This design comes from an exercise in tuning for small area, a short achievable clock period and few clock cycles per item on the open sky130 flow, not from production work. The RTL was checked by simulation tests, not by an equivalence proof against the original design.

===== run.sh =====
#!/bin/bash
# synth_recipe.tcl (not shown) runs the flow's synth.tcl, then flattens the netlist and writes it again
# the make line also repeats each setting of config.mk as NAME=value (left out here)
make -C /OpenROAD-flow-scripts/flow DESIGN_CONFIG=/design/flow/config.mk WORK_HOME=/design/flow/orfs CLKGATE_MAP_FILE= SYNTH_SCRIPT=/design/flow/synth_recipe.tcl finish

===== config.mk =====
export PLATFORM = sky130hd
export DESIGN_NAME = pipelined_fpu
export DESIGN_NICKNAME = pipelined_fpu
export VERILOG_FILES = /design/flow/design.v
export SDC_FILE = /design/flow/constraint.sdc
export NUM_CORES = 4
export LEC_CHECK = 0
export CAP_MARGIN = 20
export CORE_MARGIN = 2
export CORE_UTILIZATION = 40
export SLEW_MARGIN = 20

===== constraint.sdc =====
create_clock -name core_clock -period 11.0 [get_ports {clk}]
set_input_delay 2.2000 -clock core_clock [delete_from_list [all_inputs] [get_ports {clk}]]
set_output_delay 2.2000 -clock core_clock [all_outputs]
set_load 0.01 [all_outputs]

===== design.v =====
package operand;
    typedef  enum  logic  [2:0] {
        NORMAL    = 3'b000,   
        ZERO      = 3'b101,
        INFINITE  = 3'b011,
        NAN       = 3'b010,
        SUBNORMAL = 3'b100
    }   operand_type;
endpackage
package calc1;
    typedef  enum  logic  [2:0] {
        A        = 3'd0,
        B        = 3'd1,
        ADD      = 3'd2,
        SUB      = 3'd3,
        B_SHR    = 3'd4
    } exponent_select;
endpackage
package calc2;
    typedef  enum  logic  [2:0] {
        ADD      = 3'd0,
        SUB      = 3'd1,
        MUL      = 3'd2,
        DIV      = 3'd3,
        SQRT     = 3'd4
    } fraction_select;
endpackage
package sign;
    typedef  enum  logic  [3:0] {
        ZERO     = 4'd0,
        ONE      = 4'd1,
        A        = 4'd2,
        B        = 4'd3,
        NB       = 4'd4,
        A_B      = 4'd5,
        A_NB     = 4'd6,
        RESULT   = 4'd7,
        IRESULT  = 4'd8
    }   sign_select;
endpackage
package exponent;
    typedef  enum  logic  [2:0] {
        ZEROS    = 3'd0,
        ONES     = 3'd1,
        A        = 3'd2,
        B        = 3'd3,
        RESULT   = 3'd4,
        IRESULT  = 3'd5
    }   exponent_select;
endpackage
package fraction_msb;
    typedef  enum  logic  [2:0] {
        ZERO     = 3'd0,
        ONE      = 3'd1,
        A        = 3'd2,
        B        = 3'd3,
        RESULT   = 3'd4,
        IRESULT  = 3'd5
    }   fraction_msb_select;
endpackage
package fraction_lsbs;
    typedef  enum  logic  [2:0] {
        ZEROS    = 3'd0,
        A        = 3'd1,
        B        = 3'd2,
        RESULT   = 3'd3,
        IRESULT  = 3'd4
    }   fraction_lsbs_select;
endpackage
module level_0_detector(
    input   logic  [3:0]  bits,
    output  logic  [1:0]  level_0_count,
    output  logic         level_0_zeros
    );
    always_comb begin
        casex(bits)
            4'b1???: {level_0_zeros, level_0_count} = {1'b0, 2'd0};
            4'b01??: {level_0_zeros, level_0_count} = {1'b0, 2'd1};
            4'b001?: {level_0_zeros, level_0_count} = {1'b0, 2'd2};
            4'b0001: {level_0_zeros, level_0_count} = {1'b0, 2'd3};
            4'b0000: {level_0_zeros, level_0_count} = {1'b1, 2'd0};
        endcase
    end
endmodule
module level_1_detector(
    input   logic  [1:0][1:0] level_0_count,
    input   logic  [1:0]      level_0_zeros,
    output  logic  [2:0]      level_1_count,
    output  logic             level_1_zeros
    );
    always_comb begin
        casex(level_0_zeros[1:0])
            2'b0?: {level_1_zeros, level_1_count} = {2'd0, level_0_count[1]};
            2'b10: {level_1_zeros, level_1_count} = {2'd1, level_0_count[0]};
            2'b11: {level_1_zeros, level_1_count} = {2'd2, 2'd0            };
        endcase
    end
endmodule
module level_2_detector(
    input   logic  [1:0][2:0] level_1_count,
    input   logic  [1:0]      level_1_zeros,
    output  logic  [3:0]      level_2_count,
    output  logic             level_2_zeros
    );
    always_comb begin
        casex(level_1_zeros[1:0])
            2'b0?: {level_2_zeros, level_2_count} = {2'd0, level_1_count[1]};
            2'b10: {level_2_zeros, level_2_count} = {2'd1, level_1_count[0]};
            2'b11: {level_2_zeros, level_2_count} = {2'd2, 3'd0            };
        endcase
    end
endmodule
module level_3_detector(
    input   logic  [1:0][3:0] level_2_count,
    input   logic  [1:0]      level_2_zeros,
    output  logic  [4:0]      level_3_count,
    output  logic             level_3_zeros
    );
    always_comb begin
        casex(level_2_zeros[1:0])
            2'b0?: {level_3_zeros, level_3_count} = {2'd0, level_2_count[1]};
            2'b10: {level_3_zeros, level_3_count} = {2'd1, level_2_count[0]};
            2'b11: {level_3_zeros, level_3_count} = {2'd2, 4'd0            };
        endcase
    end
endmodule
module leading_zeros_detector(
    input   logic  [31:0]  bits,
    output  logic  [4:0]   zeros,
    output  logic          all_zeros
    );
    logic  [7:0][1:0]  level_0_count;
    logic  [7:0]       level_0_zeros;
    logic  [3:0][2:0]  level_1_count;
    logic  [3:0]       level_1_zeros;
    logic  [1:0][3:0]  level_2_count;
    logic  [1:0]       level_2_zeros;
    level_0_detector
    level_0_detector_7(
        .bits             (bits[31:28]),
        .level_0_count    (level_0_count[7]),
        .level_0_zeros    (level_0_zeros[7])
    );
    level_0_detector
    level_0_detector_6(
        .bits             (bits[27:24]),
        .level_0_count    (level_0_count[6]),
        .level_0_zeros    (level_0_zeros[6])
    );
    level_0_detector
    level_0_detector_5(
        .bits             (bits[23:20]),
        .level_0_count    (level_0_count[5]),
        .level_0_zeros    (level_0_zeros[5])
    );
    level_0_detector
    level_0_detector_4(
        .bits             (bits[19:16]),
        .level_0_count    (level_0_count[4]),
        .level_0_zeros    (level_0_zeros[4])
    );
    level_0_detector
    level_0_detector_3(
        .bits             (bits[15:12]),
        .level_0_count    (level_0_count[3]),
        .level_0_zeros    (level_0_zeros[3])
    );
    level_0_detector
    level_0_detector_2(
        .bits             (bits[11:8]),
        .level_0_count    (level_0_count[2]),
        .level_0_zeros    (level_0_zeros[2])
    );
    level_0_detector
    level_0_detector_1(
        .bits             (bits[7:4]),
        .level_0_count    (level_0_count[1]),
        .level_0_zeros    (level_0_zeros[1])
    );
    level_0_detector
    level_0_detector_0(
        .bits             (bits[3:0]),
        .level_0_count    (level_0_count[0]),
        .level_0_zeros    (level_0_zeros[0])
    );
    level_1_detector
    level_1_detector_3(
        .level_0_count    (level_0_count[7:6]),
        .level_0_zeros    (level_0_zeros[7:6]),
        .level_1_count    (level_1_count[3]),
        .level_1_zeros    (level_1_zeros[3])
    );
    level_1_detector
    level_1_detector_2(
        .level_0_count    (level_0_count[5:4]),
        .level_0_zeros    (level_0_zeros[5:4]),
        .level_1_count    (level_1_count[2]),
        .level_1_zeros    (level_1_zeros[2])
    );
    level_1_detector
    level_1_detector_1(
        .level_0_count    (level_0_count[3:2]),
        .level_0_zeros    (level_0_zeros[3:2]),
        .level_1_count    (level_1_count[1]),
        .level_1_zeros    (level_1_zeros[1])
    );
    level_1_detector
    level_1_detector_0(
        .level_0_count    (level_0_count[1:0]),
        .level_0_zeros    (level_0_zeros[1:0]),
        .level_1_count    (level_1_count[0]),
        .level_1_zeros    (level_1_zeros[0])
    );
    level_2_detector
    level_2_detector_1(
        .level_1_count    (level_1_count[3:2]),
        .level_1_zeros    (level_1_zeros[3:2]),
        .level_2_count    (level_2_count[1]),
        .level_2_zeros    (level_2_zeros[1])
    );
    level_2_detector
    level_2_detector_0(
        .level_1_count    (level_1_count[1:0]),
        .level_1_zeros    (level_1_zeros[1:0]),
        .level_2_count    (level_2_count[0]),
        .level_2_zeros    (level_2_zeros[0])
    );
    level_3_detector
    level_3_detector(
        .level_2_count    (level_2_count[1:0]),
        .level_2_zeros    (level_2_zeros[1:0]),
        .level_3_count    (zeros),
        .level_3_zeros    (all_zeros)
    );
endmodule
module control_logic(
    input   logic                                [3:0]   op,
    input   logic                                        start,
    input   logic                                        operand_sign_a,
    input   logic                                [7:0]   operand_exponent_a,
    input   logic                                [23:0]  operand_fraction_a,
    input   logic                                        operand_sign_b,
    input   logic                                [7:0]   operand_exponent_b,
    input   logic                                [23:0]  operand_fraction_b,
    input   logic                                        aligned_sign_a,
    input   logic                                [7:0]   aligned_exponent_a,
    input   logic                                        aligned_sign_b,
    input   logic                                [7:0]   aligned_exponent_b,
    output  logic                                        remove_bias,
    output  logic                                        exchange_operands,
    output  logic                                [4:0]   align_shift_count,
    output  logic                                        aligned_fraction_a_select,
    output  logic                                        aligned_exponent_b_select,
    output  logic                                        aligned_fraction_b_select,
    output  logic                                        result_sign,
    output  calc1::exponent_select                       calculation_exponent_select,
    output  calc2::fraction_select                       calculation_fraction_select,
    output  logic                                        division_mode,
    output  logic                                        division_op,
    output  logic                                        normal_op,
    output  logic                                        normalize,
    output  logic                                        rounding_mode,
    output  logic                                [1:0]   sticky_bit_select,
    output  logic                                        check_result,
    output  sign::sign_select                            sign_select,
    output  exponent::exponent_select                    exponent_select,
    output  fraction_msb::fraction_msb_select            fraction_msb_select,
    output  fraction_lsbs::fraction_lsbs_select          fraction_lsbs_select
    );
    operand::operand_type          operand_type_a;
    operand::operand_type          operand_type_b;
    logic                 exponent_all_zeros_a;
    logic                 exponent_all_ones_a;
    logic                 fraction_all_zeros_a;
    logic                 exponent_all_zeros_b;
    logic                 exponent_all_ones_b;
    logic                 fraction_all_zeros_b;
    logic         [8:0]   exponent_difference;
    logic                 exponent_over;
    logic                 exponent_under;
    always_comb begin
        exponent_all_zeros_a = ~|operand_exponent_a;
        exponent_all_ones_a  =  &operand_exponent_a;
        fraction_all_zeros_a = ~|operand_fraction_a[22:0];
        exponent_all_zeros_b = ~|operand_exponent_b;
        exponent_all_ones_b  =  &operand_exponent_b;
        fraction_all_zeros_b = ~|operand_fraction_b[22:0];
        operand_type_a = operand::operand_type'({exponent_all_zeros_a, exponent_all_ones_a, fraction_all_zeros_a});
        operand_type_b = operand::operand_type'({exponent_all_zeros_b, exponent_all_ones_b, fraction_all_zeros_b});
        remove_bias = (op != 4'd6);
        exchange_operands = ((op == 4'd0) | (op == 4'd1)) & ({operand_exponent_a, operand_fraction_a} < {operand_exponent_b, operand_fraction_b});
        exponent_difference = ((op == 4'd5) ? 9'd30 : {aligned_exponent_a[7], aligned_exponent_a}) - {aligned_exponent_b[7], aligned_exponent_b};
        case(op)
            4'd0,
            4'd1,
            4'd5:    align_shift_count = (~|exponent_difference[8:5]) ? exponent_difference[4:0] : 5'd31;  
            4'd4:    align_shift_count = (operand_exponent_b[0]) ? 5'd1 : 5'd0;  
            default: align_shift_count = 5'd0;
        endcase
        exponent_over  = (operand_exponent_b > 8'd157);                                              
        exponent_under = (operand_exponent_b < 8'd126);
        aligned_fraction_a_select = ((op == 4'd5) | (op == 4'd6) | (op == 4'd7) | (op == 4'd8));  
        aligned_exponent_b_select = (op == 4'd6);  
        aligned_fraction_b_select = (op == 4'd6);  
        case(op)
            4'd0:    result_sign = aligned_sign_a;                                          
            4'd1:    result_sign = (exchange_operands) ? ~aligned_sign_a : aligned_sign_a;  
            4'd2,
            4'd3:    result_sign = operand_sign_a ^ operand_sign_b;                         
            4'd4,
            4'd6:    result_sign = aligned_sign_b;                                          
            4'd8:    result_sign = ~aligned_sign_b;                                         
            default: result_sign = aligned_sign_a;
        endcase
        casex(op)
            4'd0,
            4'd1:    calculation_exponent_select = calc1::A;
            4'd2:    calculation_exponent_select = calc1::ADD;
            4'd3:    calculation_exponent_select = calc1::SUB;
            4'd4:    calculation_exponent_select = calc1::B_SHR;
            4'd5,
            4'd6,
            4'd7,
            4'd8:    calculation_exponent_select = calc1::B;
            default: calculation_exponent_select = calc1::A;
        endcase
        casex(op)
            4'd0:    calculation_fraction_select = (operand_sign_a  ^ operand_sign_b) ? calc2::SUB : calc2::ADD;
            4'd1:    calculation_fraction_select = (operand_sign_a ~^ operand_sign_b) ? calc2::SUB : calc2::ADD;
            4'd2:    calculation_fraction_select = calc2::MUL;
            4'd3:    calculation_fraction_select = calc2::DIV;
            4'd4:    calculation_fraction_select = calc2::SQRT;
            4'd5,
            4'd6:    calculation_fraction_select = (operand_sign_b) ? calc2::SUB : calc2::ADD;
            4'd7,
            4'd8:    calculation_fraction_select = calc2::ADD;
            default: calculation_fraction_select = calc2::ADD;
        endcase
        division_mode = 1'b0; division_op = 1'b0; normal_op = 1'b0;                               
        casex({start, op})
            {1'b1, 4'd0},
            {1'b1, 4'd1},
            {1'b1, 4'd2},
            {1'b1, 4'd5},
            {1'b1, 4'd6},
            {1'b1, 4'd7},
            {1'b1, 4'd8}: normal_op = 1'b1;                                                       
            {1'b1, 4'd3}: begin division_mode = 1'b0; division_op = 1'b1; end
            {1'b1, 4'd4}: begin division_mode = 1'b1; division_op = 1'b1; end
            default:      begin division_mode = 1'b0; division_op = 1'b0; normal_op = 1'b0; end
        endcase
        normalize = (op != 4'd5);
        rounding_mode = (op == 4'd5);
        casex(op)
            4'd3,
            4'd4:    sticky_bit_select = 2'd1;
            4'd5:    sticky_bit_select = 2'd3;
            default: sticky_bit_select = 2'd0;
        endcase
        casex({op, operand_type_a, operand_type_b, operand_sign_a, operand_sign_b})
            {4'd0, operand::INFINITE,  3'b00?,    1'b?, 1'b?},
            {4'd0, 3'b00?,    operand::INFINITE,  1'b?, 1'b?}: {sign_select, exponent_select, fraction_msb_select, fraction_lsbs_select, check_result} = {sign::RESULT, exponent::ONES,   fraction_msb::ZERO,   fraction_lsbs::ZEROS,  1'b0};   
            {4'd0, operand::INFINITE,  operand::INFINITE,  1'b1, 1'b0},
            {4'd0, operand::INFINITE,  operand::INFINITE,  1'b0, 1'b1}: {sign_select, exponent_select, fraction_msb_select, fraction_lsbs_select, check_result} = {sign::ONE,    exponent::ONES,   fraction_msb::ONE,    fraction_lsbs::ZEROS,  1'b0};   
            {4'd0, operand::INFINITE,  operand::INFINITE,  1'b0, 1'b0},
            {4'd0, operand::INFINITE,  operand::INFINITE,  1'b1, 1'b1}: {sign_select, exponent_select, fraction_msb_select, fraction_lsbs_select, check_result} = {sign::RESULT, exponent::ONES,   fraction_msb::ZERO,   fraction_lsbs::ZEROS,  1'b0};   
            {4'd1, operand::INFINITE,  3'b00?,    1'b?, 1'b?},
            {4'd1, 3'b00?,    operand::INFINITE,  1'b?, 1'b?}: {sign_select, exponent_select, fraction_msb_select, fraction_lsbs_select, check_result} = {sign::RESULT, exponent::ONES,   fraction_msb::ZERO,   fraction_lsbs::ZEROS,  1'b0};   
            {4'd1, operand::INFINITE,  operand::INFINITE,  1'b0, 1'b0},
            {4'd1, operand::INFINITE,  operand::INFINITE,  1'b1, 1'b1}: {sign_select, exponent_select, fraction_msb_select, fraction_lsbs_select, check_result} = {sign::ONE,    exponent::ONES,   fraction_msb::ONE,    fraction_lsbs::ZEROS,  1'b0};   
            {4'd1, operand::INFINITE,  operand::INFINITE,  1'b0, 1'b1},
            {4'd1, operand::INFINITE,  operand::INFINITE,  1'b1, 1'b0}: {sign_select, exponent_select, fraction_msb_select, fraction_lsbs_select, check_result} = {sign::RESULT, exponent::ONES,   fraction_msb::ZERO,   fraction_lsbs::ZEROS,  1'b0};   
            {4'd2, operand::INFINITE,  3'b00?,    1'b?, 1'b?},
            {4'd2, 3'b00?,    operand::INFINITE,  1'b?, 1'b?},
            {4'd2, operand::INFINITE,  operand::INFINITE,  1'b?, 1'b?}: {sign_select, exponent_select, fraction_msb_select, fraction_lsbs_select, check_result} = {sign::RESULT, exponent::ONES,   fraction_msb::ZERO,   fraction_lsbs::ZEROS,  1'b0};   
            {4'd3, operand::INFINITE,  3'b00?,    1'b?, 1'b?}: {sign_select, exponent_select, fraction_msb_select, fraction_lsbs_select, check_result} = {sign::RESULT, exponent::ONES,   fraction_msb::ZERO,   fraction_lsbs::ZEROS,  1'b0};   
            {4'd3, 3'b00?,    operand::INFINITE,  1'b?, 1'b?}: {sign_select, exponent_select, fraction_msb_select, fraction_lsbs_select, check_result} = {sign::RESULT, exponent::ZEROS,  fraction_msb::ZERO,   fraction_lsbs::ZEROS,  1'b0};   
            {4'd3, operand::INFINITE,  operand::INFINITE,  1'b?, 1'b?}: {sign_select, exponent_select, fraction_msb_select, fraction_lsbs_select, check_result} = {sign::ONE,    exponent::ONES,   fraction_msb::ONE,    fraction_lsbs::ZEROS,  1'b0};   
            {4'd4, 3'b???,  operand::INFINITE,  1'b?, 1'b1}: {sign_select, exponent_select, fraction_msb_select, fraction_lsbs_select, check_result} = {sign::ONE,    exponent::ONES,   fraction_msb::ONE,    fraction_lsbs::ZEROS,  1'b0};   
            {4'd4, 3'b???,  operand::INFINITE,  1'b?, 1'b0}: {sign_select, exponent_select, fraction_msb_select, fraction_lsbs_select, check_result} = {sign::ZERO,   exponent::ONES,   fraction_msb::ZERO,   fraction_lsbs::ZEROS,  1'b0};   
            {4'd5, 3'b???,  operand::INFINITE,  1'b?, 1'b?}: {sign_select, exponent_select, fraction_msb_select, fraction_lsbs_select, check_result} = {sign::ONE,    exponent::ZEROS,  fraction_msb::ZERO,   fraction_lsbs::ZEROS,  1'b0};   
            {4'd6, 3'b???,  operand::INFINITE,  1'b?, 1'b?}: {sign_select, exponent_select, fraction_msb_select, fraction_lsbs_select, check_result} = {sign::RESULT, exponent::RESULT, fraction_msb::RESULT, fraction_lsbs::RESULT, 1'b0};   
            {4'd7, 3'b???,  operand::INFINITE,  1'b?, 1'b?}: {sign_select, exponent_select, fraction_msb_select, fraction_lsbs_select, check_result} = {sign::ZERO,   exponent::RESULT, fraction_msb::RESULT, fraction_lsbs::RESULT, 1'b0};   
            {4'd8, 3'b???,  operand::INFINITE,  1'b?, 1'b?}: {sign_select, exponent_select, fraction_msb_select, fraction_lsbs_select, check_result} = {sign::RESULT, exponent::RESULT, fraction_msb::RESULT, fraction_lsbs::RESULT, 1'b0};   
            {4'd0, 3'b00?,    operand::ZERO,      1'b?, 1'b?},
            {4'd0, 3'b00?,    operand::SUBNORMAL, 1'b?, 1'b?}: {sign_select, exponent_select, fraction_msb_select, fraction_lsbs_select, check_result} = {sign::A,      exponent::A,      fraction_msb::A,      fraction_lsbs::A,      1'b0};   
            {4'd0, operand::ZERO,      3'b00?,    1'b?, 1'b?},
            {4'd0, operand::SUBNORMAL, 3'b00?,    1'b?, 1'b?}: {sign_select, exponent_select, fraction_msb_select, fraction_lsbs_select, check_result} = {sign::B,      exponent::B,      fraction_msb::B,      fraction_lsbs::B,      1'b0};   
            {4'd0, operand::ZERO,      operand::ZERO,      1'b?, 1'b?},
            {4'd0, operand::SUBNORMAL, operand::SUBNORMAL, 1'b?, 1'b?},
            {4'd0, operand::ZERO,      operand::SUBNORMAL, 1'b?, 1'b?},
            {4'd0, operand::SUBNORMAL, operand::ZERO,      1'b?, 1'b?}: {sign_select, exponent_select, fraction_msb_select, fraction_lsbs_select, check_result} = {sign::A_B,    exponent::ZEROS,  fraction_msb::ZERO,   fraction_lsbs::ZEROS,  1'b0};   
            {4'd1, 3'b00?,    operand::ZERO,      1'b?, 1'b?},
            {4'd1, 3'b00?,    operand::SUBNORMAL, 1'b?, 1'b?}: {sign_select, exponent_select, fraction_msb_select, fraction_lsbs_select, check_result} = {sign::A,      exponent::A,      fraction_msb::A,      fraction_lsbs::A,      1'b0};   
            {4'd1, operand::ZERO,      3'b00?,    1'b?, 1'b?},
            {4'd1, operand::SUBNORMAL, 3'b00?,    1'b?, 1'b?}: {sign_select, exponent_select, fraction_msb_select, fraction_lsbs_select, check_result} = {sign::NB,     exponent::B,      fraction_msb::B,      fraction_lsbs::B,      1'b0};   
            {4'd1, operand::ZERO,      operand::ZERO,      1'b?, 1'b?},
            {4'd1, operand::SUBNORMAL, operand::SUBNORMAL, 1'b?, 1'b?},
            {4'd1, operand::ZERO,      operand::SUBNORMAL, 1'b?, 1'b?},
            {4'd1, operand::SUBNORMAL, operand::ZERO,      1'b?, 1'b?}: {sign_select, exponent_select, fraction_msb_select, fraction_lsbs_select, check_result} = {sign::A_NB,   exponent::ZEROS,  fraction_msb::ZERO,   fraction_lsbs::ZEROS,  1'b0};   
            {4'd2, 3'b00?,    operand::ZERO,      1'b?, 1'b?},
            {4'd2, 3'b00?,    operand::SUBNORMAL, 1'b?, 1'b?},
            {4'd2, operand::ZERO,      3'b00?,    1'b?, 1'b?},
            {4'd2, operand::SUBNORMAL, 3'b00?,    1'b?, 1'b?},
            {4'd2, operand::ZERO,      operand::ZERO,      1'b?, 1'b?},
            {4'd2, operand::SUBNORMAL, operand::SUBNORMAL, 1'b?, 1'b?},
            {4'd2, operand::ZERO,      operand::SUBNORMAL, 1'b?, 1'b?},
            {4'd2, operand::SUBNORMAL, operand::ZERO,      1'b?, 1'b?}: {sign_select, exponent_select, fraction_msb_select, fraction_lsbs_select, check_result} = {sign::RESULT, exponent::ZEROS,  fraction_msb::ZERO,   fraction_lsbs::ZEROS,  1'b0};   
            {4'd3, 3'b00?,    operand::ZERO,      1'b?, 1'b?},
            {4'd3, 3'b00?,    operand::SUBNORMAL, 1'b?, 1'b?}: {sign_select, exponent_select, fraction_msb_select, fraction_lsbs_select, check_result} = {sign::RESULT, exponent::ONES,   fraction_msb::ZERO,   fraction_lsbs::ZEROS,  1'b0};   
            {4'd3, operand::ZERO,      3'b00?,    1'b?, 1'b?},
            {4'd3, operand::SUBNORMAL, 3'b00?,    1'b?, 1'b?}: {sign_select, exponent_select, fraction_msb_select, fraction_lsbs_select, check_result} = {sign::RESULT, exponent::ZEROS,  fraction_msb::ZERO,   fraction_lsbs::ZEROS,  1'b0};   
            {4'd3, operand::ZERO,      operand::ZERO,      1'b?, 1'b?},
            {4'd3, operand::SUBNORMAL, operand::SUBNORMAL, 1'b?, 1'b?},
            {4'd3, operand::ZERO,      operand::SUBNORMAL, 1'b?, 1'b?},
            {4'd3, operand::SUBNORMAL, operand::ZERO,      1'b?, 1'b?}: {sign_select, exponent_select, fraction_msb_select, fraction_lsbs_select, check_result} = {sign::ONE,    exponent::ONES,   fraction_msb::ONE,    fraction_lsbs::ZEROS,  1'b0};   
            {4'd4, 3'b???,  operand::ZERO,      1'b?, 1'b?},
            {4'd4, 3'b???,  operand::SUBNORMAL, 1'b?, 1'b?}: {sign_select, exponent_select, fraction_msb_select, fraction_lsbs_select, check_result} = {sign::RESULT, exponent::ZEROS,  fraction_msb::ZERO,   fraction_lsbs::ZEROS,  1'b0};   
            {4'd5, 3'b???,  operand::ZERO,      1'b?, 1'b?},
            {4'd5, 3'b???,  operand::SUBNORMAL, 1'b?, 1'b?}: {sign_select, exponent_select, fraction_msb_select, fraction_lsbs_select, check_result} = {sign::ZERO,   exponent::ZEROS,  fraction_msb::ZERO,   fraction_lsbs::ZEROS,  1'b0};   
            {4'd6, 3'b???,  operand::ZERO,      1'b?, 1'b0}: {sign_select, exponent_select, fraction_msb_select, fraction_lsbs_select, check_result} = {sign::ZERO,   exponent::ZEROS,  fraction_msb::ZERO,   fraction_lsbs::ZEROS,  1'b0};   
            {4'd6, 3'b???,  operand::ZERO,      1'b?, 1'b1}: {sign_select, exponent_select, fraction_msb_select, fraction_lsbs_select, check_result} = {sign::RESULT, exponent::RESULT, fraction_msb::RESULT, fraction_lsbs::RESULT, 1'b0};   
            {4'd6, 3'b???,  operand::SUBNORMAL, 1'b?, 1'b?}: {sign_select, exponent_select, fraction_msb_select, fraction_lsbs_select, check_result} = {sign::RESULT, exponent::RESULT, fraction_msb::RESULT, fraction_lsbs::RESULT, 1'b0};   
            {4'd7, 3'b???,  operand::ZERO,      1'b?, 1'b?}: {sign_select, exponent_select, fraction_msb_select, fraction_lsbs_select, check_result} = {sign::ZERO,   exponent::RESULT, fraction_msb::RESULT, fraction_lsbs::RESULT, 1'b0};   
            {4'd7, 3'b???,  operand::SUBNORMAL, 1'b?, 1'b?}: {sign_select, exponent_select, fraction_msb_select, fraction_lsbs_select, check_result} = {sign::ZERO,   exponent::ZEROS,  fraction_msb::ZERO,   fraction_lsbs::ZEROS,  1'b0};   
            {4'd8, 3'b???,  operand::ZERO,      1'b?, 1'b?}: {sign_select, exponent_select, fraction_msb_select, fraction_lsbs_select, check_result} = {sign::RESULT, exponent::RESULT, fraction_msb::RESULT, fraction_lsbs::RESULT, 1'b0};   
            {4'd8, 3'b???,  operand::SUBNORMAL, 1'b?, 1'b?}: {sign_select, exponent_select, fraction_msb_select, fraction_lsbs_select, check_result} = {sign::RESULT, exponent::ZEROS,  fraction_msb::ZERO,   fraction_lsbs::ZEROS,  1'b0};   
            {4'd0, operand::NAN,       operand::NAN,       1'b0, 1'b1},
            {4'd0, operand::NAN,       operand::NAN,       1'b1, 1'b0},
            {4'd1, operand::NAN,       operand::NAN,       1'b0, 1'b1},
            {4'd1, operand::NAN,       operand::NAN,       1'b1, 1'b0},
            {4'd2, operand::NAN,       operand::NAN,       1'b0, 1'b1},
            {4'd2, operand::NAN,       operand::NAN,       1'b1, 1'b0},
            {4'd3, operand::NAN,       operand::NAN,       1'b0, 1'b1},
            {4'd3, operand::NAN,       operand::NAN,       1'b1, 1'b0}: {sign_select, exponent_select, fraction_msb_select, fraction_lsbs_select, check_result} = {sign::A,      exponent::ONES,   fraction_msb::ONE,    fraction_lsbs::A,      1'b0};   
            {4'd0, operand::ZERO,      operand::INFINITE,  1'b?, 1'b?},
            {4'd0, operand::INFINITE,  operand::ZERO,      1'b?, 1'b?},
            {4'd0, operand::SUBNORMAL, operand::INFINITE,  1'b?, 1'b?},
            {4'd0, operand::INFINITE,  operand::SUBNORMAL, 1'b?, 1'b?},
            {4'd1, operand::ZERO,      operand::INFINITE,  1'b?, 1'b?},
            {4'd1, operand::INFINITE,  operand::ZERO,      1'b?, 1'b?},
            {4'd1, operand::SUBNORMAL, operand::INFINITE,  1'b?, 1'b?},
            {4'd1, operand::INFINITE,  operand::SUBNORMAL, 1'b?, 1'b?}: {sign_select, exponent_select, fraction_msb_select, fraction_lsbs_select, check_result} = {sign::RESULT, exponent::ONES,   fraction_msb::ZERO,   fraction_lsbs::ZEROS,  1'b0};   
            {4'd2, operand::ZERO,      operand::INFINITE,  1'b?, 1'b?},
            {4'd2, operand::INFINITE,  operand::ZERO,      1'b?, 1'b?},
            {4'd2, operand::SUBNORMAL, operand::INFINITE,  1'b?, 1'b?},
            {4'd2, operand::INFINITE,  operand::SUBNORMAL, 1'b?, 1'b?}: {sign_select, exponent_select, fraction_msb_select, fraction_lsbs_select, check_result} = {sign::ONE,    exponent::ONES,   fraction_msb::ONE,    fraction_lsbs::ZEROS,  1'b0};   
            {4'd3, operand::ZERO,      operand::INFINITE,  1'b?, 1'b?},
            {4'd3, operand::SUBNORMAL, operand::INFINITE,  1'b?, 1'b?}: {sign_select, exponent_select, fraction_msb_select, fraction_lsbs_select, check_result} = {sign::RESULT, exponent::ZEROS,  fraction_msb::ZERO,   fraction_lsbs::ZEROS,  1'b0};   
            {4'd3, operand::INFINITE,  operand::ZERO,      1'b?, 1'b?},
            {4'd3, operand::INFINITE,  operand::SUBNORMAL, 1'b?, 1'b?}: {sign_select, exponent_select, fraction_msb_select, fraction_lsbs_select, check_result} = {sign::RESULT, exponent::ONES,   fraction_msb::ZERO,   fraction_lsbs::ZEROS,  1'b0};   
            {4'd0, operand::NAN,       operand::NAN,       1'b0, 1'b0}: {sign_select, exponent_select, fraction_msb_select, fraction_lsbs_select, check_result} = {sign::ZERO,   exponent::ONES,   fraction_msb::ONE,    fraction_lsbs::A,      1'b0};   
            {4'd0, 3'b00?,    operand::NAN,       1'b?, 1'b0}: {sign_select, exponent_select, fraction_msb_select, fraction_lsbs_select, check_result} = {sign::ZERO,   exponent::ONES,   fraction_msb::ONE,    fraction_lsbs::B,      1'b0};   
            {4'd0, operand::NAN,       3'b00?,    1'b0, 1'b?}: {sign_select, exponent_select, fraction_msb_select, fraction_lsbs_select, check_result} = {sign::ZERO,   exponent::ONES,   fraction_msb::ONE,    fraction_lsbs::A,      1'b0};   
            {4'd0, operand::ZERO,      operand::NAN,       1'b?, 1'b0}: {sign_select, exponent_select, fraction_msb_select, fraction_lsbs_select, check_result} = {sign::ZERO,   exponent::ONES,   fraction_msb::ONE,    fraction_lsbs::B,      1'b0};   
            {4'd0, operand::NAN,       operand::ZERO,      1'b0, 1'b?}: {sign_select, exponent_select, fraction_msb_select, fraction_lsbs_select, check_result} = {sign::ZERO,   exponent::ONES,   fraction_msb::ONE,    fraction_lsbs::A,      1'b0};   
            {4'd0, operand::INFINITE,  operand::NAN,       1'b?, 1'b0}: {sign_select, exponent_select, fraction_msb_select, fraction_lsbs_select, check_result} = {sign::ZERO,   exponent::ONES,   fraction_msb::ONE,    fraction_lsbs::B,      1'b0};   
            {4'd0, operand::NAN,       operand::INFINITE,  1'b0, 1'b?}: {sign_select, exponent_select, fraction_msb_select, fraction_lsbs_select, check_result} = {sign::ZERO,   exponent::ONES,   fraction_msb::ONE,    fraction_lsbs::A,      1'b0};   
            {4'd0, operand::SUBNORMAL, operand::NAN,       1'b?, 1'b0}: {sign_select, exponent_select, fraction_msb_select, fraction_lsbs_select, check_result} = {sign::ZERO,   exponent::ONES,   fraction_msb::ONE,    fraction_lsbs::B,      1'b0};   
            {4'd0, operand::NAN,       operand::SUBNORMAL, 1'b0, 1'b?}: {sign_select, exponent_select, fraction_msb_select, fraction_lsbs_select, check_result} = {sign::ZERO,   exponent::ONES,   fraction_msb::ONE,    fraction_lsbs::A,      1'b0};   
            {4'd1, operand::NAN,       operand::NAN,       1'b0, 1'b0}: {sign_select, exponent_select, fraction_msb_select, fraction_lsbs_select, check_result} = {sign::ZERO,   exponent::ONES,   fraction_msb::ONE,    fraction_lsbs::A,      1'b0};   
            {4'd1, 3'b00?,    operand::NAN,       1'b?, 1'b0}: {sign_select, exponent_select, fraction_msb_select, fraction_lsbs_select, check_result} = {sign::ZERO,   exponent::ONES,   fraction_msb::ONE,    fraction_lsbs::B,      1'b0};   
            {4'd1, operand::NAN,       3'b00?,    1'b0, 1'b?}: {sign_select, exponent_select, fraction_msb_select, fraction_lsbs_select, check_result} = {sign::ZERO,   exponent::ONES,   fraction_msb::ONE,    fraction_lsbs::A,      1'b0};   
            {4'd1, operand::ZERO,      operand::NAN,       1'b?, 1'b0}: {sign_select, exponent_select, fraction_msb_select, fraction_lsbs_select, check_result} = {sign::ZERO,   exponent::ONES,   fraction_msb::ONE,    fraction_lsbs::B,      1'b0};   
            {4'd1, operand::NAN,       operand::ZERO,      1'b0, 1'b?}: {sign_select, exponent_select, fraction_msb_select, fraction_lsbs_select, check_result} = {sign::ZERO,   exponent::ONES,   fraction_msb::ONE,    fraction_lsbs::A,      1'b0};   
            {4'd1, operand::INFINITE,  operand::NAN,       1'b?, 1'b0}: {sign_select, exponent_select, fraction_msb_select, fraction_lsbs_select, check_result} = {sign::ZERO,   exponent::ONES,   fraction_msb::ONE,    fraction_lsbs::B,      1'b0};   
            {4'd1, operand::NAN,       operand::INFINITE,  1'b0, 1'b?}: {sign_select, exponent_select, fraction_msb_select, fraction_lsbs_select, check_result} = {sign::ZERO,   exponent::ONES,   fraction_msb::ONE,    fraction_lsbs::A,      1'b0};   
            {4'd1, operand::SUBNORMAL, operand::NAN,       1'b?, 1'b0}: {sign_select, exponent_select, fraction_msb_select, fraction_lsbs_select, check_result} = {sign::ZERO,   exponent::ONES,   fraction_msb::ONE,    fraction_lsbs::B,      1'b0};   
            {4'd1, operand::NAN,       operand::SUBNORMAL, 1'b0, 1'b?}: {sign_select, exponent_select, fraction_msb_select, fraction_lsbs_select, check_result} = {sign::ZERO,   exponent::ONES,   fraction_msb::ONE,    fraction_lsbs::A,      1'b0};   
            {4'd2, operand::NAN,       operand::NAN,       1'b0, 1'b0}: {sign_select, exponent_select, fraction_msb_select, fraction_lsbs_select, check_result} = {sign::ZERO,   exponent::ONES,   fraction_msb::ONE,    fraction_lsbs::A,      1'b0};   
            {4'd2, 3'b00?,    operand::NAN,       1'b?, 1'b0}: {sign_select, exponent_select, fraction_msb_select, fraction_lsbs_select, check_result} = {sign::ZERO,   exponent::ONES,   fraction_msb::ONE,    fraction_lsbs::B,      1'b0};   
            {4'd2, operand::NAN,       3'b00?,    1'b0, 1'b?}: {sign_select, exponent_select, fraction_msb_select, fraction_lsbs_select, check_result} = {sign::ZERO,   exponent::ONES,   fraction_msb::ONE,    fraction_lsbs::A,      1'b0};   
            {4'd2, operand::ZERO,      operand::NAN,       1'b?, 1'b0}: {sign_select, exponent_select, fraction_msb_select, fraction_lsbs_select, check_result} = {sign::ZERO,   exponent::ONES,   fraction_msb::ONE,    fraction_lsbs::B,      1'b0};   
            {4'd2, operand::NAN,       operand::ZERO,      1'b0, 1'b?}: {sign_select, exponent_select, fraction_msb_select, fraction_lsbs_select, check_result} = {sign::ZERO,   exponent::ONES,   fraction_msb::ONE,    fraction_lsbs::A,      1'b0};   
            {4'd2, operand::INFINITE,  operand::NAN,       1'b?, 1'b0}: {sign_select, exponent_select, fraction_msb_select, fraction_lsbs_select, check_result} = {sign::ZERO,   exponent::ONES,   fraction_msb::ONE,    fraction_lsbs::B,      1'b0};   
            {4'd2, operand::NAN,       operand::INFINITE,  1'b0, 1'b?}: {sign_select, exponent_select, fraction_msb_select, fraction_lsbs_select, check_result} = {sign::ZERO,   exponent::ONES,   fraction_msb::ONE,    fraction_lsbs::A,      1'b0};   
            {4'd2, operand::SUBNORMAL, operand::NAN,       1'b?, 1'b0}: {sign_select, exponent_select, fraction_msb_select, fraction_lsbs_select, check_result} = {sign::ZERO,   exponent::ONES,   fraction_msb::ONE,    fraction_lsbs::B,      1'b0};   
            {4'd2, operand::NAN,       operand::SUBNORMAL, 1'b0, 1'b?}: {sign_select, exponent_select, fraction_msb_select, fraction_lsbs_select, check_result} = {sign::ZERO,   exponent::ONES,   fraction_msb::ONE,    fraction_lsbs::A,      1'b0};   
            {4'd3, operand::NAN,       operand::NAN,       1'b0, 1'b0}: {sign_select, exponent_select, fraction_msb_select, fraction_lsbs_select, check_result} = {sign::ZERO,   exponent::ONES,   fraction_msb::ONE,    fraction_lsbs::A,      1'b0};   
            {4'd3, 3'b00?,    operand::NAN,       1'b?, 1'b0}: {sign_select, exponent_select, fraction_msb_select, fraction_lsbs_select, check_result} = {sign::ZERO,   exponent::ONES,   fraction_msb::ONE,    fraction_lsbs::B,      1'b0};   
            {4'd3, operand::NAN,       3'b00?,    1'b0, 1'b?}: {sign_select, exponent_select, fraction_msb_select, fraction_lsbs_select, check_result} = {sign::ZERO,   exponent::ONES,   fraction_msb::ONE,    fraction_lsbs::A,      1'b0};   
            {4'd3, operand::ZERO,      operand::NAN,       1'b?, 1'b0}: {sign_select, exponent_select, fraction_msb_select, fraction_lsbs_select, check_result} = {sign::ZERO,   exponent::ONES,   fraction_msb::ONE,    fraction_lsbs::B,      1'b0};   
            {4'd3, operand::NAN,       operand::ZERO,      1'b0, 1'b?}: {sign_select, exponent_select, fraction_msb_select, fraction_lsbs_select, check_result} = {sign::ZERO,   exponent::ONES,   fraction_msb::ONE,    fraction_lsbs::A,      1'b0};   
            {4'd3, operand::INFINITE,  operand::NAN,       1'b?, 1'b0}: {sign_select, exponent_select, fraction_msb_select, fraction_lsbs_select, check_result} = {sign::ZERO,   exponent::ONES,   fraction_msb::ONE,    fraction_lsbs::B,      1'b0};   
            {4'd3, operand::NAN,       operand::INFINITE,  1'b0, 1'b?}: {sign_select, exponent_select, fraction_msb_select, fraction_lsbs_select, check_result} = {sign::ZERO,   exponent::ONES,   fraction_msb::ONE,    fraction_lsbs::A,      1'b0};   
            {4'd3, operand::SUBNORMAL, operand::NAN,       1'b?, 1'b0}: {sign_select, exponent_select, fraction_msb_select, fraction_lsbs_select, check_result} = {sign::ZERO,   exponent::ONES,   fraction_msb::ONE,    fraction_lsbs::B,      1'b0};   
            {4'd3, operand::NAN,       operand::SUBNORMAL, 1'b0, 1'b?}: {sign_select, exponent_select, fraction_msb_select, fraction_lsbs_select, check_result} = {sign::ZERO,   exponent::ONES,   fraction_msb::ONE,    fraction_lsbs::A,      1'b0};   
            {4'd4, 3'b???,  operand::NAN,       1'b?, 1'b0}: {sign_select, exponent_select, fraction_msb_select, fraction_lsbs_select, check_result} = {sign::ZERO,   exponent::ONES,   fraction_msb::ONE,    fraction_lsbs::B,      1'b0};   
            {4'd5, 3'b???,  operand::NAN,       1'b?, 1'b0}: {sign_select, exponent_select, fraction_msb_select, fraction_lsbs_select, check_result} = {sign::ONE,    exponent::ZEROS,  fraction_msb::ZERO,   fraction_lsbs::ZEROS,  1'b0};   
            {4'd6, 3'b???,  operand::NAN,       1'b?, 1'b0}: {sign_select, exponent_select, fraction_msb_select, fraction_lsbs_select, check_result} = {sign::RESULT, exponent::RESULT, fraction_msb::RESULT, fraction_lsbs::RESULT, 1'b0};   
            {4'd7, 3'b???,  operand::NAN,       1'b?, 1'b0}: {sign_select, exponent_select, fraction_msb_select, fraction_lsbs_select, check_result} = {sign::ZERO,   exponent::RESULT, fraction_msb::RESULT, fraction_lsbs::RESULT, 1'b0};   
            {4'd8, 3'b???,  operand::NAN,       1'b?, 1'b0}: {sign_select, exponent_select, fraction_msb_select, fraction_lsbs_select, check_result} = {sign::RESULT, exponent::RESULT, fraction_msb::RESULT, fraction_lsbs::RESULT, 1'b0};   
            {4'd0, operand::NAN,       operand::NAN,       1'b1, 1'b1}: {sign_select, exponent_select, fraction_msb_select, fraction_lsbs_select, check_result} = {sign::ONE,    exponent::ONES,   fraction_msb::ONE,    fraction_lsbs::A,      1'b0};   
            {4'd0, 3'b00?,    operand::NAN,       1'b?, 1'b1}: {sign_select, exponent_select, fraction_msb_select, fraction_lsbs_select, check_result} = {sign::ONE,    exponent::ONES,   fraction_msb::ONE,    fraction_lsbs::B,      1'b0};   
            {4'd0, operand::NAN,       3'b00?,    1'b1, 1'b?}: {sign_select, exponent_select, fraction_msb_select, fraction_lsbs_select, check_result} = {sign::ONE,    exponent::ONES,   fraction_msb::ONE,    fraction_lsbs::A,      1'b0};   
            {4'd0, operand::ZERO,      operand::NAN,       1'b?, 1'b1}: {sign_select, exponent_select, fraction_msb_select, fraction_lsbs_select, check_result} = {sign::ONE,    exponent::ONES,   fraction_msb::ONE,    fraction_lsbs::B,      1'b0};   
            {4'd0, operand::NAN,       operand::ZERO,      1'b1, 1'b?}: {sign_select, exponent_select, fraction_msb_select, fraction_lsbs_select, check_result} = {sign::ONE,    exponent::ONES,   fraction_msb::ONE,    fraction_lsbs::A,      1'b0};   
            {4'd0, operand::INFINITE,  operand::NAN,       1'b?, 1'b1}: {sign_select, exponent_select, fraction_msb_select, fraction_lsbs_select, check_result} = {sign::ONE,    exponent::ONES,   fraction_msb::ONE,    fraction_lsbs::B,      1'b0};   
            {4'd0, operand::NAN,       operand::INFINITE,  1'b1, 1'b?}: {sign_select, exponent_select, fraction_msb_select, fraction_lsbs_select, check_result} = {sign::ONE,    exponent::ONES,   fraction_msb::ONE,    fraction_lsbs::A,      1'b0};   
            {4'd0, operand::SUBNORMAL, operand::NAN,       1'b?, 1'b1}: {sign_select, exponent_select, fraction_msb_select, fraction_lsbs_select, check_result} = {sign::ONE,    exponent::ONES,   fraction_msb::ONE,    fraction_lsbs::B,      1'b0};   
            {4'd0, operand::NAN,       operand::SUBNORMAL, 1'b1, 1'b?}: {sign_select, exponent_select, fraction_msb_select, fraction_lsbs_select, check_result} = {sign::ONE,    exponent::ONES,   fraction_msb::ONE,    fraction_lsbs::A,      1'b0};   
            {4'd1, operand::NAN,       operand::NAN,       1'b1, 1'b1}: {sign_select, exponent_select, fraction_msb_select, fraction_lsbs_select, check_result} = {sign::ONE,    exponent::ONES,   fraction_msb::ONE,    fraction_lsbs::A,      1'b0};   
            {4'd1, 3'b00?,    operand::NAN,       1'b?, 1'b1}: {sign_select, exponent_select, fraction_msb_select, fraction_lsbs_select, check_result} = {sign::ONE,    exponent::ONES,   fraction_msb::ONE,    fraction_lsbs::B,      1'b0};   
            {4'd1, operand::NAN,       3'b00?,    1'b1, 1'b?}: {sign_select, exponent_select, fraction_msb_select, fraction_lsbs_select, check_result} = {sign::ONE,    exponent::ONES,   fraction_msb::ONE,    fraction_lsbs::A,      1'b0};   
            {4'd1, operand::ZERO,      operand::NAN,       1'b?, 1'b1}: {sign_select, exponent_select, fraction_msb_select, fraction_lsbs_select, check_result} = {sign::ONE,    exponent::ONES,   fraction_msb::ONE,    fraction_lsbs::B,      1'b0};   
            {4'd1, operand::NAN,       operand::ZERO,      1'b1, 1'b?}: {sign_select, exponent_select, fraction_msb_select, fraction_lsbs_select, check_result} = {sign::ONE,    exponent::ONES,   fraction_msb::ONE,    fraction_lsbs::A,      1'b0};   
            {4'd1, operand::INFINITE,  operand::NAN,       1'b?, 1'b1}: {sign_select, exponent_select, fraction_msb_select, fraction_lsbs_select, check_result} = {sign::ONE,    exponent::ONES,   fraction_msb::ONE,    fraction_lsbs::B,      1'b0};   
            {4'd1, operand::NAN,       operand::INFINITE,  1'b1, 1'b?}: {sign_select, exponent_select, fraction_msb_select, fraction_lsbs_select, check_result} = {sign::ONE,    exponent::ONES,   fraction_msb::ONE,    fraction_lsbs::A,      1'b0};   
            {4'd1, operand::SUBNORMAL, operand::NAN,       1'b?, 1'b1}: {sign_select, exponent_select, fraction_msb_select, fraction_lsbs_select, check_result} = {sign::ONE,    exponent::ONES,   fraction_msb::ONE,    fraction_lsbs::B,      1'b0};   
            {4'd1, operand::NAN,       operand::SUBNORMAL, 1'b1, 1'b?}: {sign_select, exponent_select, fraction_msb_select, fraction_lsbs_select, check_result} = {sign::ONE,    exponent::ONES,   fraction_msb::ONE,    fraction_lsbs::A,      1'b0};   
            {4'd2, operand::NAN,       operand::NAN,       1'b1, 1'b1}: {sign_select, exponent_select, fraction_msb_select, fraction_lsbs_select, check_result} = {sign::ONE,    exponent::ONES,   fraction_msb::ONE,    fraction_lsbs::A,      1'b0};   
            {4'd2, 3'b00?,    operand::NAN,       1'b?, 1'b1}: {sign_select, exponent_select, fraction_msb_select, fraction_lsbs_select, check_result} = {sign::ONE,    exponent::ONES,   fraction_msb::ONE,    fraction_lsbs::B,      1'b0};   
            {4'd2, operand::NAN,       3'b00?,    1'b1, 1'b?}: {sign_select, exponent_select, fraction_msb_select, fraction_lsbs_select, check_result} = {sign::ONE,    exponent::ONES,   fraction_msb::ONE,    fraction_lsbs::A,      1'b0};   
            {4'd2, operand::ZERO,      operand::NAN,       1'b?, 1'b1}: {sign_select, exponent_select, fraction_msb_select, fraction_lsbs_select, check_result} = {sign::ONE,    exponent::ONES,   fraction_msb::ONE,    fraction_lsbs::B,      1'b0};   
            {4'd2, operand::NAN,       operand::ZERO,      1'b1, 1'b?}: {sign_select, exponent_select, fraction_msb_select, fraction_lsbs_select, check_result} = {sign::ONE,    exponent::ONES,   fraction_msb::ONE,    fraction_lsbs::A,      1'b0};   
            {4'd2, operand::INFINITE,  operand::NAN,       1'b?, 1'b1}: {sign_select, exponent_select, fraction_msb_select, fraction_lsbs_select, check_result} = {sign::ONE,    exponent::ONES,   fraction_msb::ONE,    fraction_lsbs::B,      1'b0};   
            {4'd2, operand::NAN,       operand::INFINITE,  1'b1, 1'b?}: {sign_select, exponent_select, fraction_msb_select, fraction_lsbs_select, check_result} = {sign::ONE,    exponent::ONES,   fraction_msb::ONE,    fraction_lsbs::A,      1'b0};   
            {4'd2, operand::SUBNORMAL, operand::NAN,       1'b?, 1'b1}: {sign_select, exponent_select, fraction_msb_select, fraction_lsbs_select, check_result} = {sign::ONE,    exponent::ONES,   fraction_msb::ONE,    fraction_lsbs::B,      1'b0};   
            {4'd2, operand::NAN,       operand::SUBNORMAL, 1'b1, 1'b?}: {sign_select, exponent_select, fraction_msb_select, fraction_lsbs_select, check_result} = {sign::ONE,    exponent::ONES,   fraction_msb::ONE,    fraction_lsbs::A,      1'b0};   
            {4'd3, operand::NAN,       operand::NAN,       1'b1, 1'b1}: {sign_select, exponent_select, fraction_msb_select, fraction_lsbs_select, check_result} = {sign::ONE,    exponent::ONES,   fraction_msb::ONE,    fraction_lsbs::A,      1'b0};   
            {4'd3, 3'b00?,    operand::NAN,       1'b?, 1'b1}: {sign_select, exponent_select, fraction_msb_select, fraction_lsbs_select, check_result} = {sign::ONE,    exponent::ONES,   fraction_msb::ONE,    fraction_lsbs::B,      1'b0};   
            {4'd3, operand::NAN,       3'b00?,    1'b1, 1'b?}: {sign_select, exponent_select, fraction_msb_select, fraction_lsbs_select, check_result} = {sign::ONE,    exponent::ONES,   fraction_msb::ONE,    fraction_lsbs::A,      1'b0};   
            {4'd3, operand::ZERO,      operand::NAN,       1'b?, 1'b1}: {sign_select, exponent_select, fraction_msb_select, fraction_lsbs_select, check_result} = {sign::ONE,    exponent::ONES,   fraction_msb::ONE,    fraction_lsbs::B,      1'b0};   
            {4'd3, operand::NAN,       operand::ZERO,      1'b1, 1'b?}: {sign_select, exponent_select, fraction_msb_select, fraction_lsbs_select, check_result} = {sign::ONE,    exponent::ONES,   fraction_msb::ONE,    fraction_lsbs::A,      1'b0};   
            {4'd3, operand::INFINITE,  operand::NAN,       1'b?, 1'b1}: {sign_select, exponent_select, fraction_msb_select, fraction_lsbs_select, check_result} = {sign::ONE,    exponent::ONES,   fraction_msb::ONE,    fraction_lsbs::B,      1'b0};   
            {4'd3, operand::NAN,       operand::INFINITE,  1'b1, 1'b?}: {sign_select, exponent_select, fraction_msb_select, fraction_lsbs_select, check_result} = {sign::ONE,    exponent::ONES,   fraction_msb::ONE,    fraction_lsbs::A,      1'b0};   
            {4'd3, operand::SUBNORMAL, operand::NAN,       1'b?, 1'b1}: {sign_select, exponent_select, fraction_msb_select, fraction_lsbs_select, check_result} = {sign::ONE,    exponent::ONES,   fraction_msb::ONE,    fraction_lsbs::B,      1'b0};   
            {4'd3, operand::NAN,       operand::SUBNORMAL, 1'b1, 1'b?}: {sign_select, exponent_select, fraction_msb_select, fraction_lsbs_select, check_result} = {sign::ONE,    exponent::ONES,   fraction_msb::ONE,    fraction_lsbs::A,      1'b0};   
            {4'd4, 3'b???,  operand::NAN,       1'b?, 1'b1}: {sign_select, exponent_select, fraction_msb_select, fraction_lsbs_select, check_result} = {sign::ONE,    exponent::ONES,   fraction_msb::ONE,    fraction_lsbs::B,      1'b0};   
            {4'd5, 3'b???,  operand::NAN,       1'b?, 1'b1}: {sign_select, exponent_select, fraction_msb_select, fraction_lsbs_select, check_result} = {sign::ONE,    exponent::ZEROS,  fraction_msb::ZERO,   fraction_lsbs::ZEROS,  1'b0};   
            {4'd6, 3'b???,  operand::NAN,       1'b?, 1'b1}: {sign_select, exponent_select, fraction_msb_select, fraction_lsbs_select, check_result} = {sign::RESULT, exponent::RESULT, fraction_msb::RESULT, fraction_lsbs::RESULT, 1'b0};   
            {4'd7, 3'b???,  operand::NAN,       1'b?, 1'b1}: {sign_select, exponent_select, fraction_msb_select, fraction_lsbs_select, check_result} = {sign::ZERO,   exponent::RESULT, fraction_msb::RESULT, fraction_lsbs::RESULT, 1'b0};   
            {4'd8, 3'b???,  operand::NAN,       1'b?, 1'b1}: {sign_select, exponent_select, fraction_msb_select, fraction_lsbs_select, check_result} = {sign::RESULT, exponent::RESULT, fraction_msb::RESULT, fraction_lsbs::RESULT, 1'b0};   
            {4'd0, 3'b00?,    3'b00?,    1'b?, 1'b?}: {sign_select, exponent_select, fraction_msb_select, fraction_lsbs_select, check_result} = {sign::RESULT, exponent::RESULT, fraction_msb::RESULT, fraction_lsbs::RESULT, 1'b1};   
            {4'd1, 3'b00?,    3'b00?,    1'b?, 1'b?}: {sign_select, exponent_select, fraction_msb_select, fraction_lsbs_select, check_result} = {sign::RESULT, exponent::RESULT, fraction_msb::RESULT, fraction_lsbs::RESULT, 1'b1};   
            {4'd2, 3'b00?,    3'b00?,    1'b?, 1'b?}: {sign_select, exponent_select, fraction_msb_select, fraction_lsbs_select, check_result} = {sign::RESULT, exponent::RESULT, fraction_msb::RESULT, fraction_lsbs::RESULT, 1'b1};   
            {4'd3, 3'b00?,    3'b00?,    1'b?, 1'b?}: {sign_select, exponent_select, fraction_msb_select, fraction_lsbs_select, check_result} = {sign::RESULT, exponent::RESULT, fraction_msb::RESULT, fraction_lsbs::RESULT, 1'b1};   
            {4'd4, 3'b???,  3'b00?,    1'b?, 1'b0}: {sign_select, exponent_select, fraction_msb_select, fraction_lsbs_select, check_result} = {sign::RESULT, exponent::RESULT, fraction_msb::RESULT, fraction_lsbs::RESULT, 1'b1};   
            {4'd4, 3'b???,  3'b00?,    1'b?, 1'b1}: {sign_select, exponent_select, fraction_msb_select, fraction_lsbs_select, check_result} = {sign::ONE,    exponent::ONES,   fraction_msb::ONE,    fraction_lsbs::ZEROS,  1'b0};   
            {4'd5, 3'b???,  3'b00?,    1'b?, 1'b?}: if(exponent_over)
                                                          {sign_select, exponent_select, fraction_msb_select, fraction_lsbs_select, check_result} = {sign::ONE,    exponent::ZEROS,   fraction_msb::ZERO,   fraction_lsbs::ZEROS, 1'b0};   
                                                      else if(exponent_under)
                                                          {sign_select, exponent_select, fraction_msb_select, fraction_lsbs_select, check_result} = {sign::ZERO,   exponent::ZEROS,   fraction_msb::ZERO,   fraction_lsbs::ZEROS, 1'b0};   
                                                      else
                                                          {sign_select, exponent_select, fraction_msb_select, fraction_lsbs_select, check_result} = {sign::IRESULT, exponent::IRESULT, fraction_msb::IRESULT, fraction_lsbs::IRESULT, 1'b0};    
            {4'd6, 3'b???,  3'b00?,    1'b?, 1'b?}: {sign_select, exponent_select, fraction_msb_select, fraction_lsbs_select, check_result} = {sign::RESULT, exponent::RESULT, fraction_msb::RESULT, fraction_lsbs::RESULT, 1'b0};   
            {4'd7, 3'b???,  3'b00?,    1'b?, 1'b?}: {sign_select, exponent_select, fraction_msb_select, fraction_lsbs_select, check_result} = {sign::ZERO,   exponent::RESULT, fraction_msb::RESULT, fraction_lsbs::RESULT, 1'b0};   
            {4'd8, 3'b???,  3'b00?,    1'b?, 1'b?}: {sign_select, exponent_select, fraction_msb_select, fraction_lsbs_select, check_result} = {sign::RESULT, exponent::RESULT, fraction_msb::RESULT, fraction_lsbs::RESULT, 1'b0};   
            default:                                  {sign_select, exponent_select, fraction_msb_select, fraction_lsbs_select, check_result} = {sign::ZERO,   exponent::ZEROS,  fraction_msb::ZERO,   fraction_lsbs::ZEROS,  1'b0};    
        endcase
    end
endmodule
module exponent_bias_remover(
    input   logic          remove_bias,
    input   logic  [7:0]   operand_exponent_a,
    input   logic  [7:0]   operand_exponent_b,
    output  logic  [7:0]   unbiased_exponent_a,
    output  logic  [7:0]   unbiased_exponent_b
    );
    assign unbiased_exponent_a = (remove_bias) ? operand_exponent_a - 8'd127 : operand_exponent_a;
    assign unbiased_exponent_b = (remove_bias) ? operand_exponent_b - 8'd127 : operand_exponent_b;
endmodule
module aligner_operand_exchanger(
    input   logic          exchange_operands,
    input   logic          operand_sign_a,
    input   logic  [7:0]   unbiased_exponent_a,
    input   logic  [23:0]  operand_fraction_a,
    input   logic          operand_sign_b,
    input   logic  [7:0]   unbiased_exponent_b,
    input   logic  [23:0]  operand_fraction_b,
    output  logic          sorted_sign_a,
    output  logic  [7:0]   sorted_exponent_a,
    output  logic  [23:0]  sorted_fraction_a,
    output  logic          sorted_sign_b,
    output  logic  [7:0]   sorted_exponent_b,
    output  logic  [23:0]  sorted_fraction_b
    );
    always_comb begin
        if(exchange_operands) begin
            {sorted_sign_a, sorted_exponent_a, sorted_fraction_a} = {operand_sign_b, unbiased_exponent_b, operand_fraction_b};
            {sorted_sign_b, sorted_exponent_b, sorted_fraction_b} = {operand_sign_a, unbiased_exponent_a, operand_fraction_a};           
        end else begin
            {sorted_sign_a, sorted_exponent_a, sorted_fraction_a} = {operand_sign_a, unbiased_exponent_a, operand_fraction_a};
            {sorted_sign_b, sorted_exponent_b, sorted_fraction_b} = {operand_sign_b, unbiased_exponent_b, operand_fraction_b};
        end
    end
endmodule
module aligner_right_shifter(
    input   logic  [4:0]   shift_count,
    input   logic  [23:0]  operand,
    output  logic  [47:0]  result
    );
    logic  [24:0]  right_shift_1;
    logic  [26:0]  right_shift_2;
    logic  [30:0]  right_shift_4;
    logic  [38:0]  right_shift_8;
    logic  [54:0]  right_shift_16;
    always_comb begin
        right_shift_1  = (shift_count[0]) ? {1'd0,  operand}       : {operand,       1'd0};
        right_shift_2  = (shift_count[1]) ? {2'd0,  right_shift_1} : {right_shift_1, 2'd0};
        right_shift_4  = (shift_count[2]) ? {4'd0,  right_shift_2} : {right_shift_2, 4'b0};
        right_shift_8  = (shift_count[3]) ? {8'd0,  right_shift_4} : {right_shift_4, 8'b0};
        right_shift_16 = (shift_count[4]) ? {16'd0, right_shift_8} : {right_shift_8, 16'b0};
        result         = right_shift_16[54:7];  
    end
endmodule
module aligner(
    input   logic          exchange_operands,
    input   logic  [4:0]   align_shift_count,
    input   logic          operand_sign_a,
    input   logic  [7:0]   unbiased_exponent_a,
    input   logic  [23:0]  operand_fraction_a,
    input   logic          operand_sign_b,
    input   logic  [7:0]   unbiased_exponent_b,
    input   logic  [23:0]  operand_fraction_b,
    output  logic          aligned_sign_a,
    output  logic  [7:0]   aligned_exponent_a,
    output  logic  [23:0]  aligned_fraction_a,   
    output  logic          aligned_sign_b,
    output  logic  [7:0]   aligned_exponent_b,
    output  logic  [48:0]  aligned_fraction_b    
    );
    logic  [23:0]  sorted_fraction_b;      
    logic  [47:0]  right_shifter_result;   
    aligner_operand_exchanger
    aligner_operand_exchanger(
        .exchange_operands,
        .operand_sign_a,
        .unbiased_exponent_a,
        .operand_fraction_a,
        .operand_sign_b,
        .unbiased_exponent_b,
        .operand_fraction_b,
        .sorted_sign_a          (aligned_sign_a),
        .sorted_exponent_a      (aligned_exponent_a),
        .sorted_fraction_a      (aligned_fraction_a),
        .sorted_sign_b          (aligned_sign_b),
        .sorted_exponent_b      (aligned_exponent_b),
        .sorted_fraction_b
    );
    aligner_right_shifter
    aligner_right_shifter(
        .shift_count    (align_shift_count),
        .operand        (sorted_fraction_b),
        .result         (right_shifter_result)
    );
    assign aligned_fraction_b = {1'b0, right_shifter_result};
endmodule
module aligned_fraction_selecter_a(
    input   logic          aligned_fraction_a_select,
    input   logic  [23:0]  aligned_fraction_a,       
    output  logic  [23:0]  aligned_fraction_a_out    
    );
    assign aligned_fraction_a_out = (aligned_fraction_a_select) ? 24'd0 : aligned_fraction_a;
endmodule
module aligned_exponent_selecter_b(
    input   logic          aligned_exponent_b_select,
    input   logic  [7:0]   aligned_exponent_b,
    output  logic  [7:0]   aligned_exponent_b_out
    );
    assign aligned_exponent_b_out = (aligned_exponent_b_select) ? 8'd30 : aligned_exponent_b;
endmodule
module aligned_fraction_selecter_b(
    input   logic          aligned_fraction_b_select,
    input   logic          aligned_sign_b,
    input   logic  [7:0]   aligned_exponent_b,
    input   logic  [48:0]  aligned_fraction_b,      
    output  logic  [48:0]  aligned_fraction_b_out   
    );
    assign aligned_fraction_b_out = (aligned_fraction_b_select) ? {aligned_sign_b, aligned_exponent_b, aligned_fraction_b[46:24], 17'd0} : aligned_fraction_b;
endmodule
module divsqrt_iter
    #(parameter FIRST = 0,
      parameter ITERS = 1
    )(
    input   logic          mode,
    input   logic  [26:0]  remainder_in,
    input   logic  [25:0]  quotient_root_in,
    input   logic  [24:0]  divisor_radicand_in,
    output  logic  [26:0]  remainder_out,
    output  logic  [25:0]  quotient_root_out,
    output  logic  [24:0]  divisor_radicand_out
    );
    logic  [24:0]  div_remainder [ITERS+1];
    logic  [25:0]  div_quotient  [ITERS+1];
    logic  [26:0]  sqrt_remainder [ITERS+1];
    logic  [25:0]  sqrt_root      [ITERS+1];
    logic  [24:0]  sqrt_radicand  [ITERS+1];
    assign div_remainder[0]  = remainder_in[24:0];
    assign div_quotient[0]   = quotient_root_in;
    assign sqrt_remainder[0] = remainder_in;
    assign sqrt_root[0]      = quotient_root_in;
    assign sqrt_radicand[0]  = divisor_radicand_in;
    genvar i;
    generate
        for(i = 0; i < ITERS; i++) begin : iteration
            localparam int T = FIRST + i;           
            localparam int W = T + 3;               
            logic  [25:0]  div_shifted;
            logic  [25:0]  div_subtracted;
            logic          div_negative;
            assign div_shifted                    = {div_remainder[i], 1'b0};
            assign {div_negative, div_subtracted} = {1'b0, div_shifted} - {2'b00, divisor_radicand_in};
            assign div_remainder[i+1]             = (div_negative) ? div_shifted[24:0] : div_subtracted[24:0];
            assign div_quotient[i+1]              = {div_quotient[i][24:0], ~div_negative};
            logic  [28:0]  sqrt_shifted_full;
            logic  [27:0]  sqrt_trial_full;
            logic  [W-1:0] sqrt_shifted;
            logic  [W-1:0] sqrt_subtracted;
            logic          sqrt_negative;
            assign sqrt_shifted_full                = {sqrt_remainder[i], sqrt_radicand[i][24:23]};
            assign sqrt_trial_full                  = {sqrt_root[i], 2'b01};
            assign sqrt_shifted                     = sqrt_shifted_full[W-1:0];
            assign {sqrt_negative, sqrt_subtracted} = {1'b0, sqrt_shifted} - {1'b0, sqrt_trial_full[W-1:0]};
            assign sqrt_remainder[i+1]              = 27'((sqrt_negative) ? sqrt_shifted : sqrt_subtracted);
            assign sqrt_root[i+1]                   = {sqrt_root[i][24:0], ~sqrt_negative};
            assign sqrt_radicand[i+1]               = {sqrt_radicand[i][22:0], 2'b00};
        end
    endgenerate
    always_comb begin
        if(mode) begin
            remainder_out        = sqrt_remainder[ITERS];
            quotient_root_out    = sqrt_root[ITERS];
            divisor_radicand_out = sqrt_radicand[ITERS];
        end else begin
            remainder_out        = {2'b00, div_remainder[ITERS]};
            quotient_root_out    = div_quotient[ITERS];
            divisor_radicand_out = divisor_radicand_in;
        end
    end
endmodule
module calculation_unit_exponent_adder(
    input   logic                            [7:0]   aligned_exponent_a,
    input   logic                            [7:0]   aligned_exponent_b,
    output  logic                            [9:0]   exponent_adder
    );
    assign exponent_adder = unsigned'({{2{aligned_exponent_a[7]}}, aligned_exponent_a}) + unsigned'({{2{aligned_exponent_b[7]}}, aligned_exponent_b});
endmodule
module calculation_unit_exponent_subtractor(
    input   logic                            [7:0]   aligned_exponent_a,
    input   logic                            [7:0]   aligned_exponent_b,
    output  logic                            [9:0]   exponent_subtractor
    );
    assign exponent_subtractor = unsigned'({{2{aligned_exponent_a[7]}}, aligned_exponent_a}) - unsigned'({{2{aligned_exponent_b[7]}}, aligned_exponent_b});
endmodule
module calculation_unit_exponent_selecter(
    input   calc1::exponent_select                   calculation_exponent_select,
    input   logic                            [7:0]   aligned_exponent_a,
    input   logic                            [7:0]   aligned_exponent_b,
    input   logic                            [9:0]   exponent_adder,
    input   logic                            [9:0]   exponent_subtractor,
    output  logic                            [9:0]   calculated_exponent
    );
    always_comb begin
        casex(calculation_exponent_select)
            calc1::A:     calculated_exponent = {{2{aligned_exponent_a[7]}}, aligned_exponent_a};
            calc1::B:     calculated_exponent = {{2{aligned_exponent_b[7]}}, aligned_exponent_b};
            calc1::ADD:   calculated_exponent = exponent_adder;
            calc1::SUB:   calculated_exponent = exponent_subtractor;
            calc1::B_SHR: calculated_exponent = {{3{aligned_exponent_b[7]}}, aligned_exponent_b[7:1]};   
            default:      calculated_exponent = {{2{aligned_exponent_a[7]}}, aligned_exponent_a};
        endcase
    end
endmodule
module calculation_unit_fraction_adder(
    input   logic                            [23:0]  aligned_fraction_a,   
    input   logic                            [48:0]  aligned_fraction_b,   
    output  logic                            [48:0]  fraction_adder        
    );
    assign fraction_adder = unsigned'({1'd0, aligned_fraction_a, 24'd0}) + unsigned'(aligned_fraction_b);
endmodule
module calculation_unit_fraction_subtractor(
    input   logic                            [23:0]  aligned_fraction_a,   
    input   logic                            [48:0]  aligned_fraction_b,   
    output  logic                            [48:0]  fraction_subtractor   
    );
    assign fraction_subtractor = unsigned'({1'd0, aligned_fraction_a, 24'd0}) - unsigned'(aligned_fraction_b);
endmodule
module calculation_unit_fraction_multiplier(
    input   logic                            [23:0]  aligned_fraction_a,   
    input   logic                            [48:0]  aligned_fraction_b,   
    output  logic                            [48:0]  fraction_multiplier   
    );
    assign fraction_multiplier = (unsigned'(aligned_fraction_a) * unsigned'(aligned_fraction_b[47:24])) << 1;
endmodule
module calculation_unit_fraction_selecter(
    input   calc2::fraction_select                   calculation_fraction_select,
    input   logic                            [48:0]  fraction_adder,        
    input   logic                            [48:0]  fraction_subtractor,   
    input   logic                            [48:0]  fraction_multiplier,   
    input   logic                            [25:0]  quotient_root,         
    output  logic                            [48:0]  calculated_fraction    
    );
    always_comb begin
        casex(calculation_fraction_select)
            calc2::ADD:  calculated_fraction = fraction_adder;
            calc2::SUB:  calculated_fraction = fraction_subtractor;
            calc2::MUL:  calculated_fraction = fraction_multiplier;
            calc2::DIV,
            calc2::SQRT: calculated_fraction = {1'b0, quotient_root, 22'd0};
            default:     calculated_fraction = fraction_adder; 
        endcase
    end
endmodule
module calculation_unit(
    input   calc1::exponent_select                   calculation_exponent_select,
    input   calc2::fraction_select                   calculation_fraction_select,
    input   logic                            [7:0]   aligned_exponent_a,
    input   logic                            [23:0]  aligned_fraction_a,    
    input   logic                            [7:0]   aligned_exponent_b,
    input   logic                            [48:0]  aligned_fraction_b,    
    output  logic                            [9:0]   calculated_exponent,
    output  logic                            [48:0]  calculated_fraction    
    );
    logic  [9:0]   exponent_adder;
    logic  [9:0]   exponent_subtractor;
    logic  [48:0]  fraction_adder;        
    logic  [48:0]  fraction_subtractor;   
    logic  [48:0]  fraction_multiplier;   
    logic  [25:0]  quotient_root;         
    calculation_unit_exponent_adder
    calculation_unit_exponent_adder(
        .aligned_exponent_a,
        .aligned_exponent_b,
        .exponent_adder
    );
    calculation_unit_exponent_subtractor
    calculation_unit_exponent_subtractor(
        .aligned_exponent_a,
        .aligned_exponent_b,
        .exponent_subtractor
    );
    calculation_unit_exponent_selecter
    calculation_unit_exponent_selecter(
        .calculation_exponent_select,
        .aligned_exponent_a,
        .aligned_exponent_b,
        .exponent_adder,
        .exponent_subtractor,
        .calculated_exponent
    );
    calculation_unit_fraction_adder
    calculation_unit_fraction_adder(
        aligned_fraction_a,
        aligned_fraction_b,
        fraction_adder
    );
    calculation_unit_fraction_subtractor
    calculation_unit_fraction_subtractor(
        aligned_fraction_a,
        aligned_fraction_b,
        fraction_subtractor
    );
    calculation_unit_fraction_multiplier
    calculation_unit_fraction_multiplier(
        .aligned_fraction_a,
        .aligned_fraction_b,
        .fraction_multiplier
    );
    assign quotient_root = 26'd0;  
    calculation_unit_fraction_selecter
    calculation_unit_fraction_selecter(
        .calculation_fraction_select,
        .fraction_adder,
        .fraction_subtractor,
        .fraction_multiplier,
        .quotient_root,
        .calculated_fraction
    );
endmodule
module normalizer_exponent_adder(
    input   logic  [9:0]   calculated_exponent,
    output  logic  [9:0]   added_exponent
    );
    assign added_exponent = calculated_exponent + 10'd1;
endmodule
module normalizer_exponent_subtractor(
    input   logic  [9:0]   calculated_exponent,
    input   logic  [4:0]   normalize_shift_count,
    output  logic  [9:0]   subtracted_exponent
    );
    assign subtracted_exponent = calculated_exponent - {5'd0, normalize_shift_count};
endmodule
module normalizer_exponent_selecter(
    input   logic          normalize,
    input   logic  [9:0]   calculated_exponent,
    input   logic  [9:0]   added_exponent,
    input   logic  [9:0]   subtracted_exponent,
    input   logic  [48:0]  calculated_fraction,     
    output  logic  [9:0]   normalized_exponent
    );
    always_comb begin
        casex({normalize, calculated_fraction[48:47]})
            3'b0??: normalized_exponent = calculated_exponent;   
            3'b11?: normalized_exponent = added_exponent;        
            3'b101: normalized_exponent = calculated_exponent;   
            3'b100: normalized_exponent = subtracted_exponent;   
        endcase
    end
endmodule
module normalizer_fraction_selecter(
    input   logic          normalize,
    input   logic  [48:0]  calculated_fraction,     
    input   logic  [48:0]  left_shifter_result,     
    output  logic  [48:0]  normalized_fraction      
    );
    always_comb begin
        casex({normalize, calculated_fraction[48:47]})
            3'b0??: normalized_fraction = calculated_fraction;        
            3'b11?: normalized_fraction = calculated_fraction >> 1;   
            3'b101: normalized_fraction = calculated_fraction;        
            3'b100: normalized_fraction = left_shifter_result;        
        endcase
    end
endmodule
module normalizer_left_shifter(
    input   logic  [4:0]   shift_count,
    input   logic  [48:0]  operand,
    output  logic  [48:0]  result
    );
    logic  [48:0]  left_shift_1;
    logic  [48:0]  left_shift_2;
    logic  [48:0]  left_shift_4;
    logic  [48:0]  left_shift_8;
    logic  [48:0]  left_shift_16;
    always_comb begin
        left_shift_1  = (shift_count[0]) ? {operand[47:0],      1'b0}  : operand;
        left_shift_2  = (shift_count[1]) ? {left_shift_1[46:0], 2'd0}  : left_shift_1;
        left_shift_4  = (shift_count[2]) ? {left_shift_2[44:0], 4'd0}  : left_shift_2;
        left_shift_8  = (shift_count[3]) ? {left_shift_4[40:0], 8'd0}  : left_shift_4;
        left_shift_16 = (shift_count[4]) ? {left_shift_8[32:0], 16'd0} : left_shift_8;
        result        = left_shift_16;
    end
endmodule
module normalizer(
    input   logic          normalize,
    input   logic  [9:0]   calculated_exponent,
    input   logic  [48:0]  calculated_fraction,     
    output  logic  [9:0]   normalized_exponent,
    output  logic  [48:0]  normalized_fraction      
    );
    logic  [4:0]   normalize_shift_count;
    logic  [48:0]  left_shifter_result;     
    logic  [9:0]   added_exponent;
    logic  [9:0]   subtracted_exponent;
    normalizer_exponent_adder
    normalizer_exponent_adder(
        .calculated_exponent,
        .added_exponent
    );
    normalizer_exponent_subtractor
    normalizer_exponent_subtractor(
        .calculated_exponent,
        .normalize_shift_count,
        .subtracted_exponent
    );
    leading_zeros_detector
    leading_zeros_detector(
        .bits           (calculated_fraction[47:16]),
        .zeros          (normalize_shift_count),
        .all_zeros      ()
    );
    normalizer_left_shifter
    normalizer_left_shifter(
        .shift_count    (normalize_shift_count),
        .operand        (calculated_fraction),
        .result         (left_shifter_result)
    );
    normalizer_exponent_selecter
    normalizer_exponent_selecter(
        .normalize,
        .calculated_exponent,
        .added_exponent,
        .subtracted_exponent,
        .calculated_fraction,
        .normalized_exponent
    );
    normalizer_fraction_selecter
    normalizer_fraction_selecter(
        .normalize,
        .calculated_fraction,
        .left_shifter_result,
        .normalized_fraction
    );
endmodule
module rounding_unit_sticky_bit_selecter(
    input   logic  [1:0]   sticky_bit_select,
    input   logic  [48:0]  normalized_fraction,   
    input   logic  [26:0]  remainder,
    output  logic          sticky_bit
    );
    always_comb begin
        casex(sticky_bit_select)
            2'd0:    sticky_bit = |normalized_fraction[21:0];  
            2'd1:    sticky_bit = |remainder;                  
            default: sticky_bit = |normalized_fraction[14:0];  
        endcase
    end
endmodule
module rounding_unit_fraction_incrementer(
    input   logic          rounding_mode,
    input   logic  [48:0]  normalized_fraction,   
    output  logic  [31:0]  incremented_fraction   
    );
    assign incremented_fraction = normalized_fraction[48:17] + ((rounding_mode) ?  32'd1 : {24'h0, 8'h80});  
endmodule
module rounding_unit_fraction_selecter(
    input   logic          rounding_mode,
    input   logic          sticky_bit,
    input   logic  [48:0]  normalized_fraction,    
    input   logic  [31:0]  incremented_fraction,   
    output  logic  [31:0]  rounded_fraction        
    );
    logic  fraction_lsb;
    logic  guard_bit;
    logic  round_bit;
    always_comb begin
        fraction_lsb = (rounding_mode) ? normalized_fraction[17] : normalized_fraction[24];  
        guard_bit    = (rounding_mode) ? normalized_fraction[16] : normalized_fraction[23];
        round_bit    = (rounding_mode) ? normalized_fraction[15] : normalized_fraction[22];
        casex({fraction_lsb, guard_bit, round_bit, sticky_bit})
            4'b?000,
            4'b?001,
            4'b?010,
            4'b?011,
            4'b0100: rounded_fraction = normalized_fraction[48:17];
            4'b1100,
            4'b?101,
            4'b?110,
            4'b?111: rounded_fraction = incremented_fraction;
        endcase
    end
endmodule
module rounding_unit_normalizer(
    input   logic          normalize,
    input   logic  [9:0]   normalized_exponent,
    input   logic  [31:0]  rounded_fraction,      
    output  logic  [9:0]   result_exponent,
    output  logic  [31:0]  result_fraction        
    );
    always_comb begin
        result_fraction =                        (normalize & rounded_fraction[31]) ? rounded_fraction >> 1 : rounded_fraction;
        result_exponent = normalized_exponent + ((normalize & rounded_fraction[31]) ? 10'd128               : 10'd127);            
    end
endmodule
module rounding_unit(
    input   logic          normalize,
    input   logic          rounding_mode,
    input   logic  [1:0]   sticky_bit_select,
    input   logic  [9:0]   normalized_exponent,
    input   logic  [48:0]  normalized_fraction,   
    input   logic  [26:0]  remainder,
    output  logic  [9:0]   result_exponent,
    output  logic  [31:0]  result_fraction        
    );
    logic          sticky_bit;
    logic  [31:0]  incremented_fraction;   
    logic  [31:0]  rounded_fraction;       
    rounding_unit_sticky_bit_selecter
    rounding_unit_sticky_bit_selecter(
        .sticky_bit_select,
        .normalized_fraction,
        .remainder,
        .sticky_bit
    );
    rounding_unit_fraction_incrementer
    rounding_unit_fraction_incrementer(
        .rounding_mode,
        .normalized_fraction,
        .incremented_fraction
    );
    rounding_unit_fraction_selecter
    rounding_unit_fraction_selecter(
        .rounding_mode,
        .sticky_bit,
        .normalized_fraction,
        .incremented_fraction,
        .rounded_fraction
    );
    rounding_unit_normalizer
    rounding_unit_normalizer(
        .normalize,
        .normalized_exponent,
        .rounded_fraction,
        .result_exponent,
        .result_fraction
    );
endmodule
module result_control_logic(
    input   logic                                        check_result,
    input   sign::sign_select                            sign_select_in,
    input   exponent::exponent_select                    exponent_select_in,
    input   fraction_msb::fraction_msb_select            fraction_msb_select_in,
    input   fraction_lsbs::fraction_lsbs_select          fraction_lsbs_select_in,
    input   logic                                [9:0]   result_exponent,
    input   logic                                [31:0]  result_fraction,
    output  sign::sign_select                            sign_select_out,
    output  exponent::exponent_select                    exponent_select_out,
    output  fraction_msb::fraction_msb_select            fraction_msb_select_out,
    output  fraction_lsbs::fraction_lsbs_select          fraction_lsbs_select_out
    );
    logic  result_zero;
    logic  result_overflow;
    logic  result_underflow;
    always_comb begin
        result_zero      = ~|result_fraction;  
        result_overflow  = (signed'(result_exponent) >= signed'(10'd255));
        result_underflow = (signed'(result_exponent) <= signed'(10'd0));
        if(check_result) begin
            casex({result_zero, result_overflow, result_underflow})
                3'b1??:  {sign_select_out, exponent_select_out, fraction_msb_select_out, fraction_lsbs_select_out} = {sign::ZERO,   exponent::ZEROS,  fraction_msb::ZERO,   fraction_lsbs::ZEROS};   
                3'b010:  {sign_select_out, exponent_select_out, fraction_msb_select_out, fraction_lsbs_select_out} = {sign::RESULT, exponent::ONES,   fraction_msb::ZERO,   fraction_lsbs::ZEROS};   
                3'b001:  {sign_select_out, exponent_select_out, fraction_msb_select_out, fraction_lsbs_select_out} = {sign::RESULT, exponent::ZEROS,  fraction_msb::ZERO,   fraction_lsbs::ZEROS};   
                default: {sign_select_out, exponent_select_out, fraction_msb_select_out, fraction_lsbs_select_out} = {sign::RESULT, exponent::RESULT, fraction_msb::RESULT, fraction_lsbs::RESULT};  
            endcase
        end else begin
            {sign_select_out, exponent_select_out, fraction_msb_select_out, fraction_lsbs_select_out} = {sign_select_in, exponent_select_in, fraction_msb_select_in, fraction_lsbs_select_in};  
        end
    end
endmodule
module result_sign_selecter(
    input   sign::sign_select                            sign_select,
    input   logic                                        operand_sign_a,
    input   logic                                        operand_sign_b,
    input   logic                                        result_sign,
    input   logic                                [31:0]  result_fraction,   
    output  logic                                        result_31
    );
    always_comb begin
        case(sign_select)
            sign::ZERO:    result_31 = 1'b0;
            sign::ONE:     result_31 = 1'b1;
            sign::A:       result_31 = operand_sign_a;
            sign::B:       result_31 = operand_sign_b;
            sign::NB:      result_31 = ~operand_sign_b;
            sign::A_B:     result_31 = operand_sign_a & operand_sign_b;
            sign::A_NB:    result_31 = operand_sign_a & ~operand_sign_b;
            sign::RESULT:  result_31 = result_sign;
            sign::IRESULT: result_31 = result_fraction[31];
            default:       result_31 = 1'b0;
        endcase
    end
endmodule
module result_exponent_selecter(
    input   exponent::exponent_select                    exponent_select,
    input   logic                                [7:0]   operand_exponent_a,
    input   logic                                [7:0]   operand_exponent_b,
    input   logic                                [9:0]   result_exponent,
    input   logic                                [31:0]  result_fraction,      
    output  logic                                [7:0]   result_30_23
    );
    always_comb begin
        case(exponent_select)
            exponent::ZEROS:   result_30_23 = 8'd0;    
            exponent::ONES:    result_30_23 = 8'd255;
            exponent::A:       result_30_23 = operand_exponent_a;
            exponent::B:       result_30_23 = operand_exponent_b;
            exponent::RESULT:  result_30_23 = result_exponent[7:0];
            exponent::IRESULT: result_30_23 = result_fraction[30:23];
            default:           result_30_23 = 8'd0;
        endcase
    end
endmodule
module result_fraction_msb_selecter(
    input   fraction_msb::fraction_msb_select            fraction_msb_select,
    input   logic                                [23:0]  operand_fraction_a,
    input   logic                                [23:0]  operand_fraction_b,
    input   logic                                [31:0]  result_fraction,       
    output  logic                                        result_22
    );
    always_comb begin
        case(fraction_msb_select)
            fraction_msb::ZERO:    result_22 = 1'b0;
            fraction_msb::ONE:     result_22 = 1'b1;
            fraction_msb::A:       result_22 = operand_fraction_a[22];
            fraction_msb::B:       result_22 = operand_fraction_b[22];
            fraction_msb::RESULT:  result_22 = result_fraction[29];
            fraction_msb::IRESULT: result_22 = result_fraction[22];
            default:               result_22 = 1'b0;
        endcase
    end
endmodule
module result_fraction_lsbs_selecter(
    input   fraction_lsbs::fraction_lsbs_select          fraction_lsbs_select,
    input   logic                                [23:0]  operand_fraction_a,
    input   logic                                [23:0]  operand_fraction_b,
    input   logic                                [31:0]  result_fraction,        
    output  logic                                [21:0]  result_21_0
    );
    always_comb begin
        case(fraction_lsbs_select)
            fraction_lsbs::ZEROS:   result_21_0 = 22'd0;
            fraction_lsbs::A:       result_21_0 = operand_fraction_a[21:0];
            fraction_lsbs::B:       result_21_0 = operand_fraction_b[21:0];
            fraction_lsbs::RESULT:  result_21_0 = result_fraction[28:7];
            fraction_lsbs::IRESULT: result_21_0 = result_fraction[21:0];
            default:                result_21_0 = 22'd0;
        endcase
    end
endmodule
module result_selecter(
    input   logic                                        check_result,
    input   logic                                [31:0]  special,            
    input   logic                                        sign_iresult,
    input   logic                                [1:0]   exponent_mode,      
    input   logic                                [1:0]   msb_mode,
    input   logic                                [1:0]   lsbs_mode,
    input   logic                                [9:0]   result_exponent,
    input   logic                                [31:0]  result_fraction,    
    output  logic                                [31:0]  result
    );
    logic  result_zero;
    logic  result_overflow;
    logic  result_underflow;
    always_comb begin
        result_zero      = ~|result_fraction;
        result_overflow  = (signed'(result_exponent) >= signed'(10'd255));
        result_underflow = (signed'(result_exponent) <= signed'(10'd0));
        if(check_result) begin
            casex({result_zero, result_overflow, result_underflow})
                3'b1??:  result = 32'd0;                                                                                  
                3'b010:  result = {special[31], 8'd255, 23'd0};                                                           
                3'b001:  result = {special[31], 8'd0, 23'd0};                                                             
                default: result = {special[31], result_exponent[7:0], result_fraction[29], result_fraction[28:7]};        
            endcase
        end else begin
            result[31] = (sign_iresult) ? result_fraction[31] : special[31];
            case(exponent_mode)
                2'd1:    result[30:23] = result_exponent[7:0];
                2'd2:    result[30:23] = result_fraction[30:23];
                default: result[30:23] = special[30:23];
            endcase
            case(msb_mode)
                2'd1:    result[22] = result_fraction[29];
                2'd2:    result[22] = result_fraction[22];
                default: result[22] = special[22];
            endcase
            case(lsbs_mode)
                2'd1:    result[21:0] = result_fraction[28:7];
                2'd2:    result[21:0] = result_fraction[21:0];
                default: result[21:0] = special[21:0];
            endcase
        end
    end
endmodule
module fpu_registers_stage2(
    input   logic                                        clk,
    input   logic                                        reset,
    input   logic                                        stall,
    input   logic                                        operand_sign_a,
    input   logic                                [7:0]   operand_exponent_a,
    input   logic                                [23:0]  operand_fraction_a,
    input   logic                                        operand_sign_b,
    input   logic                                [7:0]   operand_exponent_b,
    input   logic                                [23:0]  operand_fraction_b,
    input   logic                                        aligned_sign_b,
    input   logic                                [7:0]   aligned_exponent_a,
    input   logic                                [7:0]   aligned_exponent_b,
    input   logic                                [23:0]  aligned_fraction_a,               
    input   logic                                [48:0]  aligned_fraction_b,               
    input   logic                                        result_sign,
    input   logic                                        aligned_fraction_a_select,
    input   logic                                        aligned_exponent_b_select,
    input   logic                                        aligned_fraction_b_select,
    input   calc1::exponent_select                       calculation_exponent_select,
    input   calc2::fraction_select                       calculation_fraction_select,
    input   logic                                        division_mode,
    input   logic                                        division_op,
    input   logic                                        normal_op,
    input   logic                                        normalize,
    input   logic                                        rounding_mode,
    input   logic                                [1:0]   sticky_bit_select,
    input   logic                                        check_result,
    input   sign::sign_select                            sign_select,
    input   exponent::exponent_select                    exponent_select,
    input   fraction_msb::fraction_msb_select            fraction_msb_select,
    input   fraction_lsbs::fraction_lsbs_select          fraction_lsbs_select,
    output  logic                                        fpu_stage2_operand_sign_a,
    output  logic                                [7:0]   fpu_stage2_operand_exponent_a,
    output  logic                                [23:0]  fpu_stage2_operand_fraction_a,
    output  logic                                        fpu_stage2_operand_sign_b,
    output  logic                                [7:0]   fpu_stage2_operand_exponent_b,
    output  logic                                [23:0]  fpu_stage2_operand_fraction_b,
    output  logic                                        fpu_stage2_aligned_sign_b,
    output  logic                                [7:0]   fpu_stage2_aligned_exponent_a,
    output  logic                                [7:0]   fpu_stage2_aligned_exponent_b,
    output  logic                                [23:0]  fpu_stage2_aligned_fraction_a,    
    output  logic                                [48:0]  fpu_stage2_aligned_fraction_b,    
    output  logic                                        fpu_stage2_result_sign,
    output  logic                                        fpu_stage2_aligned_fraction_a_select,
    output  logic                                        fpu_stage2_aligned_exponent_b_select,
    output  logic                                        fpu_stage2_aligned_fraction_b_select,
    output  calc1::exponent_select                       fpu_stage2_calculation_exponent_select,
    output  calc2::fraction_select                       fpu_stage2_calculation_fraction_select,
    output  logic                                        fpu_stage2_division_mode,
    output  logic                                        fpu_stage2_division_op,
    output  logic                                        fpu_stage2_normal_op,
    output  logic                                        fpu_stage2_normalize,
    output  logic                                        fpu_stage2_rounding_mode,
    output  logic                                [1:0]   fpu_stage2_sticky_bit_select,
    output  logic                                        fpu_stage2_check_result,
    output  sign::sign_select                            fpu_stage2_sign_select,
    output  exponent::exponent_select                    fpu_stage2_exponent_select,
    output  fraction_msb::fraction_msb_select            fpu_stage2_fraction_msb_select,
    output  fraction_lsbs::fraction_lsbs_select          fpu_stage2_fraction_lsbs_select
    );
    always_ff @(posedge clk) begin
        fpu_stage2_operand_sign_a       <= (stall) ? fpu_stage2_operand_sign_a     : operand_sign_a;
        fpu_stage2_operand_exponent_a   <= (stall) ? fpu_stage2_operand_exponent_a : operand_exponent_a;
        fpu_stage2_operand_fraction_a   <= (stall) ? fpu_stage2_operand_fraction_a : operand_fraction_a;
        fpu_stage2_operand_sign_b       <= (stall) ? fpu_stage2_operand_sign_b     : operand_sign_b;
        fpu_stage2_operand_exponent_b   <= (stall) ? fpu_stage2_operand_exponent_b : operand_exponent_b;
        fpu_stage2_operand_fraction_b   <= (stall) ? fpu_stage2_operand_fraction_b : operand_fraction_b;
        fpu_stage2_aligned_sign_b       <= (stall) ? fpu_stage2_aligned_sign_b     : aligned_sign_b;
        fpu_stage2_aligned_exponent_a   <= (stall) ? fpu_stage2_aligned_exponent_a : aligned_exponent_a;
        fpu_stage2_aligned_fraction_a   <= (stall) ? fpu_stage2_aligned_fraction_a : aligned_fraction_a;
        fpu_stage2_aligned_exponent_b   <= (stall) ? fpu_stage2_aligned_exponent_b : aligned_exponent_b;
        fpu_stage2_aligned_fraction_b   <= (stall) ? fpu_stage2_aligned_fraction_b : aligned_fraction_b;
        fpu_stage2_result_sign          <= (stall) ? fpu_stage2_result_sign        : result_sign;
    end
    always_ff @(posedge clk or posedge reset) begin
        if(reset) begin
            fpu_stage2_aligned_fraction_a_select   <= 1'b0;
            fpu_stage2_aligned_exponent_b_select   <= 1'b0;
            fpu_stage2_aligned_fraction_b_select   <= 1'b0;
            fpu_stage2_calculation_exponent_select <= calc1::A;
            fpu_stage2_calculation_fraction_select <= calc2::ADD;
            fpu_stage2_division_mode               <= 1'b0;
            fpu_stage2_division_op                 <= 1'b0;
            fpu_stage2_normal_op                   <= 1'b0;
            fpu_stage2_normalize                   <= 1'b0;
            fpu_stage2_rounding_mode               <= 1'b0;
            fpu_stage2_sticky_bit_select           <= 2'd0;
            fpu_stage2_check_result                <= 1'b0;
            fpu_stage2_sign_select                 <= sign::ZERO;
            fpu_stage2_exponent_select             <= exponent::ZEROS;
            fpu_stage2_fraction_msb_select         <= fraction_msb::ZERO;
            fpu_stage2_fraction_lsbs_select        <= fraction_lsbs::ZEROS;
        end else begin
            fpu_stage2_aligned_fraction_a_select   <= (stall) ? fpu_stage2_aligned_fraction_a_select   : aligned_fraction_a_select;
            fpu_stage2_aligned_exponent_b_select   <= (stall) ? fpu_stage2_aligned_exponent_b_select   : aligned_exponent_b_select;
            fpu_stage2_aligned_fraction_b_select   <= (stall) ? fpu_stage2_aligned_fraction_b_select   : aligned_fraction_b_select;
            fpu_stage2_calculation_exponent_select <= (stall) ? fpu_stage2_calculation_exponent_select : calculation_exponent_select;
            fpu_stage2_calculation_fraction_select <= (stall) ? fpu_stage2_calculation_fraction_select : calculation_fraction_select;
            fpu_stage2_division_mode               <= (stall) ? fpu_stage2_division_mode               : division_mode;
            fpu_stage2_division_op                 <= (stall) ? fpu_stage2_division_op                 : division_op;
            fpu_stage2_normal_op                   <= (stall) ? fpu_stage2_normal_op                   : normal_op;
            fpu_stage2_normalize                   <= (stall) ? fpu_stage2_normalize                   : normalize;
            fpu_stage2_rounding_mode               <= (stall) ? fpu_stage2_rounding_mode               : rounding_mode;
            fpu_stage2_sticky_bit_select           <= (stall) ? fpu_stage2_sticky_bit_select           : sticky_bit_select;
            fpu_stage2_check_result                <= (stall) ? fpu_stage2_check_result                : check_result;
            fpu_stage2_sign_select                 <= (stall) ? fpu_stage2_sign_select                 : sign_select;
            fpu_stage2_exponent_select             <= (stall) ? fpu_stage2_exponent_select             : exponent_select;
            fpu_stage2_fraction_msb_select         <= (stall) ? fpu_stage2_fraction_msb_select         : fraction_msb_select;
            fpu_stage2_fraction_lsbs_select        <= (stall) ? fpu_stage2_fraction_lsbs_select        : fraction_lsbs_select;
        end
    end
endmodule
module fpu_registers_stage3(
    input   logic                                        clk,
    input   logic                                        reset,
    input   logic                                        fpu_stage2_operand_sign_a,
    input   logic                                [7:0]   fpu_stage2_operand_exponent_a,
    input   logic                                [23:0]  fpu_stage2_operand_fraction_a,
    input   logic                                        fpu_stage2_operand_sign_b,
    input   logic                                [7:0]   fpu_stage2_operand_exponent_b,
    input   logic                                [23:0]  fpu_stage2_operand_fraction_b,
    input   logic                                [9:0]   calculated_exponent,
    input   logic                                [48:0]  calculated_fraction,            
    input   logic                                [26:0]  remainder,
    input   logic                                        fpu_stage2_result_sign,
    input   logic                                        result_valid,
    input   logic                                        fpu_stage2_normalize,
    input   logic                                        fpu_stage2_rounding_mode,
    input   logic                                [1:0]   fpu_stage2_sticky_bit_select,
    input   logic                                        fpu_stage2_check_result,
    input   sign::sign_select                            fpu_stage2_sign_select,
    input   exponent::exponent_select                    fpu_stage2_exponent_select,
    input   fraction_msb::fraction_msb_select            fpu_stage2_fraction_msb_select,
    input   fraction_lsbs::fraction_lsbs_select          fpu_stage2_fraction_lsbs_select,
    output  logic                                        fpu_stage3_operand_sign_a,
    output  logic                                [7:0]   fpu_stage3_operand_exponent_a,
    output  logic                                [23:0]  fpu_stage3_operand_fraction_a,
    output  logic                                        fpu_stage3_operand_sign_b,
    output  logic                                [7:0]   fpu_stage3_operand_exponent_b,
    output  logic                                [23:0]  fpu_stage3_operand_fraction_b,
    output  logic                                [9:0]   fpu_stage3_calculated_exponent,
    output  logic                                [48:0]  fpu_stage3_calculated_fraction,     
    output  logic                                [26:0]  fpu_stage3_remainder,
    output  logic                                        fpu_stage3_result_sign,
    output  logic                                        fpu_stage3_result_valid,
    output  logic                                        fpu_stage3_normalize,
    output  logic                                        fpu_stage3_rounding_mode,
    output  logic                                [1:0]   fpu_stage3_sticky_bit_select,
    output  logic                                        fpu_stage3_check_result,
    output  sign::sign_select                            fpu_stage3_sign_select,
    output  exponent::exponent_select                    fpu_stage3_exponent_select,
    output  fraction_msb::fraction_msb_select            fpu_stage3_fraction_msb_select,
    output  fraction_lsbs::fraction_lsbs_select          fpu_stage3_fraction_lsbs_select
    );
    always_ff @(posedge clk) begin
        fpu_stage3_operand_sign_a       <= fpu_stage2_operand_sign_a;
        fpu_stage3_operand_exponent_a   <= fpu_stage2_operand_exponent_a;
        fpu_stage3_operand_fraction_a   <= fpu_stage2_operand_fraction_a;
        fpu_stage3_operand_sign_b       <= fpu_stage2_operand_sign_b;
        fpu_stage3_operand_exponent_b   <= fpu_stage2_operand_exponent_b;
        fpu_stage3_operand_fraction_b   <= fpu_stage2_operand_fraction_b;
        fpu_stage3_calculated_exponent  <= calculated_exponent;
        fpu_stage3_calculated_fraction  <= calculated_fraction;
        fpu_stage3_remainder            <= remainder;
        fpu_stage3_result_sign          <= fpu_stage2_result_sign;
    end
    always_ff @(posedge clk or posedge reset) begin
        if(reset) begin
            fpu_stage3_result_valid         <= 1'b0;
            fpu_stage3_normalize            <= 1'b0;
            fpu_stage3_rounding_mode        <= 1'b0;
            fpu_stage3_sticky_bit_select    <= 2'd0;
            fpu_stage3_check_result         <= 1'b0;
            fpu_stage3_sign_select          <= sign::ZERO;
            fpu_stage3_exponent_select      <= exponent::ZEROS;
            fpu_stage3_fraction_msb_select  <= fraction_msb::ZERO;
            fpu_stage3_fraction_lsbs_select <= fraction_lsbs::ZEROS;
        end else begin
            fpu_stage3_result_valid         <= result_valid;
            fpu_stage3_normalize            <= fpu_stage2_normalize;
            fpu_stage3_rounding_mode        <= fpu_stage2_rounding_mode;
            fpu_stage3_sticky_bit_select    <= fpu_stage2_sticky_bit_select;
            fpu_stage3_check_result         <= fpu_stage2_check_result;
            fpu_stage3_sign_select          <= fpu_stage2_sign_select;
            fpu_stage3_exponent_select      <= fpu_stage2_exponent_select;
            fpu_stage3_fraction_msb_select  <= fpu_stage2_fraction_msb_select;
            fpu_stage3_fraction_lsbs_select <= fpu_stage2_fraction_lsbs_select;
        end
    end
endmodule
module pipelined_fpu(
    input   logic          clk,
    input   logic          reset,
    input   logic  [3:0]   op,
    input   logic          start,
    input   logic  [31:0]  operand_a,
    input   logic  [31:0]  operand_b,
    output  logic          stall,
    output  logic          valid,
    output  logic  [31:0]  result
    );
    localparam int ITERATIONS = 26;
    localparam int K2         = 2;
    localparam int K          = 4;
    localparam int NSTAGES    = (ITERATIONS - K2 + K - 1) / K;
    logic                                        fpu_stage2_operand_sign_a;
    logic                                [7:0]   fpu_stage2_operand_exponent_a;
    logic                                [23:0]  fpu_stage2_operand_fraction_a;
    logic                                        fpu_stage2_operand_sign_b;
    logic                                [7:0]   fpu_stage2_operand_exponent_b;
    logic                                [23:0]  fpu_stage2_operand_fraction_b;
    logic                                        fpu_stage2_aligned_sign_b;
    logic                                [7:0]   fpu_stage2_aligned_exponent_a;
    logic                                [7:0]   fpu_stage2_aligned_exponent_b;
    logic                                [23:0]  fpu_stage2_aligned_fraction_a;
    logic                                [48:0]  fpu_stage2_aligned_fraction_b;
    logic                                        fpu_stage2_aligned_fraction_a_select;
    logic                                        fpu_stage2_aligned_exponent_b_select;
    logic                                        fpu_stage2_aligned_fraction_b_select;
    calc1::exponent_select                       fpu_stage2_calculation_exponent_select;
    calc2::fraction_select                       fpu_stage2_calculation_fraction_select;
    logic                                        fpu_stage2_division_mode;
    logic                                        fpu_stage2_division_op;
    logic                                        fpu_stage2_normal_op;
    logic                                        fpu_stage2_normalize;
    logic                                        fpu_stage2_rounding_mode;
    logic                                [1:0]   fpu_stage2_sticky_bit_select;
    logic                                        fpu_stage2_result_sign;
    logic                                        fpu_stage2_check_result;
    sign::sign_select                            fpu_stage2_sign_select;
    exponent::exponent_select                    fpu_stage2_exponent_select;
    fraction_msb::fraction_msb_select            fpu_stage2_fraction_msb_select;
    fraction_lsbs::fraction_lsbs_select          fpu_stage2_fraction_lsbs_select;
    logic                                        operand_sign_a;
    logic                                [7:0]   operand_exponent_a;
    logic                                [23:0]  operand_fraction_a;
    logic                                        operand_sign_b;
    logic                                [7:0]   operand_exponent_b;
    logic                                [23:0]  operand_fraction_b;
    logic                                [7:0]   unbiased_exponent_a;
    logic                                [7:0]   unbiased_exponent_b;
    logic                                        remove_bias;
    logic                                        exchange_operands;
    logic                                [4:0]   align_shift_count;
    logic                                        aligned_fraction_a_select;
    logic                                        aligned_exponent_b_select;
    logic                                        aligned_fraction_b_select;
    logic                                        aligned_sign_a;
    logic                                        aligned_sign_b;
    logic                                [7:0]   aligned_exponent_a;
    logic                                [7:0]   aligned_exponent_b;
    logic                                [7:0]   aligned_exponent_b_out;
    logic                                [23:0]  aligned_fraction_a;
    logic                                [23:0]  aligned_fraction_a_out;
    logic                                [48:0]  aligned_fraction_b;
    logic                                [48:0]  aligned_fraction_b_out;
    calc1::exponent_select                       calculation_exponent_select;
    calc2::fraction_select                       calculation_fraction_select;
    logic                                        division_mode;
    logic                                        division_op;
    logic                                        normal_op;
    logic                                [9:0]   calculated_exponent;
    logic                                [48:0]  calculated_fraction;
    logic                                        normalize;
    logic                                        rounding_mode;
    logic                                [1:0]   sticky_bit_select;
    logic                                        result_sign;
    logic                                        check_result;
    sign::sign_select                            sign_select;
    exponent::exponent_select                    exponent_select;
    fraction_msb::fraction_msb_select            fraction_msb_select;
    fraction_lsbs::fraction_lsbs_select          fraction_lsbs_select;
    always_comb begin
        operand_sign_a     = operand_a[31];
        operand_exponent_a = operand_a[30:23];
        operand_fraction_a = {1'b1, operand_a[22:0]};
        operand_sign_b     = operand_b[31];
        operand_exponent_b = operand_b[30:23];
        operand_fraction_b = {1'b1, operand_b[22:0]};
        stall              = 1'b0;
    end
    control_logic
    control_logic(
        .op,
        .start,
        .operand_sign_a,
        .operand_exponent_a,
        .operand_fraction_a,
        .operand_sign_b,
        .operand_exponent_b,
        .operand_fraction_b,
        .aligned_sign_a,
        .aligned_exponent_a,
        .aligned_sign_b,
        .aligned_exponent_b,
        .remove_bias,
        .exchange_operands,
        .align_shift_count,
        .aligned_fraction_a_select,
        .aligned_exponent_b_select,
        .aligned_fraction_b_select,
        .result_sign,
        .calculation_exponent_select,
        .calculation_fraction_select,
        .division_mode,
        .division_op,
        .normal_op,
        .normalize,
        .rounding_mode,
        .sticky_bit_select,
        .check_result,
        .sign_select,
        .exponent_select,
        .fraction_msb_select,
        .fraction_lsbs_select
    );
    exponent_bias_remover
    exponent_bias_remover(
        .remove_bias,
        .operand_exponent_a,
        .operand_exponent_b,
        .unbiased_exponent_a,
        .unbiased_exponent_b
    );
    aligner
    aligner(
        .exchange_operands,
        .align_shift_count,
        .operand_sign_a,
        .unbiased_exponent_a,
        .operand_fraction_a,
        .operand_sign_b,
        .unbiased_exponent_b,
        .operand_fraction_b,
        .aligned_sign_a,
        .aligned_exponent_a,
        .aligned_fraction_a,
        .aligned_sign_b,
        .aligned_exponent_b,
        .aligned_fraction_b
    );
    fpu_registers_stage2
    fpu_registers_stage2(
        .clk,
        .reset,
        .stall                                  (1'b0),
        .operand_sign_a,
        .operand_exponent_a,
        .operand_fraction_a,
        .operand_sign_b,
        .operand_exponent_b,
        .operand_fraction_b,
        .aligned_sign_b,
        .aligned_exponent_a,
        .aligned_exponent_b,
        .aligned_fraction_a,
        .aligned_fraction_b,
        .result_sign,
        .aligned_fraction_a_select,
        .aligned_exponent_b_select,
        .aligned_fraction_b_select,
        .calculation_exponent_select,
        .calculation_fraction_select,
        .division_mode,
        .division_op,
        .normal_op,
        .normalize,
        .rounding_mode,
        .sticky_bit_select,
        .check_result,
        .sign_select,
        .exponent_select,
        .fraction_msb_select,
        .fraction_lsbs_select,
        .fpu_stage2_operand_sign_a,
        .fpu_stage2_operand_exponent_a,
        .fpu_stage2_operand_fraction_a,
        .fpu_stage2_operand_sign_b,
        .fpu_stage2_operand_exponent_b,
        .fpu_stage2_operand_fraction_b,
        .fpu_stage2_aligned_sign_b,
        .fpu_stage2_aligned_exponent_a,
        .fpu_stage2_aligned_exponent_b,
        .fpu_stage2_aligned_fraction_a,
        .fpu_stage2_aligned_fraction_b,
        .fpu_stage2_result_sign,
        .fpu_stage2_aligned_fraction_a_select,
        .fpu_stage2_aligned_exponent_b_select,
        .fpu_stage2_aligned_fraction_b_select,
        .fpu_stage2_calculation_exponent_select,
        .fpu_stage2_calculation_fraction_select,
        .fpu_stage2_division_mode,
        .fpu_stage2_division_op,
        .fpu_stage2_normal_op,
        .fpu_stage2_normalize,
        .fpu_stage2_rounding_mode,
        .fpu_stage2_sticky_bit_select,
        .fpu_stage2_check_result,
        .fpu_stage2_sign_select,
        .fpu_stage2_exponent_select,
        .fpu_stage2_fraction_msb_select,
        .fpu_stage2_fraction_lsbs_select
    );
    aligned_fraction_selecter_a
    aligned_fraction_selecter_a(
        .aligned_fraction_a_select    (fpu_stage2_aligned_fraction_a_select),
        .aligned_fraction_a           (fpu_stage2_aligned_fraction_a),
        .aligned_fraction_a_out
    );
    aligned_exponent_selecter_b
    aligned_exponent_selecter_b(
       .aligned_exponent_b_select     (fpu_stage2_aligned_exponent_b_select),
       .aligned_exponent_b            (fpu_stage2_aligned_exponent_b),
       .aligned_exponent_b_out
    );
    aligned_fraction_selecter_b
    aligned_fraction_selecter_b(
        .aligned_fraction_b_select    (fpu_stage2_aligned_fraction_b_select),
        .aligned_sign_b               (fpu_stage2_aligned_sign_b),
        .aligned_exponent_b           (fpu_stage2_aligned_exponent_b),
        .aligned_fraction_b           (fpu_stage2_aligned_fraction_b),
        .aligned_fraction_b_out
    );
    calculation_unit
    calculation_unit(
        .calculation_exponent_select    (fpu_stage2_calculation_exponent_select),
        .calculation_fraction_select    (fpu_stage2_calculation_fraction_select),
        .aligned_exponent_a             (fpu_stage2_aligned_exponent_a),
        .aligned_fraction_a             (aligned_fraction_a_out),
        .aligned_exponent_b             (aligned_exponent_b_out),
        .aligned_fraction_b             (aligned_fraction_b_out),
        .calculated_exponent,
        .calculated_fraction
    );
    logic  [24:0]  dividend_in;
    logic  [24:0]  divisor_radicand_in;
    logic  [26:0]  ds_remainder_init;
    logic  [25:0]  ds_quotient_root_init;
    logic  [26:0]  ds_remainder_s2;
    logic  [25:0]  ds_quotient_root_s2;
    logic  [24:0]  ds_divisor_radicand_s2;
    always_comb begin
        dividend_in         = {aligned_fraction_a_out, 1'b0};
        divisor_radicand_in = aligned_fraction_b_out[47:23];
        if(~fpu_stage2_division_mode) begin
            ds_quotient_root_init = {dividend_in[0], 25'd0};
            ds_remainder_init     = {3'd0, dividend_in[24:1]};
        end else begin
            ds_quotient_root_init = 26'd0;
            ds_remainder_init     = 27'd0;
        end
    end
    divsqrt_iter #(.FIRST(0), .ITERS(K2))
    divsqrt_iter_s2(
        .mode                   (fpu_stage2_division_mode),
        .remainder_in           (ds_remainder_init),
        .quotient_root_in       (ds_quotient_root_init),
        .divisor_radicand_in    (divisor_radicand_in),
        .remainder_out          (ds_remainder_s2),
        .quotient_root_out      (ds_quotient_root_s2),
        .divisor_radicand_out   (ds_divisor_radicand_s2)
    );
    logic  [31:0]  special;
    logic          sign_iresult;
    logic  [1:0]   exponent_mode;    
    logic  [1:0]   msb_mode;
    logic  [1:0]   lsbs_mode;
    always_comb begin
        sign_iresult = 1'b0;
        case(fpu_stage2_sign_select)
            sign::ZERO:    special[31] = 1'b0;
            sign::ONE:     special[31] = 1'b1;
            sign::A:       special[31] = fpu_stage2_operand_sign_a;
            sign::B:       special[31] = fpu_stage2_operand_sign_b;
            sign::NB:      special[31] = ~fpu_stage2_operand_sign_b;
            sign::A_B:     special[31] = fpu_stage2_operand_sign_a & fpu_stage2_operand_sign_b;
            sign::A_NB:    special[31] = fpu_stage2_operand_sign_a & ~fpu_stage2_operand_sign_b;
            sign::RESULT:  special[31] = fpu_stage2_result_sign;
            sign::IRESULT: begin special[31] = 1'b0; sign_iresult = 1'b1; end
            default:       special[31] = 1'b0;
        endcase
        exponent_mode = 2'd0;
        case(fpu_stage2_exponent_select)
            exponent::ZEROS:   special[30:23] = 8'd0;
            exponent::ONES:    special[30:23] = 8'd255;
            exponent::A:       special[30:23] = fpu_stage2_operand_exponent_a;
            exponent::B:       special[30:23] = fpu_stage2_operand_exponent_b;
            exponent::RESULT:  begin special[30:23] = 8'd0; exponent_mode = 2'd1; end
            exponent::IRESULT: begin special[30:23] = 8'd0; exponent_mode = 2'd2; end
            default:           special[30:23] = 8'd0;
        endcase
        msb_mode = 2'd0;
        case(fpu_stage2_fraction_msb_select)
            fraction_msb::ZERO:    special[22] = 1'b0;
            fraction_msb::ONE:     special[22] = 1'b1;
            fraction_msb::A:       special[22] = fpu_stage2_operand_fraction_a[22];
            fraction_msb::B:       special[22] = fpu_stage2_operand_fraction_b[22];
            fraction_msb::RESULT:  begin special[22] = 1'b0; msb_mode = 2'd1; end
            fraction_msb::IRESULT: begin special[22] = 1'b0; msb_mode = 2'd2; end
            default:               special[22] = 1'b0;
        endcase
        lsbs_mode = 2'd0;
        case(fpu_stage2_fraction_lsbs_select)
            fraction_lsbs::ZEROS:   special[21:0] = 22'd0;
            fraction_lsbs::A:       special[21:0] = fpu_stage2_operand_fraction_a[21:0];
            fraction_lsbs::B:       special[21:0] = fpu_stage2_operand_fraction_b[21:0];
            fraction_lsbs::RESULT:  begin special[21:0] = 22'd0; lsbs_mode = 2'd1; end
            fraction_lsbs::IRESULT: begin special[21:0] = 22'd0; lsbs_mode = 2'd2; end
            default:                special[21:0] = 22'd0;
        endcase
    end
    logic          p_valid            [NSTAGES+1];
    logic          p_divsqrt          [NSTAGES+1];
    logic          p_mode             [NSTAGES+1];
    logic  [52:0]  p_data             [NSTAGES+1];
    logic  [24:0]  p_divisor_radicand [NSTAGES+1];
    logic  [9:0]   p_exponent         [NSTAGES+1];
    logic          p_normalize        [NSTAGES+1];
    logic          p_rounding_mode    [NSTAGES+1];
    logic  [1:0]   p_sticky_bit_select[NSTAGES+1];
    logic          p_check_result     [NSTAGES+1];
    logic  [31:0]  p_special          [NSTAGES+1];
    logic          p_sign_iresult     [NSTAGES+1];
    logic  [1:0]   p_exponent_mode    [NSTAGES+1];
    logic  [1:0]   p_msb_mode         [NSTAGES+1];
    logic  [1:0]   p_lsbs_mode        [NSTAGES+1];
    logic  [52:0]  data_s2;
    always_comb begin
        if(fpu_stage2_division_op)
            data_s2 = {ds_remainder_s2[26:22], ds_quotient_root_s2, ds_remainder_s2[21:0]};
        else
            data_s2 = {4'd0, calculated_fraction};
    end
    always_ff @(posedge clk or posedge reset) begin
        if(reset)
            p_valid[0] <= 1'b0;
        else
            p_valid[0] <= fpu_stage2_normal_op | fpu_stage2_division_op;
    end
    always_ff @(posedge clk) begin
        p_divsqrt[0]           <= fpu_stage2_division_op;
        p_mode[0]              <= fpu_stage2_division_mode;
        p_data[0]              <= data_s2;
        p_divisor_radicand[0]  <= ds_divisor_radicand_s2;
        p_exponent[0]          <= calculated_exponent;
        p_normalize[0]         <= fpu_stage2_normalize;
        p_rounding_mode[0]     <= fpu_stage2_rounding_mode;
        p_sticky_bit_select[0] <= fpu_stage2_sticky_bit_select;
        p_check_result[0]      <= fpu_stage2_check_result;
        p_special[0]           <= special;
        p_sign_iresult[0]      <= sign_iresult;
        p_exponent_mode[0]     <= exponent_mode;
        p_msb_mode[0]          <= msb_mode;
        p_lsbs_mode[0]         <= lsbs_mode;
    end
    genvar s;
    generate
        for(s = 1; s <= NSTAGES; s++) begin : divsqrt_stage
            localparam int ITERS = ((ITERATIONS - K2 - (s - 1) * K) < K) ? (ITERATIONS - K2 - (s - 1) * K) : K;
            logic  [26:0]  rem_out;
            logic  [25:0]  qr_out;
            logic  [24:0]  dr_out;
            logic  [52:0]  data_next;
            divsqrt_iter #(.FIRST(K2 + (s - 1) * K), .ITERS(ITERS))
            divsqrt_iter(
                .mode                   (p_mode[s-1]),
                .remainder_in           ({p_data[s-1][52:48], p_data[s-1][21:0]}),
                .quotient_root_in       (p_data[s-1][47:22]),
                .divisor_radicand_in    (p_divisor_radicand[s-1]),
                .remainder_out          (rem_out),
                .quotient_root_out      (qr_out),
                .divisor_radicand_out   (dr_out)
            );
            always_comb begin
                if(p_divsqrt[s-1])
                    data_next = {rem_out[26:22], qr_out, rem_out[21:0]};
                else
                    data_next = p_data[s-1];
            end
            always_ff @(posedge clk or posedge reset) begin
                if(reset)
                    p_valid[s] <= 1'b0;
                else
                    p_valid[s] <= p_valid[s-1];
            end
            always_ff @(posedge clk) begin
                p_divsqrt[s]           <= p_divsqrt[s-1];
                p_mode[s]              <= p_mode[s-1];
                p_data[s]              <= data_next;
                p_divisor_radicand[s]  <= dr_out;
                p_exponent[s]          <= p_exponent[s-1];
                p_normalize[s]         <= p_normalize[s-1];
                p_rounding_mode[s]     <= p_rounding_mode[s-1];
                p_sticky_bit_select[s] <= p_sticky_bit_select[s-1];
                p_check_result[s]      <= p_check_result[s-1];
                p_special[s]           <= p_special[s-1];
                p_sign_iresult[s]      <= p_sign_iresult[s-1];
                p_exponent_mode[s]     <= p_exponent_mode[s-1];
                p_msb_mode[s]          <= p_msb_mode[s-1];
                p_lsbs_mode[s]         <= p_lsbs_mode[s-1];
            end
        end
    endgenerate
    logic  [48:0]  final_fraction;
    logic  [26:0]  final_remainder;
    logic  [9:0]   normalized_exponent;
    logic  [48:0]  normalized_fraction;
    logic  [9:0]   result_exponent;
    logic  [31:0]  result_fraction;
    always_comb begin
        if(p_divsqrt[NSTAGES])
            final_fraction = {1'b0, p_data[NSTAGES][47:22], 22'd0};
        else
            final_fraction = p_data[NSTAGES][48:0];
        final_remainder = {p_data[NSTAGES][52:48], p_data[NSTAGES][21:0]};
        valid           = p_valid[NSTAGES];
    end
    normalizer
    normalizer(
        .normalize              (p_normalize[NSTAGES]),
        .calculated_exponent    (p_exponent[NSTAGES]),
        .calculated_fraction    (final_fraction),
        .normalized_exponent,
        .normalized_fraction
    );
    rounding_unit
    rounding_unit(
        .normalize              (p_normalize[NSTAGES]),
        .rounding_mode          (p_rounding_mode[NSTAGES]),
        .sticky_bit_select      (p_sticky_bit_select[NSTAGES]),
        .normalized_exponent,
        .normalized_fraction,
        .remainder              (final_remainder),
        .result_exponent,
        .result_fraction
    );
    result_selecter
    result_selecter(
        .check_result            (p_check_result[NSTAGES]),
        .special                 (p_special[NSTAGES]),
        .sign_iresult            (p_sign_iresult[NSTAGES]),
        .exponent_mode           (p_exponent_mode[NSTAGES]),
        .msb_mode                (p_msb_mode[NSTAGES]),
        .lsbs_mode               (p_lsbs_mode[NSTAGES]),
        .result_exponent,
        .result_fraction,
        .result
    );
endmodule

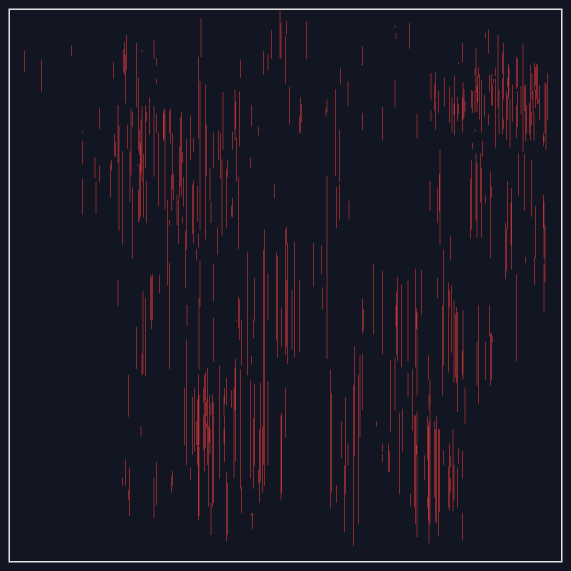
(images/met4.png)
(1 px per um)
nets with wire on the layer	354
share of all routed wire	4.3%
longest straight run	256 um
main direction	vertical
wire length on this layer	19800 um
vias: 122999
Total Wirelength: 464000 um

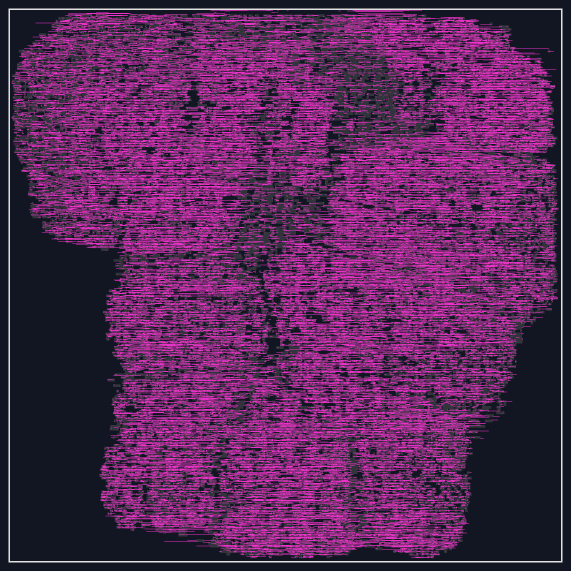
(images/met1.png)
(1 px per um)
main direction	horizontal
share of all routed wire	44%
wire length on this layer	202 mm
nets with wire on the layer	18645
longest straight run	107 um

==> results_tabular.tex <==
\begin{tabular}{lr}
\hline
Metric & Value \\
\hline
\multicolumn{2}{l}{\textbf{Placed design}} \\
\quad Final RePlAce weighted congestion & a little over 1 \\
\quad Number of buffers inserted by port buffering & approximately 100 \\
\multicolumn{2}{l}{\textbf{Worst hold path}} \\
\quad Number of cells on the worst hold path & 0 \\
\multicolumn{2}{l}{\textbf{Setup path}} \\
\quad Most used cell, CP & a21o\_1 \\
\quad Slowest library cell on the worst path & a2111o\_2 \\
\quad Number of stages on the worst setup path & 62 \\
\quad Worst Setup Start Kind & register \\
\quad Crit path kind & reg2reg \\
\multicolumn{2}{l}{\textbf{Clock tree}} \\
\quad Later-pin clock latency in the skew report & 0.79 ns \\
\quad Clock buffer count from CTS & 109 \\
\multicolumn{2}{l}{\textbf{Routing}} \\
\quad Routed length on met3 & 32400 um \\
\quad Detailed-route wire length per cell & 21.3 um \\
\quad Pre-antenna DRT Iters & 9 \\
\quad Post-detailed-route DRC marker count & 0 \\
\multicolumn{2}{l}{\textbf{Global routing}} \\
\quad Total grt overflow & 0 \\
\multicolumn{2}{l}{\textbf{Timing}} \\
\quad Worst-Margin Slew & 1.21 ns \\
\quad Final Hold Fails & 0 \\
\quad Count of final setup violators & 156 \\
\quad Final cycle utilization of the critical path & 1.10 \\
\quad RSZ-0062 raised after global routing & yes \\
\quad Shortest period the worst path allows & roughly 12 ns \\
\quad Final worst-path setup slack & -1.06 ns \\
\quad Aggregate negative setup slack & -88.11 ns \\
\multicolumn{2}{l}{\textbf{Synth}} \\
\quad Proportion of synthesized chip area in sequential cells & 0.181 \\
\quad Gate count after technology mapping & 15197 \\
\quad Average footprint of a synthesized cell & between 7 and 8 sq um \\
\quad Mapped Nets & 17066 \\
\multicolumn{2}{l}{\textbf{Finish}} \\
\quad Number of nets in the layout & $\sim$20000 \\
\quad Leading cell type in the layout, fill and taps excluded & buf\_4 \\
\multicolumn{2}{l}{\textbf{Floorplanning}} \\
\quad IO Count & between 100 and 150 \\
\multicolumn{2}{l}{\textbf{Status}} \\
\quad Run status & complete, but fails checks \\
\quad List of failed layout checks & setup timing \\
\hline
\end{tabular}
Testbench counts, summed over its fixed seeds: cycles 18,042, items 18,000.
cell families after synthesis:
logic type	after synthesis	share of synthesized area
simple gates	4623	0.182
compound gates	4339	0.237
buf+inv	1842	0.0584
other cells	1	0.0000313
fa+ha+maj	1798	0.219
mux	626	0.0574
xor+xnor	894	0.0654
flops	1074	0.181
layout make-up:
type | count | area [sq um] | share of cell area
Multi-Input combinational cell | 12282 | 95500 | 0.618
Timing Repair Buffer | 2972 | 23700 | 0.153
Sequential cell | 1074 | 21700 | 0.141
Tap cell | 3939 | 4930 | 0.0319
Inverter | 1246 | 4700 | 0.0305
Clock buffer | 145 | 3080 | 0.0200
Clock inverter | 63 | 792 | 0.00513
Antenna cell | 9 | 22.5 | 0.000146
synthesized netlist by cell type (all sizes together), types with 86 or more instances:
library cell,instances,share of area
a211oi,166,0.010
a21boi,109,0.0069
a21o,388,0.024
a21oi,1085,0.045
a31oi,146,0.0076
and2,253,0.013
and3,173,0.0090
buf,97,0.0037
clkbuf,499,0.016
dfxtp,1039,0.17
fa,494,0.083
ha,1304,0.14
inv,1238,0.039
mux2,373,0.035
mux2i,242,0.020
nand2,1555,0.049
nand2b,156,0.0082
nand3,333,0.014
nor2,1136,0.036
nor2b,174,0.0091
nor3,355,0.015
o211ai,152,0.0096
o21a,130,0.0082
o21ai,1001,0.042
o21bai,135,0.0085
o22ai,86,0.0046
o31ai,128,0.0080
or3,141,0.0074
xnor2,562,0.041
xor2,332,0.024
worst register-to-register path, delay by kind of cell, from the launching register on:
kind            cells  cell delay, ns
compound gates     48            9.09
fa+ha+maj           4            1.05
buf+inv             3            0.36
flops               1            0.33
mux                 2            0.59
simple gates        5            0.54
registers in the layout (all words and copies together), names as in the netlist, 8 cells and up:
signal	flops
p_msb_mode	14
fpu_registers_stage2.fpu_stage2_aligned_fraction_b	48
p_special	224
p_exponent	63
fpu_registers_stage2.fpu_stage2_operand_fraction_b	23
fpu_registers_stage2.fpu_stage2_operand_exponent_a	8
p_lsbs_mode	14
fpu_registers_stage2.fpu_stage2_aligned_exponent_b	8
p_divisor_radicand	150
fpu_registers_stage2.fpu_stage2_aligned_fraction_a	23
p_exponent_mode	14
fpu_registers_stage2.fpu_stage2_operand_fraction_a	23
fpu_registers_stage2.fpu_stage2_aligned_exponent_a	8
fpu_registers_stage2.fpu_stage2_operand_exponent_b	8
p_data	359
layer usage:
| metal | track usage | vias to the layer above |
|---|---|---|
| met1 | 0.394 | 58457 |
| li1 | - | 59131 |
| met3 | 0.0345 | 914 |
| met2 | 0.475 | 4489 |
| met5 | 0 | - |
| met4 | 0.111 | 8 |
stage by stage:
step           instance area, sq um  std cells
4_1_cts                      150000      21566
3_3_place_gp                 145000      21293
5_1_grt                      154000      21724
3_5_place_dp                 145000      21293
2_1_floorplan                122000      15197
6_report                     154000      21730
final timing paths:
check	start	end	slack [ns]
worst min-delay path	p_special[1][13]	p_special[2][13]	0.29
min in group asynchronous	reset	async pin	1.85
worst max register to register	p_data[0][0]	p_data[1][49]	-1.06
worst max-delay path	p_data[0][0]	p_data[1][49]	-1.06
max in group asynchronous	reset	fpu_registers_stage2.fpu_stage2_division_op	8.75
worst min register to register	p_special[1][13]	p_special[2][13]	0.29
repair_timing:
action                                  4_1_cts  5_1_grt
resized for setup                           128      747
gates cloned                                  4       11
buffers inserted                             63      154
hold buffers                                  0        0
endpoints found under the setup margin      189      190
pin swaps                                    92      246

## port drivers added, routing unchanged
The results above use ideal ports. As a check the final layout listed here was re-extracted and re-timed, cells and wires unchanged. Step 1: set_driving_cell puts a clkbuf_16 on clk and a buf_2 on each other input, an assumption about the parent block. Step 2 times the ports against the registers' clock, not the clock port: input delays grow and output delays shrink by t, the midpoint of the rising clock arrivals with the driver on. Three values: no drivers, after step 1, after step 2; two values: the first two.
shift t [ns]: 0.863
slack for setup (ns): -1.064 / -1.064 / -1.064
worst slew at a driven data input, ns: 0.20
For this run, drivers alone change the setup slack by 0.000 ns; drivers and shift together by 0.000 ns.
